Background: an optimization exercise with open tools, aiming at small area, a short achievable clock period and few clock cycles. Do not read the settings as production practice. Function was checked by simulation only, so behaviour that the tests miss may differ from the original.

Fig. 1: selected gate families
Drawn at 1.5 px/µm.
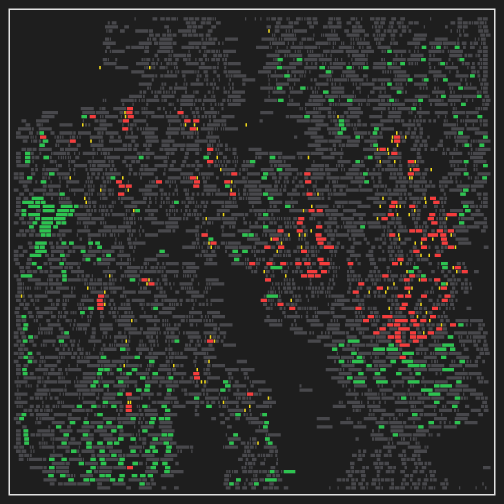
Fig. 2: the worst timing path
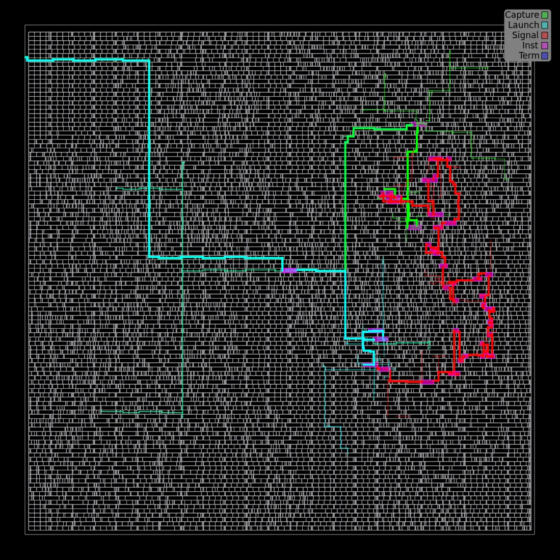
Fig. 3: I/O pins on the die edge
Drawn at 1.5 px/µm. Pins as bars across the die edge, other pins in gray.
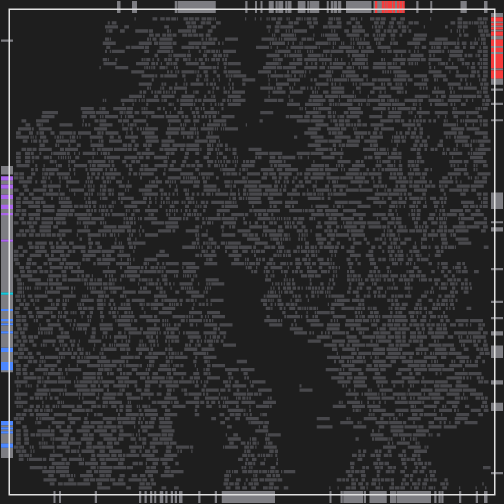
--- design/flow/run.sh ---
#!/bin/bash
# synth_recipe.tcl (not shown) runs the flow's synth.tcl, then flattens the netlist and writes it again
# the make line also repeats each setting of config.mk as NAME=value (left out here)
make -C /OpenROAD-flow-scripts/flow DESIGN_CONFIG=/design/flow/config.mk WORK_HOME=/design/flow/orfs CLKGATE_MAP_FILE= SYNTH_SCRIPT=/design/flow/synth_recipe.tcl finish
--- design/flow/config.mk ---
export PLATFORM = sky130hd
export DESIGN_NAME = vdec_hs
export DESIGN_NICKNAME = vdec_hs
export VERILOG_FILES = /design/flow/design.v
export SDC_FILE = /design/flow/constraint.sdc
export NUM_CORES = 4
export LEC_CHECK = 0
export CAP_MARGIN = 20
export CORE_MARGIN = 2
export CORE_UTILIZATION = 40
export SLEW_MARGIN = 20
--- design/flow/constraint.sdc ---
create_clock -name core_clock -period 9.5 [get_ports {clk}]
set_input_delay 1.9000 -clock core_clock [delete_from_list [all_inputs] [get_ports {clk}]]
set_output_delay 1.9000 -clock core_clock [all_outputs]
set_load 0.01 [all_outputs]
--- design/flow/design.v ---
module vdec_hs (
    clk,
    rst_n,
    busy,
    done,
    done_hsscch_part1,
    done_hsscch_part2,
    done_agch,
    done_ns_hsscch_part1,
    done_ns_hsscch_part2,
    status,
    mp_vdec_sel_AB,
    mp_vdec_sel_CD,
    hsscch_uemask,
    start_part1,
    start_part2,
    hsscch_ca_sel,
    hsscch_pp_sel,
    hsscch_ch_sel,
    hsscch_uemask2_sel,
    ns_hsscch_uemask,
    start_ns_part1,
    start_ns_part2,
    ns_hsscch_sel,
    agch_uemask1,
    agch_uemask2,
    start_agch,
    agch_sel,
    agch_crc1,
    agch_crc2,
    diram_dout,
    diram_rd_addr,
    diram_rd_ack,
    diram_rd_req,
    vdec_crc,
    vdec_ser_acc,
    vdec_output,
    sm0_cen_out,
    sm0_wen_out,
    sm0_a_out,
    sm0_d_out,
    sm0_q_in,
    sm1_cen_out,
    sm1_wen_out,
    sm1_a_out,
    sm1_d_out,
    sm1_q_in,
    pt_cen_out,
    pt_wen_out,
    pt_a_out,
    pt_d_out,
    pt_q_in
);
input                       clk;
input                       rst_n;
output                      busy;
output                      done;
output                      done_hsscch_part1;
output                      done_hsscch_part2;
output                      done_agch;
output                      done_ns_hsscch_part1;
output                      done_ns_hsscch_part2;
output  [31:0]              status;
input                       mp_vdec_sel_AB;
input                       mp_vdec_sel_CD;
input   [15:0]              hsscch_uemask;
input                       start_part1;
input                       start_part2;
input                       hsscch_ca_sel;
input                       hsscch_pp_sel;
input   [ 1:0]              hsscch_ch_sel;
input                       hsscch_uemask2_sel;
input   [15:0]              ns_hsscch_uemask;
input                       start_ns_part1;
input                       start_ns_part2;
input                       ns_hsscch_sel;
input   [15:0]              agch_uemask1;
input   [15:0]              agch_uemask2;
input                       start_agch;
input                       agch_sel;
output                      agch_crc1;
output                      agch_crc2;
input   [23:0]              diram_dout;
output  [ 9:0]              diram_rd_addr;       
input                       diram_rd_ack;
output                      diram_rd_req;
output                      vdec_crc;
output  [ 6:0]              vdec_ser_acc;
output  [31:0]              vdec_output;
output                      sm0_cen_out;
output                      sm0_wen_out;
output  [ 5:0]              sm0_a_out;
output  [31:0]              sm0_d_out;
input   [31:0]              sm0_q_in;
output                      sm1_cen_out;
output                      sm1_wen_out;
output  [ 5:0]              sm1_a_out;
output  [31:0]              sm1_d_out;
input   [31:0]              sm1_q_in;
output                      pt_cen_out;
output                      pt_wen_out;
output  [ 8:0]              pt_a_out;
output  [31:0]              pt_d_out;
input   [31:0]              pt_q_in;
reg                         agch_crc1;
reg                         agch_crc2;
wire                        vdec_hs_start;
wire                        vdec_hs_busy;
wire                        vdec_hs_done;
wire    [ 3:0]              hsscch_sel;
reg     [ 1:0]              hs_mode;
reg                         ns_type;
wire                        crc_match;
wire                        agch_crc_sel;
wire                        fwd_start;
wire                        fwd_done;
wire                        bwd_start;
wire                        bwd_done;
wire                        crc_start;
wire                        crc_done;
wire                        ser_start;
wire                        ser_done;
wire    [2:0]               fsm_out;
wire                        fwd_busy;
reg     [5:0]               codeblk_size_p7;
wire    [15:0]              hs_uemask;
wire    [15:0]              agch_uemask;
reg     [ 9:0]              base_sys;
wire                        fwd_sm0_rd;
wire                        fwd_sm0_wr;
wire    [ 5:0]              fwd_sm0_addr;
wire    [31:0]              fwd_sm0_din;
wire    [31:0]              fwd_sm0_dout;
wire                        fwd_sm1_rd;
wire                        fwd_sm1_wr;
wire    [ 5:0]              fwd_sm1_addr;
wire    [31:0]              fwd_sm1_din;
wire    [31:0]              fwd_sm1_dout;
wire                        fwd_pt_wr;
wire    [ 8:0]              fwd_pt_wr_addr;
wire    [31:0]              fwd_pt_din;
wire                        bwd_pt_rd;
wire    [ 8:0]              bwd_pt_rd_addr;
wire    [31:0]              bwd_pt_dout;
wire                        bwd_busy;
wire    [28:0]              bwd_dec_bits;
wire                        crc_busy;
reg     [36:0]              crc_check_bits;      
reg     [ 5:0]              crc_check_len;
wire                        ser_busy;
wire    [28:0]              ser_dec_bits;
wire    [ 6:0]              ser_acc;
wire                        fwd_diram_rd_req;
wire                        fwd_diram_rd_ack;
wire    [ 9:0]              fwd_diram_rd_addr;
wire    [23:0]              fwd_diram_dout;
wire                        ser_diram_rd_req;
wire                        ser_diram_rd_ack;
wire    [ 9:0]              ser_diram_rd_addr;
wire    [23:0]              ser_diram_dout;
reg                         fwd_diram_rd_pend;
reg                         ser_diram_rd_pend;
reg     [ 7:0]              ns_part1_c0;
reg     [ 7:0]              ca0_part1_c0;
reg     [ 7:0]              ca0_part1_c1;
reg     [ 7:0]              ca0_part1_c2;
reg     [ 7:0]              ca0_part1_c3;
reg     [ 7:0]              ca0_part1_c4;
reg     [ 7:0]              ca1_part1_c0;
reg     [ 7:0]              ca1_part1_c1;
reg     [ 7:0]              ca1_part1_c2;
reg     [ 7:0]              ca1_part1_c3;
assign vdec_hs_start    = start_part1 | start_part2 | start_ns_part1 | start_ns_part2 | start_agch;
assign hs_uemask        = ns_type ? ns_hsscch_uemask : hsscch_uemask;
assign agch_uemask      = agch_crc_sel ? agch_uemask2 : agch_uemask1;
assign hsscch_sel       = {hsscch_ca_sel, hsscch_pp_sel, hsscch_ch_sel};
always @(posedge clk or negedge rst_n) begin
    if (~rst_n) begin
        hs_mode <= 2'd0;
        ns_type <= 1'd0;
    end
    else begin
        if (~vdec_hs_busy) begin
            if (start_part1) begin           
                hs_mode <= 2'd0;
                ns_type <= 1'd0;
            end
            else if (start_part2) begin      
                hs_mode <= 2'd1;
                ns_type <= 1'd0;
            end
            else if (start_ns_part1) begin   
                hs_mode <= 2'd0;
                ns_type <= 1'd1;
            end
            else if (start_ns_part2) begin   
                hs_mode <= 2'd1;
                ns_type <= 1'd1;
            end
            else if (start_agch) begin       
                hs_mode <= 2'd2;
                ns_type <= 1'd0;
            end
        end
    end
end
always @(posedge clk or negedge rst_n) begin
    if (~rst_n) begin
        base_sys <= 10'd0;
    end
    else begin
        if (~vdec_hs_busy) begin
            if (start_part1) begin           
                case (hsscch_sel)
                    4'd0    : base_sys <= 10'h000;   
                    4'd1    : base_sys <= 10'h020;   
                    4'd2    : base_sys <= 10'h040;   
                    4'd3    : base_sys <= 10'h060;   
                    4'd4    : base_sys <= 10'h080;   
                    4'd5    : base_sys <= 10'h0A0;   
                    4'd6    : base_sys <= 10'h0C0;   
                    4'd7    : base_sys <= 10'h0E0;   
                    4'd8    : base_sys <= 10'h160;   
                    4'd9    : base_sys <= 10'h180;   
                    4'd10   : base_sys <= 10'h1A0;   
                    4'd11   : base_sys <= 10'h1C0;   
                    4'd12   : base_sys <= 10'h1E0;   
                    4'd13   : base_sys <= 10'h200;   
                    4'd14   : base_sys <= 10'h220;   
                    default : base_sys <= 10'h240;   
                endcase
            end
            else if (start_part2) begin      
                case (hsscch_sel)
                    4'd0    : base_sys <= 10'h00A;
                    4'd1    : base_sys <= 10'h02A;
                    4'd2    : base_sys <= 10'h04A;
                    4'd3    : base_sys <= 10'h06A;
                    4'd4    : base_sys <= 10'h08A;
                    4'd5    : base_sys <= 10'h0AA;
                    4'd6    : base_sys <= 10'h0CA;
                    4'd7    : base_sys <= 10'h0EA;
                    4'd8    : base_sys <= 10'h16A;
                    4'd9    : base_sys <= 10'h18A;
                    4'd10   : base_sys <= 10'h1AA;
                    4'd11   : base_sys <= 10'h1CA;
                    4'd12   : base_sys <= 10'h1EA;
                    4'd13   : base_sys <= 10'h20A;
                    4'd14   : base_sys <= 10'h22A;
                    default : base_sys <= 10'h24A;
                endcase
            end
            else if (start_ns_part1) begin   
                if (ns_hsscch_sel == 1'd0) begin
                    base_sys <= 10'h120;             
                end
                else begin
                    base_sys <= 10'h140;             
                end
            end
            else if (start_ns_part2) begin   
                if (ns_hsscch_sel == 1'd0) begin
                    base_sys <= 10'h12A;
                end
                else begin
                    base_sys <= 10'h14A;
                end
            end
            else if (start_agch) begin       
                if (agch_sel == 1'd0) begin
                    base_sys <= 10'h100;             
                end
                else begin
                    base_sys <= 10'h110;             
                end
            end
        end
    end
end
always @(*) begin
    case (hs_mode)
        2'd0    : codeblk_size_p7 = 6'd15;       
        2'd1    : codeblk_size_p7 = 6'd36;       
        default : codeblk_size_p7 = 6'd29;       
    endcase
end
always @(*) begin
    case (hs_mode)
        2'd0    : crc_check_len = 6'd8;          
        2'd1    : crc_check_len = 6'd37;         
        default : crc_check_len = 6'd22;         
    endcase
end
assign ser_dec_bits = bwd_dec_bits;
always @(posedge clk or negedge rst_n) begin
    if (~rst_n) begin
        ns_part1_c0  <= 8'd0;
        ca0_part1_c0 <= 8'd0;
        ca0_part1_c1 <= 8'd0;
        ca0_part1_c2 <= 8'd0;
        ca0_part1_c3 <= 8'd0;
        ca0_part1_c4 <= 8'd0;
        ca1_part1_c0 <= 8'd0;
        ca1_part1_c1 <= 8'd0;
        ca1_part1_c2 <= 8'd0;
        ca1_part1_c3 <= 8'd0;
    end
    else begin
        if (hs_mode == 0 && bwd_done == 1) begin
            if (ns_type) begin
                ns_part1_c0  <= bwd_dec_bits[7:0];
            end
            else if (hsscch_uemask2_sel) begin
                ca0_part1_c4 <= bwd_dec_bits[7:0];
            end
            else begin
                case ({hsscch_ca_sel, hsscch_ch_sel})
                    3'd0    : ca0_part1_c0 <= bwd_dec_bits[7:0];
                    3'd1    : ca0_part1_c1 <= bwd_dec_bits[7:0];
                    3'd2    : ca0_part1_c2 <= bwd_dec_bits[7:0];
                    3'd3    : ca0_part1_c3 <= bwd_dec_bits[7:0];
                    3'd4    : ca1_part1_c0 <= bwd_dec_bits[7:0];
                    3'd5    : ca1_part1_c1 <= bwd_dec_bits[7:0];
                    3'd6    : ca1_part1_c2 <= bwd_dec_bits[7:0];
                    default : ca1_part1_c3 <= bwd_dec_bits[7:0];
                endcase
            end
        end
    end
end
always @(*) begin
    if (hs_mode == 3'd0) begin           
        crc_check_bits = 37'd0;
    end
    else if (hs_mode == 3'd1) begin      
        crc_check_bits[36] = bwd_dec_bits[13] ^ hs_uemask[15];
        crc_check_bits[35] = bwd_dec_bits[14] ^ hs_uemask[14];
        crc_check_bits[34] = bwd_dec_bits[15] ^ hs_uemask[13];
        crc_check_bits[33] = bwd_dec_bits[16] ^ hs_uemask[12];
        crc_check_bits[32] = bwd_dec_bits[17] ^ hs_uemask[11];
        crc_check_bits[31] = bwd_dec_bits[18] ^ hs_uemask[10];
        crc_check_bits[30] = bwd_dec_bits[19] ^ hs_uemask[ 9];
        crc_check_bits[29] = bwd_dec_bits[20] ^ hs_uemask[ 8];
        crc_check_bits[28] = bwd_dec_bits[21] ^ hs_uemask[ 7];
        crc_check_bits[27] = bwd_dec_bits[22] ^ hs_uemask[ 6];
        crc_check_bits[26] = bwd_dec_bits[23] ^ hs_uemask[ 5];
        crc_check_bits[25] = bwd_dec_bits[24] ^ hs_uemask[ 4];
        crc_check_bits[24] = bwd_dec_bits[25] ^ hs_uemask[ 3];
        crc_check_bits[23] = bwd_dec_bits[26] ^ hs_uemask[ 2];
        crc_check_bits[22] = bwd_dec_bits[27] ^ hs_uemask[ 1];
        crc_check_bits[21] = bwd_dec_bits[28] ^ hs_uemask[ 0];
        if (ns_type) begin   
            crc_check_bits[20:0] = {bwd_dec_bits[12:0], ns_part1_c0[7:0]};
        end
        else if (hsscch_uemask2_sel) begin
            crc_check_bits[20:0] = {bwd_dec_bits[12:0], ca0_part1_c4[7:0]};
        end
        else begin
            case ({hsscch_ca_sel, hsscch_ch_sel})
                3'd0    : crc_check_bits[20:0] = {bwd_dec_bits[12:0], ca0_part1_c0[7:0]};
                3'd1    : crc_check_bits[20:0] = {bwd_dec_bits[12:0], ca0_part1_c1[7:0]};
                3'd2    : crc_check_bits[20:0] = {bwd_dec_bits[12:0], ca0_part1_c2[7:0]};
                3'd3    : crc_check_bits[20:0] = {bwd_dec_bits[12:0], ca0_part1_c3[7:0]};
                3'd4    : crc_check_bits[20:0] = {bwd_dec_bits[12:0], ca1_part1_c0[7:0]};
                3'd5    : crc_check_bits[20:0] = {bwd_dec_bits[12:0], ca1_part1_c1[7:0]};
                3'd6    : crc_check_bits[20:0] = {bwd_dec_bits[12:0], ca1_part1_c2[7:0]};
                default : crc_check_bits[20:0] = {bwd_dec_bits[12:0], ca1_part1_c3[7:0]};
            endcase
        end
    end
    else begin                           
        crc_check_bits[36:22] = 15'd0;
        crc_check_bits[21] = bwd_dec_bits[ 6] ^ agch_uemask[15];
        crc_check_bits[20] = bwd_dec_bits[ 7] ^ agch_uemask[14];
        crc_check_bits[19] = bwd_dec_bits[ 8] ^ agch_uemask[13];
        crc_check_bits[18] = bwd_dec_bits[ 9] ^ agch_uemask[12];
        crc_check_bits[17] = bwd_dec_bits[10] ^ agch_uemask[11];
        crc_check_bits[16] = bwd_dec_bits[11] ^ agch_uemask[10];
        crc_check_bits[15] = bwd_dec_bits[12] ^ agch_uemask[ 9];
        crc_check_bits[14] = bwd_dec_bits[13] ^ agch_uemask[ 8];
        crc_check_bits[13] = bwd_dec_bits[14] ^ agch_uemask[ 7];
        crc_check_bits[12] = bwd_dec_bits[15] ^ agch_uemask[ 6];
        crc_check_bits[11] = bwd_dec_bits[16] ^ agch_uemask[ 5];
        crc_check_bits[10] = bwd_dec_bits[17] ^ agch_uemask[ 4];
        crc_check_bits[ 9] = bwd_dec_bits[18] ^ agch_uemask[ 3];
        crc_check_bits[ 8] = bwd_dec_bits[19] ^ agch_uemask[ 2];
        crc_check_bits[ 7] = bwd_dec_bits[20] ^ agch_uemask[ 1];
        crc_check_bits[ 6] = bwd_dec_bits[21] ^ agch_uemask[ 0];
        crc_check_bits[ 5] = bwd_dec_bits[5];
        crc_check_bits[ 4] = bwd_dec_bits[4];
        crc_check_bits[ 3] = bwd_dec_bits[3];
        crc_check_bits[ 2] = bwd_dec_bits[2];
        crc_check_bits[ 1] = bwd_dec_bits[1];
        crc_check_bits[ 0] = bwd_dec_bits[0];
    end
end
vdec_hs_ctrl u0_fsm (
    .clk                    ( clk                           ),
    .rst_n                  ( rst_n                         ),
    .start                  ( vdec_hs_start                 ),
    .busy                   ( vdec_hs_busy                  ),
    .done                   ( vdec_hs_done                  ),
    .hs_mode                ( hs_mode                       ),
    .crc_match              ( crc_match                     ),
    .agch_crc_sel           ( agch_crc_sel                  ),
    .fwd_start              ( fwd_start                     ),
    .fwd_done               ( fwd_done                      ),
    .bwd_start              ( bwd_start                     ),
    .bwd_done               ( bwd_done                      ),
    .crc_start              ( crc_start                     ),
    .crc_done               ( crc_done                      ),
    .ser_start              ( ser_start                     ),
    .ser_done               ( ser_done                      ),
    .fsm_out                ( fsm_out                       )
);
vdec_hs_fwd u1_fwd (
    .clk                    ( clk                           ),
    .rst_n                  ( rst_n                         ),
    .start                  ( fwd_start                     ),
    .busy                   ( fwd_busy                      ),
    .done                   ( fwd_done                      ),
    .codeblk_size_p7        ( codeblk_size_p7               ),
    .hs_mode                ( hs_mode                       ),
    .ue_mask                ( hs_uemask                     ),
    .base_sys               ( base_sys                      ),
    .mp_sel_AB              ( mp_vdec_sel_AB                ),
    .mp_sel_CD              ( mp_vdec_sel_CD                ),
    .diram_rd_req           ( fwd_diram_rd_req              ),
    .diram_rd_ack           ( fwd_diram_rd_ack              ),
    .diram_raddr            ( fwd_diram_rd_addr             ),
    .diram_rdata            ( fwd_diram_dout                ),
    .sm0_rd                 ( fwd_sm0_rd                    ),
    .sm0_wr                 ( fwd_sm0_wr                    ),
    .sm0_addr               ( fwd_sm0_addr                  ),
    .sm0_din                ( fwd_sm0_din                   ),
    .sm0_dout               ( fwd_sm0_dout                  ),
    .sm1_rd                 ( fwd_sm1_rd                    ),
    .sm1_wr                 ( fwd_sm1_wr                    ),
    .sm1_addr               ( fwd_sm1_addr                  ),
    .sm1_din                ( fwd_sm1_din                   ),
    .sm1_dout               ( fwd_sm1_dout                  ),
    .pt_wr                  ( fwd_pt_wr                     ),
    .pt_addr                ( fwd_pt_wr_addr                ),
    .pt_din                 ( fwd_pt_din                    )
);
vdec_hs_bwd u2_traceback (
    .clk                    ( clk                           ),
    .rst_n                  ( rst_n                         ),
    .start                  ( bwd_start                     ),
    .busy                   ( bwd_busy                      ),
    .done                   ( bwd_done                      ),
    .dec_bits               ( bwd_dec_bits                  ),
    .codeblk_size_p7        ( codeblk_size_p7               ),
    .pt_rd                  ( bwd_pt_rd                     ),
    .pt_addr                ( bwd_pt_rd_addr                ),
    .pt_dout                ( bwd_pt_dout                   )
);
vdec_hs_crc_check u3_crc (
    .clk                    ( clk                           ),
    .rst_n                  ( rst_n                         ),
    .start                  ( crc_start                     ),
    .busy                   ( crc_busy                      ),
    .done                   ( crc_done                      ),
    .crc_match              ( crc_match                     ),
    .check_bits             ( crc_check_bits                ),
    .check_len              ( crc_check_len                 )
);
vdec_hs_ser u4_ser (
    .clk                    ( clk                           ),
    .rst_n                  ( rst_n                         ),
    .start                  ( ser_start                     ),
    .busy                   ( ser_busy                      ),
    .done                   ( ser_done                      ),
    .dec_bits               ( ser_dec_bits                  ),
    .codeblk_size_p7        ( codeblk_size_p7               ),
    .hs_mode                ( hs_mode                       ),
    .ue_mask                ( hs_uemask                     ),
    .base_sys               ( base_sys                      ),
    .ser_acc                ( ser_acc                       ),
    .diram_rd_req           ( ser_diram_rd_req              ),
    .diram_rd_ack           ( ser_diram_rd_ack              ),
    .diram_raddr            ( ser_diram_rd_addr             ),
    .diram_rdata            ( ser_diram_dout                )
);
always @(posedge clk or negedge rst_n) begin
    if (~rst_n) begin
        fwd_diram_rd_pend <= 1'd0;
    end
    else begin
        if (fwd_diram_rd_req) begin
            fwd_diram_rd_pend <= 1'd1;
        end
        else if (fwd_diram_rd_ack) begin
            fwd_diram_rd_pend <= 1'd0;
        end
    end
end
always @(posedge clk or negedge rst_n) begin
    if (~rst_n) begin
        ser_diram_rd_pend <= 1'd0;
    end
    else begin
        if (ser_diram_rd_req) begin
            ser_diram_rd_pend <= 1'd1;
        end
        else if (ser_diram_rd_ack) begin
            ser_diram_rd_pend <= 1'd0;
        end
    end
end
assign diram_rd_req     = fwd_diram_rd_req | ser_diram_rd_req;
assign diram_rd_addr    = (ser_diram_rd_req | ser_diram_rd_pend) ? ser_diram_rd_addr : fwd_diram_rd_addr;
assign fwd_diram_rd_ack = diram_rd_ack;
assign ser_diram_rd_ack = diram_rd_ack;
assign fwd_diram_dout   = diram_dout;
assign ser_diram_dout   = diram_dout;
assign sm0_cen_out          = ~(fwd_sm0_rd | fwd_sm0_wr);
assign sm0_wen_out          = ~(             fwd_sm0_wr);
assign sm0_a_out            = fwd_sm0_addr;
assign sm0_d_out            = fwd_sm0_din;
assign fwd_sm0_dout         = sm0_q_in;
assign sm1_cen_out          = ~(fwd_sm1_rd | fwd_sm1_wr);
assign sm1_wen_out          = ~(             fwd_sm1_wr);
assign sm1_a_out            = fwd_sm1_addr;
assign sm1_d_out            = fwd_sm1_din;
assign fwd_sm1_dout         = sm1_q_in;
assign pt_cen_out           = ~(bwd_pt_rd | fwd_pt_wr);
assign pt_wen_out           = ~(            fwd_pt_wr);
assign pt_a_out             = bwd_pt_rd ? bwd_pt_rd_addr : fwd_pt_wr_addr;
assign pt_d_out             = fwd_pt_din;
assign bwd_pt_dout          = pt_q_in;
assign busy                 = vdec_hs_busy;
assign done                 = vdec_hs_done;
assign done_hsscch_part1    = (hs_mode == 2'd0) ? ((~ns_type) & vdec_hs_done) : 1'd0;
assign done_hsscch_part2    = (hs_mode == 2'd1) ? ((~ns_type) & vdec_hs_done) : 1'd0;
assign done_ns_hsscch_part1 = (hs_mode == 2'd0) ? (( ns_type) & vdec_hs_done) : 1'd0;
assign done_ns_hsscch_part2 = (hs_mode == 2'd1) ? (( ns_type) & vdec_hs_done) : 1'd0;
assign done_agch            = (hs_mode == 2'd2) ? vdec_hs_done : 1'd0;
assign status               = {29'd0, fsm_out[2:0]};  
assign vdec_crc             = crc_match;
assign vdec_ser_acc         = ser_acc;
assign vdec_output[31]      = bwd_dec_bits[ 0];
assign vdec_output[30]      = bwd_dec_bits[ 1];
assign vdec_output[29]      = bwd_dec_bits[ 2];
assign vdec_output[28]      = bwd_dec_bits[ 3];
assign vdec_output[27]      = bwd_dec_bits[ 4];
assign vdec_output[26]      = bwd_dec_bits[ 5];
assign vdec_output[25]      = bwd_dec_bits[ 6];
assign vdec_output[24]      = bwd_dec_bits[ 7];
assign vdec_output[23]      = bwd_dec_bits[ 8];
assign vdec_output[22]      = bwd_dec_bits[ 9];
assign vdec_output[21]      = bwd_dec_bits[10];
assign vdec_output[20]      = bwd_dec_bits[11];
assign vdec_output[19]      = bwd_dec_bits[12];
assign vdec_output[18]      = bwd_dec_bits[13];
assign vdec_output[17]      = bwd_dec_bits[14];
assign vdec_output[16]      = bwd_dec_bits[15];
assign vdec_output[15]      = bwd_dec_bits[16];
assign vdec_output[14]      = bwd_dec_bits[17];
assign vdec_output[13]      = bwd_dec_bits[18];
assign vdec_output[12]      = bwd_dec_bits[19];
assign vdec_output[11]      = bwd_dec_bits[20];
assign vdec_output[10]      = bwd_dec_bits[21];
assign vdec_output[9]       = bwd_dec_bits[22];
assign vdec_output[8]       = bwd_dec_bits[23];
assign vdec_output[7]       = bwd_dec_bits[24];
assign vdec_output[6]       = bwd_dec_bits[25];
assign vdec_output[5]       = bwd_dec_bits[26];
assign vdec_output[4]       = bwd_dec_bits[27];
assign vdec_output[3]       = bwd_dec_bits[28];
assign vdec_output[2]       = 1'd0;
assign vdec_output[1]       = 1'd0;
assign vdec_output[0]       = 1'd0;
always @(posedge clk or negedge rst_n) begin
    if (~rst_n) begin
        agch_crc1 <= 1'd0;
        agch_crc2 <= 1'd0;
    end
    else begin
        if (start_agch) begin
            agch_crc1 <= 1'd0;
        end
        else if (hs_mode == 2'd2 && crc_done == 1'd1 && agch_crc_sel == 1'd0) begin
            agch_crc1 <= crc_match;
        end
        if (start_agch) begin
            agch_crc2 <= 1'd0;
        end
        else if (hs_mode == 2'd2 && crc_done == 1'd1 && agch_crc_sel == 1'd1) begin
            agch_crc2 <= crc_match;
        end
    end
end
endmodule
module vdec_hs_ctrl (
    clk,
    rst_n,
    start,
    busy,
    done,
    hs_mode,
    crc_match,
    agch_crc_sel,
    fwd_start,
    fwd_done,
    bwd_start,
    bwd_done,
    crc_start,
    crc_done,
    ser_start,
    ser_done,
    fsm_out
);
input                       clk;
input                       rst_n;
input                       start;
output                      busy;
output                      done;
input   [ 1:0]              hs_mode;
input                       crc_match;
output                      agch_crc_sel;
output                      fwd_start;
input                       fwd_done;
output                      bwd_start;
input                       bwd_done;
output                      crc_start;
input                       crc_done;
output                      ser_start;
input                       ser_done;
output  [ 2:0]              fsm_out;
reg                         fwd_start;
reg                         bwd_start;
reg                         crc_start;
reg                         ser_start;
reg     [ 2:0]              fsm;
reg     [ 2:0]              fsm_next;
parameter   IDLE            = 3'b000;
parameter   FWD             = 3'b001;
parameter   BWD             = 3'b010;
parameter   CRC1            = 3'b011;
parameter   CRC2            = 3'b100;
parameter   SER             = 3'b101;
parameter   FINISH          = 3'b110;
always @(posedge clk or negedge rst_n) begin
    if (~rst_n) begin
        fsm <= IDLE;
    end
    else begin
        fsm <= fsm_next;
    end
end
always @(*) begin
    case (fsm)
        IDLE :       
            if (start) begin
                fsm_next = FWD;
            end
            else begin
                fsm_next = IDLE;
            end
        FWD :        
            if (fwd_done) begin
                fsm_next = BWD;
            end
            else begin
                fsm_next = FWD;
            end
        BWD :        
            if (bwd_done) begin
                if (hs_mode == 2'b00) begin      
                    fsm_next = SER;
                end
                else begin
                    fsm_next = CRC1;
                end
            end
            else begin
                fsm_next = BWD;
            end
        CRC1 :       
            if (crc_done) begin
                if (hs_mode == 2'b01) begin      
                    if (crc_match) begin
                        fsm_next = SER;
                    end
                    else begin
                        fsm_next = FINISH;
                    end
                end
                else begin                       
                    if (crc_match) begin
                        fsm_next = SER;
                    end
                    else begin
                        fsm_next = CRC2;
                    end
                end
            end
            else begin
                fsm_next = CRC1;
            end
        CRC2 :       
            if (crc_done) begin
                if (crc_match) begin
                    fsm_next = SER;
                end
                else begin
                    fsm_next = FINISH;
                end
            end
            else begin
                fsm_next = CRC2;
            end
        SER :        
            if (ser_done) begin
                fsm_next = FINISH;
            end
            else begin
                fsm_next = SER;
            end
        FINISH :     
            fsm_next = IDLE;
        default :
            fsm_next = IDLE;
    endcase
end
always @(posedge clk or negedge rst_n) begin
    if (~rst_n) begin
        fwd_start <= 1'd0;
    end
    else begin
        if (fsm == IDLE && fsm_next == FWD) begin
            fwd_start <= 1'd1;
        end
        else begin
            fwd_start <= 1'd0;
        end
    end
end
always @(posedge clk or negedge rst_n) begin
    if (~rst_n) begin
        bwd_start <= 1'd0;
    end
    else begin
        if (fsm == FWD && fsm_next == BWD) begin
            bwd_start <= 1'd1;
        end
        else begin
            bwd_start <= 1'd0;
        end
    end
end
always @(posedge clk or negedge rst_n) begin
    if (~rst_n) begin
        crc_start <= 1'd0;
    end
    else begin
        if ((fsm == BWD && fsm_next == CRC1) || (fsm == CRC1 && fsm_next == CRC2)) begin
            crc_start <= 1'd1;
        end
        else begin
            crc_start <= 1'd0;
        end
    end
end
always @(posedge clk or negedge rst_n) begin
    if (~rst_n) begin
        ser_start <= 1'd0;
    end
    else begin
        if (fsm != SER && fsm_next == SER) begin
            ser_start <= 1'd1;
        end
        else begin
            ser_start <= 1'd0;
        end
    end
end
assign fsm_out      = fsm;
assign agch_crc_sel = (fsm == CRC2  ) ? 1'd1 : 1'd0;
assign busy         = (fsm == IDLE  ) ? 1'd0 : 1'd1;
assign done         = (fsm == FINISH) ? 1'd1 : 1'd0;
endmodule
module vdec_hs_fwd (
    clk,
    rst_n,
    start,
    busy,
    done,
    codeblk_size_p7,
    hs_mode,
    ue_mask,
    base_sys,
    mp_sel_AB,
    mp_sel_CD,
    diram_rd_req,
    diram_rd_ack,
    diram_raddr,
    diram_rdata,
    sm0_rd,
    sm0_wr,
    sm0_addr,
    sm0_din,
    sm0_dout,
    sm1_rd,
    sm1_wr,
    sm1_addr,
    sm1_din,
    sm1_dout,
    pt_wr,
    pt_addr,
    pt_din
);
input                       clk;
input                       rst_n;
input                       start;
output                      busy;
output                      done;
input   [5:0]               codeblk_size_p7;     
input   [1:0]               hs_mode;             
input   [15:0]              ue_mask;
input   [ 9:0]              base_sys;
input                       mp_sel_AB;
input                       mp_sel_CD;
output                      diram_rd_req;
input                       diram_rd_ack;
output  [ 9:0]              diram_raddr;         
input   [23:0]              diram_rdata;
output                      sm0_rd;
output                      sm0_wr;
output  [5:0]               sm0_addr;
output  [31:0]              sm0_din;
input   [31:0]              sm0_dout;
output                      sm1_rd;
output                      sm1_wr;
output  [5:0]               sm1_addr;
output  [31:0]              sm1_din;
input   [31:0]              sm1_dout;
output                      pt_wr;
output  [8:0]               pt_addr;             
output  [31:0]              pt_din;
reg                         busy;
reg                         diram_rd_req;
reg     [ 9:0]              diram_raddr;
reg     [31:0]              sm0_din;
reg     [31:0]              sm1_din;
reg                         pt_wr;
reg     [8:0]               pt_addr;             
reg     [31:0]              pt_din;
reg                         c_ini;
reg                         pre_load;
reg     [ 1:0]              pre_load_cnt;
reg                         diram_rd_pend;
reg     [41:0]              diram_cache;
reg     [ 2:0]              diram_cache_cnt;
wire                        diram_cache_low;
reg                         c_stat;              
reg     [ 5:0]              c0_next;
reg     [ 5:0]              c1_next;
reg     [ 5:0]              c2_next;
reg     [ 5:0]              c0;
reg     [ 5:0]              c1;
reg     [ 5:0]              c2;
reg     [ 5:0]              stage;       
reg     [ 6:0]              code_index;  
reg                         fwd_start;
reg                         cyc_en;
reg     [ 6:0]              cyc;
wire                        smram_sel;
wire                        smram_rd;
wire                        smram_wr;
wire    [ 5:0]              sm_rd_addr;
wire    [ 5:0]              sm_wr_addr;
reg     [ 6:0]              cyc_d1;
reg     [ 6:0]              cyc_d2;
reg     [ 6:0]              cyc_d3;
reg     [ 6:0]              cyc_d4;
reg     [ 6:0]              cyc_d5;
reg     [ 6:0]              cyc_d6;
reg                         smram_sel_d1;
reg                         smram_sel_d2;
reg                         smram_sel_d3;
reg                         smram_sel_d4;
reg                         smram_sel_d5;
reg                         smram_sel_d6;
reg                         smram_rd_d1;
reg                         smram_rd_d2;
reg                         smram_rd_d3;
reg                         smram_rd_d4;
reg                         smram_rd_d5;
reg                         smram_rd_d6;
wire    [31:0]              smram_dout;
reg     [31:0]              a_states_reg;
reg     [31:0]              a_states_reg_d1;
reg     [31:0]              b_states_reg;
wire                        e0;
wire                        e1;
wire                        e2;
wire    [ 5:0]              abs_c0;
wire    [ 5:0]              abs_c1;
wire    [ 5:0]              abs_c2;
wire    [ 5:0]              abs_c01;
wire    [ 5:0]              abs_c12;
wire    [ 5:0]              abs_c02;
wire    [ 6:0]              abs_c012;
reg     [ 6:0]              branch_ac;
reg     [ 6:0]              branch_bc;
reg     [ 6:0]              branch_ac_d1;
reg     [ 6:0]              branch_bc_d1;
wire    [ 2:0]              match;
reg     [ 7:0]              path_a;
reg     [ 7:0]              path_b;
wire    [ 8:0]              path_ac;
wire    [ 8:0]              path_bc;
wire    [ 8:0]              path_ad;
wire    [ 8:0]              path_bd;
wire    [ 9:0]              diff_c;
wire    [ 9:0]              diff_d;
wire                        sel_ac_bc;
wire                        sel_ad_bd;
wire    [ 8:0]              state_c_win;
wire    [ 8:0]              state_d_win;
wire                        state_c_src;
wire                        state_d_src;
wire    [ 8:0]              norm_c;
wire    [ 8:0]              norm_d;
wire    [ 7:0]              state_c;
wire    [ 7:0]              state_d;
wire    [ 9:0]              diff_cd;
wire                        sel_cd;
wire    [ 7:0]              state_min_cd;
wire    [ 8:0]              diff_min_sofar;
reg     [ 7:0]              min_sofar;
reg     [ 7:0]              min_state;
reg     [31:0]              next_a_states;
reg     [31:0]              next_b_states;
reg     [29:0]              pt_cache;
reg                         done_tmp1;
reg                         done_tmp2;
reg                         done_tmp3;
reg                         done_tmp4;
reg     [ 7:0]              cc_reg;
reg                         cc_in;
wire                        cc_g0;
wire                        cc_g1;
wire                        punc;
always @(posedge clk or negedge rst_n) begin
    if (~rst_n) begin
        c_ini <= 0;
    end
    else begin
        if (start) begin
            c_ini <= 1;
        end
        else if (fwd_start) begin
            c_ini <= 0;
        end
    end
end
always @(posedge clk or negedge rst_n) begin
    if (~rst_n) begin
        fwd_start <= 0;
    end
    else begin
        if (c_ini & pre_load & pre_load_cnt == 2'd2 & (~diram_cache_low)) begin
            fwd_start <= 1;
        end
        else begin
            fwd_start <= 0;
        end
    end
end
always @(posedge clk or negedge rst_n) begin
    if (~rst_n) begin
        pre_load <= 0;
    end
    else begin
        if (start) begin
            pre_load <= 1;
        end
        else if (cyc == 7'd2) begin
            pre_load <= 1;
        end
        else if (pre_load_cnt == 2'd2 && diram_cache_low == 1'b0) begin
            pre_load <= 0;
        end
    end
end
always @(posedge clk or negedge rst_n) begin
    if (~rst_n) begin
        pre_load_cnt <= 2'd0;
    end
    else begin
        if (pre_load) begin
            if (~diram_cache_low) begin
                pre_load_cnt <= pre_load_cnt + 1;
            end
        end
        else begin
            pre_load_cnt <= 2'd0;
        end
    end
end
always @(*) begin
    if (hs_mode == 2'b00) begin
        case (code_index[6:1])
            6'd0    : cc_in = ue_mask[15];
            6'd1    : cc_in = ue_mask[14];
            6'd2    : cc_in = ue_mask[13];
            6'd3    : cc_in = ue_mask[12];
            6'd4    : cc_in = ue_mask[11];
            6'd5    : cc_in = ue_mask[10];
            6'd6    : cc_in = ue_mask[9];
            6'd7    : cc_in = ue_mask[8];
            6'd8    : cc_in = ue_mask[7];
            6'd9    : cc_in = ue_mask[6];
            6'd10   : cc_in = ue_mask[5];
            6'd11   : cc_in = ue_mask[4];
            6'd12   : cc_in = ue_mask[3];
            6'd13   : cc_in = ue_mask[2];
            6'd14   : cc_in = ue_mask[1];
            6'd15   : cc_in = ue_mask[0];
            default : cc_in = 1'd0;
        endcase
    end
    else begin
        cc_in = 1'd0;
    end
end
always @(posedge clk or negedge rst_n) begin
    if (~rst_n) begin
        cc_reg <= 8'd0;
    end
    else begin
        if (start) begin
            cc_reg <= 8'd0;
        end
        else if (hs_mode == 2'b00) begin     
            if (pre_load == 1 && diram_cache_low == 0 && code_index[0] == 1) begin
                cc_reg <= {cc_in, cc_reg[7:1]};
            end
        end
    end
end
assign cc_g0 = cc_reg[6] ^ cc_reg[5] ^ cc_reg[4] ^ cc_reg[0] ^ cc_in;    
assign cc_g1 = cc_reg[7] ^ cc_reg[6] ^ cc_reg[5] ^ cc_reg[3] ^ cc_reg[1] ^ cc_reg[0] ^ cc_in;
always @(posedge clk or negedge rst_n) begin
    if (~rst_n) begin
        code_index <= 7'd0;
        c0_next <= 6'd0;
        c1_next <= 6'd0;
        c2_next <= 6'd0;
    end
    else begin
        if (start) begin
            code_index <= 7'd0;
            c0_next <= 6'd0;
            c1_next <= 6'd0;
            c2_next <= 6'd0;
        end
        else if (pre_load) begin
            if (~diram_cache_low) begin
                code_index <= code_index + 1;
                if (pre_load_cnt == 2'd0) begin
                    if (punc) begin
                        c0_next <= 6'd0;
                    end
                    else begin
                        if (code_index[0]) begin
                            c0_next <= ({6{cc_g1}} ^ diram_cache[41:36]) + cc_g1;
                        end
                        else begin
                            c0_next <= ({6{cc_g0}} ^ diram_cache[41:36]) + cc_g0;
                        end
                    end
                end
                if (pre_load_cnt == 2'd1) begin
                    if (punc) begin
                        c1_next <= 6'd0;
                    end
                    else begin
                        if (code_index[0]) begin
                            c1_next <= ({6{cc_g1}} ^ diram_cache[41:36]) + cc_g1;
                        end
                        else begin
                            c1_next <= ({6{cc_g0}} ^ diram_cache[41:36]) + cc_g0;
                        end
                    end
                end
                if (pre_load_cnt == 2'd2) begin
                    if (punc) begin
                        c2_next <= 6'd0;
                    end
                    else begin
                        if (code_index[0]) begin
                            c2_next <= ({6{cc_g1}} ^ diram_cache[41:36]) + cc_g1;
                        end
                        else begin
                            c2_next <= ({6{cc_g0}} ^ diram_cache[41:36]) + cc_g0;
                        end
                    end
                end
            end
        end
    end
end
always @(posedge clk or negedge rst_n) begin
    if (~rst_n) begin
        diram_rd_req <= 0;
    end
    else begin
        if (busy) begin
            if ((~diram_rd_req) & (~diram_rd_pend) & diram_cache_low) begin
                diram_rd_req <= 1;
            end
            else begin
                diram_rd_req <= 0;
            end
        end
        else begin
            diram_rd_req <= 0;
        end
    end
end
always @(posedge clk or negedge rst_n) begin
    if (~rst_n) begin
        diram_rd_pend <= 0;
    end
    else begin
        if (busy) begin
            if ((~diram_rd_req) & (~diram_rd_pend) & diram_cache_low) begin
                diram_rd_pend <= 1;
            end
            else if (diram_rd_ack) begin
                diram_rd_pend <= 0;
            end
        end
        else begin
            diram_rd_pend <= 0;
        end
    end
end
always @(posedge clk or negedge rst_n) begin
    if (~rst_n) begin
        diram_raddr <= 0;
    end
    else begin
        if (start) begin
            diram_raddr <= base_sys;
        end
        else if (busy & diram_rd_ack) begin
            diram_raddr <= diram_raddr + 1;
        end
    end
end
always @(posedge clk or negedge rst_n) begin
    if (~rst_n) begin
        diram_cache <= 0;
        diram_cache_cnt <= 0;
    end
    else begin
        if (start) begin
            diram_cache <= 0;
            diram_cache_cnt <= 0;
        end
        else if (diram_rd_ack) begin
            diram_cache_cnt <= diram_cache_cnt + 3'b100;
            case (diram_cache_cnt)
                3'b000  : diram_cache <= {                    diram_rdata, diram_cache[17:0]};       
                3'b001  : diram_cache <= {diram_cache[41:36], diram_rdata, diram_cache[11:0]};       
                3'b010  : diram_cache <= {diram_cache[41:30], diram_rdata, diram_cache[ 5:0]};       
                default : diram_cache <= {diram_cache[41:24], diram_rdata                   };       
            endcase
        end
        else if (pre_load & (~diram_cache_low) & (~punc)) begin
            diram_cache_cnt <= diram_cache_cnt - 1;
            diram_cache <= {diram_cache[35:0], 6'd0};
        end
    end
end
always @(posedge clk or negedge rst_n) begin
    if (~rst_n) begin
        c_stat <= 1'd0;
    end
    else begin
        if (pre_load==1 && cyc==7'd127) begin
            c_stat <= 1'd1;
        end
    end
end
assign diram_cache_low = ~diram_cache_cnt[2];
vdec_hs_derm uderm (
    .hs_mode                ( hs_mode               ),
    .index                  ( code_index            ),
    .punc                   ( punc                  )
);
always @(posedge clk or negedge rst_n) begin
    if (~rst_n) begin
        cyc_en <= 1'd0;
    end
    else begin
        if (start) begin
            cyc_en <= 1'd0;
        end
        else if (fwd_start) begin
            cyc_en <= 1'd1;
        end
        else if (stage == codeblk_size_p7 && cyc == 7'd127) begin
            cyc_en <= 1'd0;
        end
    end
end
always @(posedge clk or negedge rst_n) begin
    if (~rst_n) begin
        cyc <= 7'd0;
    end
    else begin
        if (start) begin
            cyc <= 7'd0;
        end
        else if (cyc_en) begin
            cyc <= cyc + 1;
        end
    end
end
always @(posedge clk or negedge rst_n) begin
    if (~rst_n) begin
        stage <= 6'd0;
    end
    else begin
        if (start) begin
            stage <= 6'd0;
        end
        else if (cyc == 7'd127) begin
            stage <= stage + 1;
        end
    end
end
always @(posedge clk or negedge rst_n) begin
    if (~rst_n) begin
        cyc_d1 <= 7'd0;
        cyc_d2 <= 7'd0;
        cyc_d3 <= 7'd0;
        cyc_d4 <= 7'd0;
        cyc_d5 <= 7'd0;
        cyc_d6 <= 7'd0;
        smram_sel_d1 <= 1'd0;
        smram_sel_d2 <= 1'd0;
        smram_sel_d3 <= 1'd0;
        smram_sel_d4 <= 1'd0;
        smram_sel_d5 <= 1'd0;
        smram_sel_d6 <= 1'd0;
        smram_rd_d1 <= 1'd0;
        smram_rd_d2 <= 1'd0;
        smram_rd_d3 <= 1'd0;
        smram_rd_d4 <= 1'd0;
        smram_rd_d5 <= 1'd0;
        smram_rd_d6 <= 1'd0;
    end
    else begin
        cyc_d1 <= cyc;
        cyc_d2 <= cyc_d1;
        cyc_d3 <= cyc_d2;
        cyc_d4 <= cyc_d3;
        cyc_d5 <= cyc_d4;
        cyc_d6 <= cyc_d5;
        smram_sel_d1 <= smram_sel;
        smram_sel_d2 <= smram_sel_d1;
        smram_sel_d3 <= smram_sel_d2;
        smram_sel_d4 <= smram_sel_d3;
        smram_sel_d5 <= smram_sel_d4;
        smram_sel_d6 <= smram_sel_d5;
        smram_rd_d1 <= smram_rd;
        smram_rd_d2 <= smram_rd_d1;
        smram_rd_d3 <= smram_rd_d2;
        smram_rd_d4 <= smram_rd_d3;
        smram_rd_d5 <= smram_rd_d4;
        smram_rd_d6 <= smram_rd_d5;
    end
end
assign smram_sel    = stage[0];
assign smram_rd     = cyc_en & (~cyc[1]);        
assign sm0_rd       = smram_rd & (~smram_sel) & (stage != 6'd0);      
assign sm1_rd       = smram_rd & ( smram_sel);
assign sm_rd_addr   = {cyc[0], cyc[6:2]};
assign smram_wr     = smram_rd_d6;
assign sm0_wr       = smram_wr & ( smram_sel_d6);
assign sm1_wr       = smram_wr & (~smram_sel_d6);
assign sm_wr_addr   = {cyc_d6[6:2], cyc_d6[0]};      
assign sm0_addr     = sm0_rd ? sm_rd_addr : sm_wr_addr;
assign sm1_addr     = sm1_rd ? sm_rd_addr : sm_wr_addr;
always @(*) begin
    if (smram_sel_d6) begin
        if (cyc_d6[1:0] == 2'b00) begin
            sm0_din = next_a_states;
        end
        else begin
            sm0_din = next_b_states;
        end
    end
    else begin
        sm0_din = 32'd0;
    end
end
always @(*) begin
    if (smram_sel_d6) begin
        sm1_din = 32'd0;
    end
    else begin
        if (cyc_d6[1:0] == 2'b00) begin
            sm1_din = next_a_states;
        end
        else begin
            sm1_din = next_b_states;
        end
    end
end
assign smram_dout = smram_sel_d1 ? sm1_dout : sm0_dout;
always @(posedge clk or negedge rst_n) begin
    if (~rst_n) begin
        a_states_reg <= 32'd0;
        a_states_reg_d1 <= 32'd0;
        b_states_reg <= 32'd0;
    end
    else begin
        if (cyc_en) begin
            a_states_reg_d1 <= a_states_reg;         
            if (stage == 6'd0) begin
                if (cyc[6:2] == 4'd0) begin  
                    a_states_reg <= {8'd0, {24{1'b1}}};  
                end
                else begin
                    a_states_reg <= {32{1'b1}};
                end
                b_states_reg <= {32{1'b1}};
            end
            else begin
                if (smram_rd_d1 & (~cyc_d1[0])) begin
                    a_states_reg <= smram_dout;
                end
                if (smram_rd_d1 & ( cyc_d1[0])) begin
                    b_states_reg <= smram_dout;
                end
            end
        end
    end
end
always @(posedge clk or negedge rst_n) begin
    if (~rst_n) begin
        c0 <= 6'd0;
        c1 <= 6'd0;
        c2 <= 6'd0;
    end
    else begin
        if (cyc_en & cyc[6:0] == 7'd1) begin
            c0 <= c0_next;
            c1 <= c1_next;
            c2 <= c2_next;
        end
    end
end
assign e0 = cyc_d2[6] ^ cyc_d2[5] ^ cyc_d2[4] ^ cyc_d2[2] ^ cyc_d2[1];
assign e1 = cyc_d2[6] ^ cyc_d2[3] ^ cyc_d2[2] ^ cyc_d2[0];
assign e2 = cyc_d2[4] ^ cyc_d2[1] ^ cyc_d2[0];
assign abs_c0   = ({6{c0[5]}} ^ c0) + c0[5];
assign abs_c1   = ({6{c1[5]}} ^ c1) + c1[5];
assign abs_c2   = ({6{c2[5]}} ^ c2) + c2[5];
assign abs_c01  = abs_c0 + abs_c1;
assign abs_c12  = abs_c1 + abs_c2;
assign abs_c02  = abs_c0 + abs_c2;
assign abs_c012 = {1'b0, abs_c01} + {1'b0, abs_c2};
assign match[0] = ~(c0[5] ^ e0);         
assign match[1] = ~(c1[5] ^ e1);
assign match[2] = ~(c2[5] ^ e2);
always @(*) begin
    case (match)
        3'b000  : branch_ac[6:0] = abs_c012[6:0];
        3'b001  : branch_ac[6:0] = {1'd0, abs_c12};
        3'b010  : branch_ac[6:0] = {1'd0, abs_c02};
        3'b011  : branch_ac[6:0] = {1'd0, abs_c2};
        3'b100  : branch_ac[6:0] = {1'd0, abs_c01};
        3'b101  : branch_ac[6:0] = {1'd0, abs_c1};
        3'b110  : branch_ac[6:0] = {1'd0, abs_c0};
        default : branch_ac[6:0] = 7'd0;
    endcase
end
always @(*) begin
    case (~match)
        3'b000  : branch_bc[6:0] = abs_c012[6:0];
        3'b001  : branch_bc[6:0] = {1'd0, abs_c12};
        3'b010  : branch_bc[6:0] = {1'd0, abs_c02};
        3'b011  : branch_bc[6:0] = {1'd0, abs_c2};
        3'b100  : branch_bc[6:0] = {1'd0, abs_c01};
        3'b101  : branch_bc[6:0] = {1'd0, abs_c1};
        3'b110  : branch_bc[6:0] = {1'd0, abs_c0};
        default : branch_bc[6:0] = 7'd0;
    endcase
end
always @(posedge clk or negedge rst_n) begin
    if (~rst_n) begin
        branch_ac_d1 <= 7'd0;
        branch_bc_d1 <= 7'd0;
    end
    else begin
        if (cyc_en) begin
            branch_ac_d1 <= branch_ac;
            branch_bc_d1 <= branch_bc;
        end
    end
end
always @(*) begin
    case (cyc_d3[1:0])
        2'b00   : path_a = a_states_reg_d1[31:24];
        2'b01   : path_a = a_states_reg_d1[23:16];
        2'b10   : path_a = a_states_reg_d1[15: 8];
        default : path_a = a_states_reg_d1[ 7: 0];
    endcase
end
always @(*) begin
    case (cyc_d3[1:0])
        2'b00   : path_b = b_states_reg[31:24];
        2'b01   : path_b = b_states_reg[23:16];
        2'b10   : path_b = b_states_reg[15: 8];
        default : path_b = b_states_reg[ 7: 0];
    endcase
end
assign path_ac      = {1'b0, path_a} + {2'd0, branch_ac_d1};
assign path_bc      = {1'b0, path_b} + {2'd0, branch_bc_d1};
assign path_ad      = {1'b0, path_a} + {2'd0, branch_bc_d1};
assign path_bd      = {1'b0, path_b} + {2'd0, branch_ac_d1};
assign diff_c       = {1'b0, path_bc} - {1'b0, path_ac};
assign diff_d       = {1'b0, path_bd} - {1'b0, path_ad};
assign sel_ac_bc    = (diff_c == 10'd0) ? mp_sel_AB : diff_c[9];
assign sel_ad_bd    = (diff_d == 10'd0) ? mp_sel_AB : diff_d[9];
assign state_c_win  = sel_ac_bc ? path_bc : path_ac;
assign state_d_win  = sel_ad_bd ? path_bd : path_ad;
assign state_c_src  = sel_ac_bc;
assign state_d_src  = sel_ad_bd;
assign norm_c       = state_c_win - {1'b0, min_state};
assign norm_d       = state_d_win - {1'b0, min_state};
assign state_c      = norm_c[8] ? 8'd255 : norm_c[7:0];
assign state_d      = norm_d[8] ? 8'd255 : norm_d[7:0];
assign diff_cd      = {1'b0, state_d_win} - {1'b0, state_c_win};
assign sel_cd       = (diff_cd == 10'd0) ? mp_sel_CD : diff_cd[9];
assign state_min_cd = sel_cd ? state_d : state_c;
assign diff_min_sofar = {1'b0, state_min_cd} - {1'b0, min_sofar};
always @(posedge clk or negedge rst_n) begin
    if (~rst_n) begin
        next_a_states <= 32'd0;
        next_b_states <= 32'd0;
    end
    else begin
        if (busy) begin
            case (cyc_d3[1:0])
                2'b00   : next_a_states[31:16] <= {state_c, state_d};
                2'b01   : next_a_states[15: 0] <= {state_c, state_d};
                2'b10   : next_b_states[31:16] <= {state_c, state_d};
                default : next_b_states[15: 0] <= {state_c, state_d};
            endcase
        end
    end
end
always @(posedge clk or negedge rst_n) begin
    if (~rst_n) begin
        min_sofar <= 8'd0;
    end
    else begin
        if (start) begin
            min_sofar <= 8'd0;
        end
        else if (busy) begin
            if (cyc_d3[6:0] == 7'd0 || diff_min_sofar[8]) begin
                min_sofar <= state_min_cd;
            end
        end
    end
end
always @(posedge clk or negedge rst_n) begin
    if (~rst_n) begin
        min_state <= 8'd0;
    end
    else begin
        if (start) begin
            min_state <= 8'd0;
        end
        else if (busy) begin
            if (cyc_d3[6:0] == 7'd127) begin
                if (diff_min_sofar[8]) begin
                    min_state <= state_min_cd;
                end
                else begin
                    min_state <= min_sofar;
                end
            end
        end
    end
end
always @(posedge clk or negedge rst_n) begin
    if (~rst_n) begin
        pt_wr <= 1'd0;
    end
    else begin
        if (cyc_d3[3:0] == 4'd15) begin
            pt_wr <= 1'd1;
        end
        else begin
            pt_wr <= 1'd0;
        end
    end
end
always @(posedge clk or negedge rst_n) begin
    if (~rst_n) begin
        pt_addr <= 9'd511;
    end
    else begin
        if (start) begin
            pt_addr <= 9'd511;
        end
        else if (cyc_d3[3:0] == 4'd15) begin
            pt_addr <= pt_addr + 1;
        end
    end
end
always @(posedge clk or negedge rst_n) begin
    if (~rst_n) begin
        pt_cache <= 30'd0;
    end
    else begin
        if (busy) begin
            if (cyc_d3[3:0] == 4'd0 ) pt_cache[29:28] <= {state_c_src, state_d_src};
            if (cyc_d3[3:0] == 4'd1 ) pt_cache[27:26] <= {state_c_src, state_d_src};
            if (cyc_d3[3:0] == 4'd2 ) pt_cache[25:24] <= {state_c_src, state_d_src};
            if (cyc_d3[3:0] == 4'd3 ) pt_cache[23:22] <= {state_c_src, state_d_src};
            if (cyc_d3[3:0] == 4'd4 ) pt_cache[21:20] <= {state_c_src, state_d_src};
            if (cyc_d3[3:0] == 4'd5 ) pt_cache[19:18] <= {state_c_src, state_d_src};
            if (cyc_d3[3:0] == 4'd6 ) pt_cache[17:16] <= {state_c_src, state_d_src};
            if (cyc_d3[3:0] == 4'd7 ) pt_cache[15:14] <= {state_c_src, state_d_src};
            if (cyc_d3[3:0] == 4'd8 ) pt_cache[13:12] <= {state_c_src, state_d_src};
            if (cyc_d3[3:0] == 4'd9 ) pt_cache[11:10] <= {state_c_src, state_d_src};
            if (cyc_d3[3:0] == 4'd10) pt_cache[ 9: 8] <= {state_c_src, state_d_src};
            if (cyc_d3[3:0] == 4'd11) pt_cache[ 7: 6] <= {state_c_src, state_d_src};
            if (cyc_d3[3:0] == 4'd12) pt_cache[ 5: 4] <= {state_c_src, state_d_src};
            if (cyc_d3[3:0] == 4'd13) pt_cache[ 3: 2] <= {state_c_src, state_d_src};
            if (cyc_d3[3:0] == 4'd14) pt_cache[ 1: 0] <= {state_c_src, state_d_src};
        end
    end
end
always @(posedge clk or negedge rst_n) begin
    if (~rst_n) begin
        pt_din <= 32'd0;
    end
    else begin
        if (cyc_d3[3:0] == 4'd15) begin
            pt_din <= {pt_cache[29:0], state_c_src, state_d_src};
        end
    end
end
always @(posedge clk or negedge rst_n) begin
    if (~rst_n) begin
        done_tmp1 <= 1'd0;
        done_tmp2 <= 1'd0;
        done_tmp3 <= 1'd0;
        done_tmp4 <= 1'd0;
    end
    else begin
        if (stage == codeblk_size_p7 && cyc[6:0] == 7'd127) begin
            done_tmp1 <= 1'd1;
        end
        else begin
            done_tmp1 <= 1'd0;
        end
        done_tmp2 <= done_tmp1;
        done_tmp3 <= done_tmp2;
        done_tmp4 <= done_tmp3;
    end
end
assign done = done_tmp4;
always @(posedge clk or negedge rst_n) begin
    if (~rst_n) begin
        busy <= 1'd0;
    end
    else begin
        if (start) begin
            busy <= 1'd1;
        end
        else if (done) begin
            busy <= 1'd0;
        end
    end
end
endmodule
module vdec_hs_bwd (
    clk,
    rst_n,
    start,
    busy,
    done,
    dec_bits,
    codeblk_size_p7,
    pt_rd,
    pt_addr,
    pt_dout
);
input                       clk;
input                       rst_n;
input                       start;
output                      busy;
output                      done;
output  [28:0]              dec_bits;
input   [ 5:0]              codeblk_size_p7;
output                      pt_rd;
output  [8:0]               pt_addr;             
input   [31:0]              pt_dout;
reg                         busy;
reg                         done;
reg     [28:0]              dec_bits;
reg                         pt_rd;
reg                         pt_rd_d1;
reg     [7:0]               pre_state;
reg     [7:0]               cur_state;
reg     [3:0]               train_cnt;
reg                         done_tmp1;
reg     [5:0]               pt_stage;
reg     [2:0]               pt_state;
always @(posedge clk or negedge rst_n) begin
    if (~rst_n) begin
        pt_stage <= 6'd0;
    end
    else begin
        if (start) begin
            pt_stage <= codeblk_size_p7[5:0];
        end
        else if (pt_stage != 0) begin
            pt_stage <= pt_stage - 1;
        end
    end
end
always @(*) begin
    if (pt_rd_d1 == 1) begin
        pt_state = pre_state[7:5];
    end
    else begin
        pt_state = 3'd0;
    end
end
assign pt_addr = {pt_stage, pt_state};
always @(posedge clk or negedge rst_n) begin
    if (~rst_n) begin
        pt_rd <= 1'd0;
    end
    else begin
        if (start) begin
            pt_rd <= 1'd1;
        end
        else if (pt_addr[8:3] == 0) begin
            pt_rd <= 1'd0;
        end
    end
end
always @(posedge clk or negedge rst_n) begin
    if (~rst_n) begin
        pt_rd_d1 <= 1'd0;
    end
    else begin
        pt_rd_d1 <= pt_rd;
    end
end
always @(posedge clk or negedge rst_n) begin
    if (~rst_n) begin
        cur_state <= 8'd0;
    end
    else begin
        if (start) begin
            cur_state <= 8'd0;
        end
        else if (pt_rd_d1) begin
            cur_state <= pre_state;
        end
    end
end
always @(*) begin
    case (cur_state[4:0])
        5'd0    : pre_state = {pt_dout[31], cur_state[7:1]};
        5'd1    : pre_state = {pt_dout[30], cur_state[7:1]};
        5'd2    : pre_state = {pt_dout[29], cur_state[7:1]};
        5'd3    : pre_state = {pt_dout[28], cur_state[7:1]};
        5'd4    : pre_state = {pt_dout[27], cur_state[7:1]};
        5'd5    : pre_state = {pt_dout[26], cur_state[7:1]};
        5'd6    : pre_state = {pt_dout[25], cur_state[7:1]};
        5'd7    : pre_state = {pt_dout[24], cur_state[7:1]};
        5'd8    : pre_state = {pt_dout[23], cur_state[7:1]};
        5'd9    : pre_state = {pt_dout[22], cur_state[7:1]};
        5'd10   : pre_state = {pt_dout[21], cur_state[7:1]};
        5'd11   : pre_state = {pt_dout[20], cur_state[7:1]};
        5'd12   : pre_state = {pt_dout[19], cur_state[7:1]};
        5'd13   : pre_state = {pt_dout[18], cur_state[7:1]};
        5'd14   : pre_state = {pt_dout[17], cur_state[7:1]};
        5'd15   : pre_state = {pt_dout[16], cur_state[7:1]};
        5'd16   : pre_state = {pt_dout[15], cur_state[7:1]};
        5'd17   : pre_state = {pt_dout[14], cur_state[7:1]};
        5'd18   : pre_state = {pt_dout[13], cur_state[7:1]};
        5'd19   : pre_state = {pt_dout[12], cur_state[7:1]};
        5'd20   : pre_state = {pt_dout[11], cur_state[7:1]};
        5'd21   : pre_state = {pt_dout[10], cur_state[7:1]};
        5'd22   : pre_state = {pt_dout[ 9], cur_state[7:1]};
        5'd23   : pre_state = {pt_dout[ 8], cur_state[7:1]};
        5'd24   : pre_state = {pt_dout[ 7], cur_state[7:1]};
        5'd25   : pre_state = {pt_dout[ 6], cur_state[7:1]};
        5'd26   : pre_state = {pt_dout[ 5], cur_state[7:1]};
        5'd27   : pre_state = {pt_dout[ 4], cur_state[7:1]};
        5'd28   : pre_state = {pt_dout[ 3], cur_state[7:1]};
        5'd29   : pre_state = {pt_dout[ 2], cur_state[7:1]};
        5'd30   : pre_state = {pt_dout[ 1], cur_state[7:1]};
        default : pre_state = {pt_dout[ 0], cur_state[7:1]};
    endcase
end
always @(posedge clk or negedge rst_n) begin
    if (~rst_n) begin
        train_cnt <= 4'd0;
    end
    else begin
        if (start) begin
            train_cnt <= 4'd8;
        end
        else if (train_cnt != 4'd0) begin
            train_cnt <= train_cnt - 1;
        end
    end
end
always @(posedge clk or negedge rst_n) begin
    if (~rst_n) begin
        dec_bits <= 29'd0;
    end
    else begin
        if (start) begin
            dec_bits <= 29'd0;
        end
        else if (pt_rd == 1 && train_cnt == 4'd0) begin
            dec_bits <= {dec_bits[27:0], pre_state[0]};      
        end
    end
end
always @(posedge clk or negedge rst_n) begin
    if (~rst_n) begin
        done_tmp1 <= 1'd0;
        done <= 1'd0;
    end
    else begin
        if (pt_rd == 1'd0 && pt_rd_d1 == 1) begin
            done_tmp1 <= 1'd1;
        end
        else begin
            done_tmp1 <= 1'd0;
        end
        done <= done_tmp1;
    end
end
always @(posedge clk or negedge rst_n) begin
    if (~rst_n) begin
        busy <= 1'd0;
    end
    else begin
        if (start) begin
            busy <= 1'd1;
        end
        else if (done) begin
            busy <= 1'd0;
        end
    end
end
endmodule
module vdec_hs_crc_check (
    clk,
    rst_n,
    start,
    busy,
    done,
    crc_match,
    check_bits,
    check_len
);
input                       clk;
input                       rst_n;
input                       start;
output                      busy;
output                      done;
output                      crc_match;
input   [36:0]              check_bits;
input   [ 5:0]              check_len;
reg                         busy;
reg                         done;
reg                         crc_match;
wire                        crc_in;
wire                        crc_en;
reg     [15:0]              crc_reg;
wire    [15:0]              crc_next;
reg     [ 5:0]              bit_cnt;
reg     [36:0]              data_cache;
always @(posedge clk or negedge rst_n) begin
    if (~rst_n) begin
        bit_cnt <= 6'd0;
    end
    else begin
        if (start) begin
            bit_cnt <= check_len;
        end
        else if (bit_cnt != 0) begin
            bit_cnt <= bit_cnt - 1;
        end
    end
end
assign crc_en = |bit_cnt;
always @(posedge clk or negedge rst_n) begin
    if (~rst_n) begin
        crc_reg <= 16'd0;
    end
    else begin
        if (start) begin
            crc_reg <= 16'd0;
        end
        else if (crc_en) begin
            crc_reg <= crc_next;
        end
    end
end
always @(posedge clk or negedge rst_n) begin
    if (~rst_n) begin
        data_cache <= 37'd0;
    end
    else begin
        if (start) begin
            data_cache <= check_bits;
        end
        else if (crc_en) begin
            data_cache <= {1'd0, data_cache[36:1]};
        end
    end
end
assign crc_in = data_cache[0];
vdec_hs_crc16 ucrc16 (
    .crc_in     ( crc_in    ),
    .crc_reg    ( crc_reg   ),
    .crc_next   ( crc_next  )
);
always @(posedge clk or negedge rst_n) begin
    if (~rst_n) begin
        crc_match <= 1'd0;
    end
    else begin
        if (start) begin
            crc_match <= 1'd0;
        end
        else if (bit_cnt == 5'd1) begin
            if (crc_next == 16'd0) begin
                crc_match <= 1'd1;
            end
            else begin
                crc_match <= 1'd0;
            end
        end
    end
end
always @(posedge clk or negedge rst_n) begin
    if (~rst_n) begin
        done <= 1'd0;
    end
    else begin
        if (bit_cnt == 5'd1) begin
            done <= 1'd1;
        end
        else begin
            done <= 1'd0;
        end
    end
end
always @(posedge clk or negedge rst_n) begin
    if (~rst_n) begin
        busy <= 1'd0;
    end
    else begin
        if (start) begin
            busy <= 1'd1;
        end
        else if (done) begin
            busy <= 1'd0;
        end
    end
end
endmodule
module vdec_hs_crc16 (
    crc_in,
    crc_reg,
    crc_next
);
input                   crc_in;
input   [15:0]          crc_reg;
output  [15:0]          crc_next;
wire    [15:0]          crc_16b_next;
assign crc_16b_next[ 0] = crc_reg[15] ^ crc_in;
assign crc_16b_next[ 1] =               crc_reg[ 0];
assign crc_16b_next[ 2] =               crc_reg[ 1];
assign crc_16b_next[ 3] =               crc_reg[ 2];
assign crc_16b_next[ 4] =               crc_reg[ 3];
assign crc_16b_next[ 5] = crc_reg[15] ^ crc_reg[ 4];
assign crc_16b_next[ 6] =               crc_reg[ 5];
assign crc_16b_next[ 7] =               crc_reg[ 6];
assign crc_16b_next[ 8] =               crc_reg[ 7];
assign crc_16b_next[ 9] =               crc_reg[ 8];
assign crc_16b_next[10] =               crc_reg[ 9];
assign crc_16b_next[11] =               crc_reg[10];
assign crc_16b_next[12] = crc_reg[15] ^ crc_reg[11];
assign crc_16b_next[13] =               crc_reg[12];
assign crc_16b_next[14] =               crc_reg[13];
assign crc_16b_next[15] =               crc_reg[14];
assign crc_next         = crc_16b_next;
endmodule
module vdec_hs_ser (
    clk,
    rst_n,
    start,
    busy,
    done,
    dec_bits,
    codeblk_size_p7,
    hs_mode,
    ue_mask,
    base_sys,
    ser_acc,
    diram_rd_req,
    diram_rd_ack,
    diram_raddr,
    diram_rdata
);
input                       clk;
input                       rst_n;
input                       start;
output                      busy;
output                      done;
input   [28:0]              dec_bits;
input   [5:0]               codeblk_size_p7;     
input   [1:0]               hs_mode;             
input   [15:0]              ue_mask;
input   [ 9:0]              base_sys;
output  [ 6:0]              ser_acc;
output                      diram_rd_req;
input                       diram_rd_ack;
output  [ 9:0]              diram_raddr;
input   [23:0]              diram_rdata;
reg                         diram_rd_req;
reg     [ 9:0]              diram_raddr;
reg     [ 6:0]              ser_acc;
reg                         ser_en;
reg                         ser_en_d1;
reg     [5:0]               bit_index;
reg     [1:0]               cc13_index;
reg     [6:0]               code_index;
reg                         diram_rd_pend;
reg     [ 3:0]              diram_cache;
reg     [ 2:0]              diram_cache_cnt;
reg                         diram_sign;
wire                        diram_cache_low;
wire                        punc;
reg     [7:0]               cc13_reg;
reg                         cc13_in;
wire                        cc13_g0;
wire                        cc13_g1;
wire                        cc13_g2;
reg     [7:0]               cc12_reg;
reg                         cc12_in;
wire                        cc12_g0;
wire                        cc12_g1;
reg                         cur_data;
always @(posedge clk or negedge rst_n) begin
    if (~rst_n) begin
        diram_rd_req <= 1'd0;
        diram_raddr <= 10'd0;
    end
    else begin
        if (start) begin
            diram_rd_req <= 1'd1;
            diram_raddr <= base_sys;
        end
        else if (ser_en & diram_cache_low & (~diram_rd_pend)) begin
            diram_rd_req <= 1'd1;
            diram_raddr <= diram_raddr + 1;
        end
        else begin
            diram_rd_req <= 1'd0;
        end
    end
end
always @(posedge clk or negedge rst_n) begin
    if (~rst_n) begin
        diram_rd_pend <= 1'd0;
    end
    else begin
        if (start) begin
            diram_rd_pend <= 1'd1;
        end
        else if (ser_en & diram_cache_low & (~diram_rd_pend)) begin
            diram_rd_pend <= 1'd1;
        end
        else if (diram_rd_ack) begin
            diram_rd_pend <= 1'd0;
        end
    end
end
always @(posedge clk or negedge rst_n) begin
    if (~rst_n) begin
        diram_cache <= 4'd0;
        diram_cache_cnt <= 3'd0;
    end
    else begin
        if (start) begin
            diram_cache <= 4'd0;
            diram_cache_cnt <= 3'd0;
        end
        else if (ser_en & diram_cache_low & diram_rd_ack) begin
            diram_cache[3] <= diram_rdata[5];
            diram_cache[2] <= diram_rdata[11];
            diram_cache[1] <= diram_rdata[17];
            diram_cache[0] <= diram_rdata[23];
            diram_cache_cnt <= 3'd4;
        end
        else if (ser_en & (~punc) & (~diram_cache_low)) begin
            diram_cache_cnt <= diram_cache_cnt - 1;
        end
    end
end
assign diram_cache_low = (diram_cache_cnt == 3'd0) ? 1'b1 : 1'b0;
always @(*) begin
    case (diram_cache_cnt)
        3'd1  : diram_sign = diram_cache[3];
        3'd2  : diram_sign = diram_cache[2];
        3'd3  : diram_sign = diram_cache[1];
        3'd4  : diram_sign = diram_cache[0];
        default : diram_sign = 1'd0;
    endcase
end
always @(posedge clk or negedge rst_n) begin
    if (~rst_n) begin
        ser_en <= 1'd0;
    end
    else begin
        if (start) begin
            ser_en <= 1'd1;
        end
        else if (ser_en == 1 && diram_cache_low == 0 && bit_index == codeblk_size_p7 && cc13_index == 2'd2) begin
            ser_en <= 1'd0;
        end
    end
end
always @(posedge clk or negedge rst_n) begin
    if (~rst_n) begin
        bit_index <= 6'd0;
    end
    else begin
        if (start) begin
            bit_index <= 6'd0;
        end
        else if (ser_en == 1 && (~diram_cache_low) && cc13_index == 2'd2) begin
            bit_index <= bit_index + 1;
        end
    end
end
always @(posedge clk or negedge rst_n) begin
    if (~rst_n) begin
        cc13_index <= 2'd0;
    end
    else begin
        if (start) begin
            cc13_index <= 2'd0;
        end
        else if (ser_en == 1 && (~diram_cache_low)) begin        
            cc13_index[0] <= ~(cc13_index[1] | cc13_index[0]);
            cc13_index[1] <= cc13_index[0];
        end
    end
end
always @(posedge clk or negedge rst_n) begin
    if (~rst_n) begin
        code_index <= 7'd0;
    end
    else begin
        if (start) begin
            code_index <= 7'd0;
        end
        else if (ser_en == 1 && (~diram_cache_low)) begin
            code_index <= code_index + 1;
        end
    end
end
vdec_hs_derm uderm (
    .hs_mode                ( hs_mode               ),
    .index                  ( code_index            ),
    .punc                   ( punc                  )
);
always @(*) begin
    case (bit_index[5:0])
        6'd0    : cc13_in = dec_bits[0];
        6'd1    : cc13_in = dec_bits[1];
        6'd2    : cc13_in = dec_bits[2];
        6'd3    : cc13_in = dec_bits[3];
        6'd4    : cc13_in = dec_bits[4];
        6'd5    : cc13_in = dec_bits[5];
        6'd6    : cc13_in = dec_bits[6];
        6'd7    : cc13_in = dec_bits[7];
        6'd8    : cc13_in = dec_bits[8];
        6'd9    : cc13_in = dec_bits[9];
        6'd10   : cc13_in = dec_bits[10];
        6'd11   : cc13_in = dec_bits[11];
        6'd12   : cc13_in = dec_bits[12];
        6'd13   : cc13_in = dec_bits[13];
        6'd14   : cc13_in = dec_bits[14];
        6'd15   : cc13_in = dec_bits[15];
        6'd16   : cc13_in = dec_bits[16];
        6'd17   : cc13_in = dec_bits[17];
        6'd18   : cc13_in = dec_bits[18];
        6'd19   : cc13_in = dec_bits[19];
        6'd20   : cc13_in = dec_bits[20];
        6'd21   : cc13_in = dec_bits[21];
        6'd22   : cc13_in = dec_bits[22];
        6'd23   : cc13_in = dec_bits[23];
        6'd24   : cc13_in = dec_bits[24];
        6'd25   : cc13_in = dec_bits[25];
        6'd26   : cc13_in = dec_bits[26];
        6'd27   : cc13_in = dec_bits[27];
        6'd28   : cc13_in = dec_bits[28];
        default : cc13_in = 1'd0;
    endcase
end
always @(posedge clk or negedge rst_n) begin
    if (~rst_n) begin
        cc13_reg <= 8'd0;
    end
    else begin
        if (start) begin
            cc13_reg <= 8'd0;
        end
        else if (ser_en & (~diram_cache_low) & (cc13_index == 2'd2)) begin
            cc13_reg <= {cc13_in, cc13_reg[7:1]};
        end
    end
end
assign cc13_g0 =               cc13_reg[6] ^ cc13_reg[5] ^               cc13_reg[3] ^ cc13_reg[2] ^ cc13_reg[1] ^ cc13_reg[0] ^ cc13_in;
assign cc13_g1 = cc13_reg[7] ^               cc13_reg[5] ^ cc13_reg[4] ^                             cc13_reg[1] ^ cc13_reg[0] ^ cc13_in;
assign cc13_g2 = cc13_reg[7] ^ cc13_reg[6] ^                             cc13_reg[3] ^                             cc13_reg[0] ^ cc13_in;
always @(*) begin
    if (hs_mode == 2'b00) begin
        case (code_index[6:1])
            6'd0    : cc12_in = ue_mask[15];
            6'd1    : cc12_in = ue_mask[14];
            6'd2    : cc12_in = ue_mask[13];
            6'd3    : cc12_in = ue_mask[12];
            6'd4    : cc12_in = ue_mask[11];
            6'd5    : cc12_in = ue_mask[10];
            6'd6    : cc12_in = ue_mask[9];
            6'd7    : cc12_in = ue_mask[8];
            6'd8    : cc12_in = ue_mask[7];
            6'd9    : cc12_in = ue_mask[6];
            6'd10   : cc12_in = ue_mask[5];
            6'd11   : cc12_in = ue_mask[4];
            6'd12   : cc12_in = ue_mask[3];
            6'd13   : cc12_in = ue_mask[2];
            6'd14   : cc12_in = ue_mask[1];
            6'd15   : cc12_in = ue_mask[0];
            default : cc12_in = 1'd0;
        endcase
    end
    else begin
        cc12_in = 1'd0;
    end
end
always @(posedge clk or negedge rst_n) begin
    if (~rst_n) begin
        cc12_reg <= 8'd0;
    end
    else begin
        if (start) begin
            cc12_reg <= 8'd0;
        end
        else if (hs_mode == 2'b00) begin
            if (ser_en & (~diram_cache_low) & code_index[0]) begin
                cc12_reg <= {cc12_in, cc12_reg[7:1]};
            end
        end
    end
end
assign cc12_g0 =               cc12_reg[6] ^ cc12_reg[5] ^ cc12_reg[4] ^                                           cc12_reg[0] ^ cc12_in;
assign cc12_g1 = cc12_reg[7] ^ cc12_reg[6] ^ cc12_reg[5] ^               cc12_reg[3] ^               cc12_reg[1] ^ cc12_reg[0] ^ cc12_in;
always @(*) begin
    if (cc13_index == 2'd0) begin                
        if (~code_index[0]) begin
            cur_data = cc13_g0 ^ cc12_g0;
        end
        else begin
            cur_data = cc13_g0 ^ cc12_g1;
        end
    end
    else if (cc13_index == 2'd1) begin           
        if (~code_index[0]) begin
            cur_data = cc13_g1 ^ cc12_g0;
        end
        else begin
            cur_data = cc13_g1 ^ cc12_g1;
        end
    end
    else begin                                   
        if (~code_index[0]) begin
            cur_data = cc13_g2 ^ cc12_g0;
        end
        else begin
            cur_data = cc13_g2 ^ cc12_g1;
        end
    end
end
always @(posedge clk or negedge rst_n) begin
    if (~rst_n) begin
        ser_acc <= 7'd0;
    end
    else begin
        if (start) begin
            ser_acc <= 7'd0;
        end
        else if (ser_en & (~diram_cache_low) & (~punc)) begin
            if (cur_data != diram_sign) begin
                ser_acc <= ser_acc + 1;
            end
        end
    end
end
always @(posedge clk or negedge rst_n) begin
    if (~rst_n) begin
        ser_en_d1 <= 1'd0;
    end
    else begin
        ser_en_d1 <= ser_en;
    end
end
assign done = (~ser_en) & ser_en_d1;
assign busy = start | ser_en | done;
endmodule
module vdec_hs_derm (
    hs_mode,
    index,
    punc
);
input   [1:0]       hs_mode;         
input   [6:0]       index;
output              punc;
reg                 punc_part1;
always @(*) begin
    if ((   index == 7'd0      ) ||
        (   index == 7'd1      ) ||
        (   index == 7'd3      ) ||
        (   index == 7'd7      ) ||
        (   index == 7'd41     ) ||
        (   index == 7'd44     ) ||
        (   index == 7'd46     ) ||
        (   index == 7'd47     )) begin
        punc_part1 = 1'b1;
    end
    else begin
        punc_part1 = 1'b0;
    end
end
reg                 punc_part2;
always @(*) begin
    if ((   index == 7'd0      ) ||
        (   index == 7'd1      ) ||
        (   index == 7'd2      ) ||
        (   index == 7'd3      ) ||
        (   index == 7'd4      ) ||
        (   index == 7'd5      ) ||
        (   index == 7'd6      ) ||
        (   index == 7'd7      ) ||
        (   index == 7'd11     ) ||
        (   index == 7'd13     ) ||
        (   index == 7'd14     ) ||
        (   index == 7'd23     ) ||
        (   index == 7'd41     ) ||
        (   index == 7'd47     ) ||
        (   index == 7'd53     ) ||
        (   index == 7'd56     ) ||
        (   index == 7'd59     ) ||
        (   index == 7'd65     ) ||
        (   index == 7'd68     ) ||
        (   index == 7'd95     ) ||
        (   index == 7'd98     ) ||
        (   index == 7'd100    ) ||
        (   index == 7'd101    ) ||
        (   index == 7'd103    ) ||
        (   index == 7'd104    ) ||
        (   index == 7'd105    ) ||
        (   index == 7'd106    ) ||
        (   index == 7'd107    ) ||
        (   index == 7'd108    ) ||
        (   index == 7'd109    ) ||
        (   index == 7'd110    )) begin
        punc_part2 = 1'b1;
    end
    else begin
        punc_part2 = 1'b0;
    end
end
reg                 punc_agch;
always @(*) begin
    if ((   index == 7'd0      ) ||
        (   index == 7'd1      ) ||
        (   index == 7'd4      ) ||
        (   index == 7'd5      ) ||
        (   index == 7'd6      ) ||
        (   index == 7'd10     ) ||
        (   index == 7'd11     ) ||
        (   index == 7'd13     ) ||
        (   index == 7'd14     ) ||
        (   index == 7'd16     ) ||
        (   index == 7'd22     ) ||
        (   index == 7'd23     ) ||
        (   index == 7'd30     ) ||
        (   index == 7'd36     ) ||
        (   index == 7'd43     ) ||
        (   index == 7'd46     ) ||
        (   index == 7'd60     ) ||
        (   index == 7'd62     ) ||
        (   index == 7'd63     ) ||
        (   index == 7'd70     ) ||
        (   index == 7'd71     ) ||
        (   index == 7'd74     ) ||
        (   index == 7'd76     ) ||
        (   index == 7'd79     ) ||
        (   index == 7'd82     ) ||
        (   index == 7'd83     ) ||
        (   index == 7'd84     ) ||
        (   index == 7'd86     ) ||
        (   index == 7'd87     ) ||
        (   index == 7'd89     )) begin
        punc_agch = 1'b1;
    end
    else begin
        punc_agch = 1'b0;
    end
end
reg                 punc;
always @(*) begin
    case (hs_mode)
        2'b00   : punc = punc_part1;
        2'b01   : punc = punc_part2;
        2'b10   : punc = punc_agch;
        default : punc = 1'b0;
    endcase
end
endmodule
==> flow_results.org <==
** Status
- The run finished with no timing, DRC or antenna violations.

** Min path
- The worst hold path was traced through 0 stages.
- Hold Path Sink :: u1_fwd.cyc_d2[5]
- HP Start :: u1_fwd.cyc_d1[5]
- The min-delay analysis places its worst path in the category register to register.

** Place
- Final weighted congestion of routability-driven global placement :: 0.920
- Placed Instances :: approximately 5800
- Once detailed placement completed, the half-perimeter wirelength came to just over 80 mm.

** Worst setup path
- In this run the critical register-to-register path is launched from u1_fwd.cyc_d3[0].
- Type of element capturing the critical path :: register
- Endpoint of the most critical register-to-register path :: u1_fwd.min_sofar[2]
- Critical path type :: register to register
- Cell at the slowest stage of the critical path :: mux4_2
- The worst setup path is launched from a register.
- By instance count, the cell type seen most on the critical path is ha_1.
- Worst reg-to-reg path cell count :: 40
- Worst setup slack for register-to-register paths :: about 380 ps

** Route
- Pre-antenna DRT Iters :: 7
- For this block, the initial DRC count from the detailed router was about 2200.
- Number of design rule violations left after detail routing :: 0
- Final wirelength :: 115 mm
- The routed layout has around 32000 vias.
- In the routed layout, each cell is associated on average with a via count of 5.41.

** Synth
- Largest area contributor in the synthesized netlist :: dfrtp_1
- Post-synth top area share :: 0.437
- After technology mapping, the gate count stands at between 4000 and 5000.
- Syn Area/Cell :: between 9 and 10 µm²
- After synthesis, the netlist uses 109 different library cells.
- Warning count from the yosys run :: 7

** Clock network
- The clock reaches the later pin of the worst-skew pair after 680 ps.
- TritonCTS clock tree :: done
- Clock tree synthesis selected as its root buffer the cell clkbuf_16.
- Number of clock sinks seen by CTS :: 718

** Timing
- Worst Tran Pin Value :: 1120 ps
- Headroom to the max-slew limit came out at 0.251.
- Final slew viol count :: 0
- Final Cycle Share :: 0.960

** GRT
- The number of antenna violations at the first check in global routing came to 4.
- Aggregate global routing overflow :: 0
- Overall routing resource usage :: 0.218
- Pin count of the biggest net entering global routing :: 150
- The first global-routing pass estimated 181 mm of wire.

** Final layout
- The final layout contains between 4000 and 5000 nets.
- The register with the most flip-flops in the layout has 42 of them.

** Floorplanning
- Row generation in the floorplan step produced 116 rows.
- Total core area :: between 100000 and 150000 µm²

** Flow run
- Max-cap violations in this run came to 0.
Testbench counts, summed over its fixed seeds: cycles 1,077,223.
About Fig. 1:
- green: mux cells (cells 347; where spread over the die)
- red: fa/ha/maj cells (cells 158)
- yellow: inv cells (cells 122)
commonest non-fill, non-tap cell in the layout: dfrtp_1
share of cell area taken by multi-input logic gates: 0.437
post-route non-filler standard cell count: 5957

About Fig. 2:
clock period minus worst slack: 9120 ps
setup tns final: 0 ps

About Fig. 3:
- red: sm0_d_out (pins 32; direction output; edge 22 right, 10 top)
- purple: diram_rd_addr (pins 10; direction output; edge left)
- cyan: done_hsscch_part1 (pins 1; direction output; edge left)
- blue: agch_uemask2 (pins 16; direction input; edge left)
die width: 323 µm
count of port buffers added during placement: 383
Die Y: 323 µm

## kinds of logic after synthesis
| group | after synthesis | share of synthesized area |
|---|---|---|
| and+or+nand+nor | 1343 | 0.150 |
| AOI/OAI and AO/OA | 1014 | 0.163 |
| DFF | 718 | 0.442 |
| buffers and inverters | 409 | 0.0413 |
| muxes | 347 | 0.103 |
| xor gates and xnor gates | 228 | 0.0497 |
| adders and majority gates | 158 | 0.0505 |
| other | 1 | 0.0000923 |
## routing by layer
layer | track usage | share of wire
met1 | 0.287 | 0.43
met2 | 0.374 | 0.49
met3 | 0.0303 | 0.044
met4 | 0.0625 | 0.026
met5 | 0 | 0.00018
## metrics by stage
step	setup slack, ps	instance area, µm²
2_1_floorplan	31.5	40800
3_3_place_gp	-139	45700
3_5_place_dp	-222	45700
4_1_cts	3.00	48500
5_1_grt	-59.6	48900
6_report	378	48900
## layout by cell type, fill, tap and decap left out, types with 14 or more instances in the layout
cell type and instances:
xor2_1 99, mux2i_1 116, mux4_2 38, buf_4 95, a21oi_1 274, mux2_2 192, a22o_1 47, ha_1 146
clkbuf_16 83, nand2b_1 48, or3_1 14, conb_1 32, nand4_1 33, nand2_1 599, clkbuf_1 24, clkinv_2 18
a221oi_1 46, dfrtp_1 702, o22ai_1 27, a22oi_1 35, nor4_1 15, xnor2_1 125, o21bai_1 20, nor2_1 315
inv_1 119, a211oi_1 58, and3_1 20, nand3_1 47, o21a_1 19, nor3_1 53, and2_1 18, clkdlybuf4s50_1 382
o21ai_0 245, a21o_1 36, nand3b_1 20, o31ai_1 28, a31oi_1 38, nor2b_1 96
## critical path: cells and delay by family (launching register included)
| kind | cells | cell delay, ps |
|---|---|---|
| flops | 1 | 380 |
| compound gates | 19 | 3830 |
| simple gates | 7 | 1430 |
| buf+inv | 4 | 480 |
| mux | 3 | 1160 |
| fa+ha+maj | 4 | 1220 |
| xor+xnor | 3 | 560 |
## how the worst max path moves through the flow
stage	from	to	slack, ps	cells after the start
floorplan	u1_fwd.cyc_d3[0]	u1_fwd.min_sofar[0]	30	43
CTS	u1_fwd.cyc_d3[0]	u1_fwd.min_sofar[2]	3	37
detailed placement	u1_fwd.cyc_d3[0]	u1_fwd.min_sofar[2]	-220	36
global route	u1_fwd.cyc_d3[0]	u1_fwd.min_sofar[5]	-60	43
global placement	u1_fwd.cyc_d3[0]	u1_fwd.min_sofar[0]	-140	36
finish	u1_fwd.cyc_d3[0]	u1_fwd.min_sofar[2]	380	40
## layout make-up
| type | count | share of cell area |
|---|---|---|
| antenna | 1 | 0.0000512 |
| clock buffer | 117 | 0.0471 |
| clock inverter | 35 | 0.00878 |
| inverter | 122 | 0.00937 |
| multi-input combinational | 3123 | 0.437 |
| sequential | 718 | 0.368 |
| tap | 1357 | 0.0347 |
| timing repair buffer | 484 | 0.0952 |
## timing repair
item                                    4_1_cts  5_1_grt
hold buffers                                  0        0
setup buffers                                 4       26
endpoints found under the setup margin       16       16
hold endpoints to repair                      0        0
pin swaps                                     2       12
cloned                                        0        1
resized for setup                             1       35

-- afterwards: timing with drivers on the ports --
In the flow no input, the clock included, has a driving cell. The finished layout below was timed again as built, in two steps.
Step 1 (the two cells are an assumption about what drives the block):
set clk [get_ports {clk}]
set_driving_cell -lib_cell sky130_fd_sc_hd__clkbuf_16 $clk
set_driving_cell -lib_cell sky130_fd_sc_hd__buf_2 [delete_from_list [all_inputs] $clk]
Step 2 times the ports against the registers' clock, not the clock port: input delays grow and output delays shrink by t, the midpoint of the rising clock arrivals with the driver on.
a / b / c = no drivers / after step 1 / after step 2; a / b = the first two.
t, ns: 0.719
setup WS [ns]: 0.378 / 0.378 / 0.378
worst data-port slew with drivers (ns): 0.09
pins driven straight from the clock port: 1
After both steps setup and hold are still met in this run. The setup slack of this run moves by 0.000 ns with the drivers and by 0.000 ns with both steps.
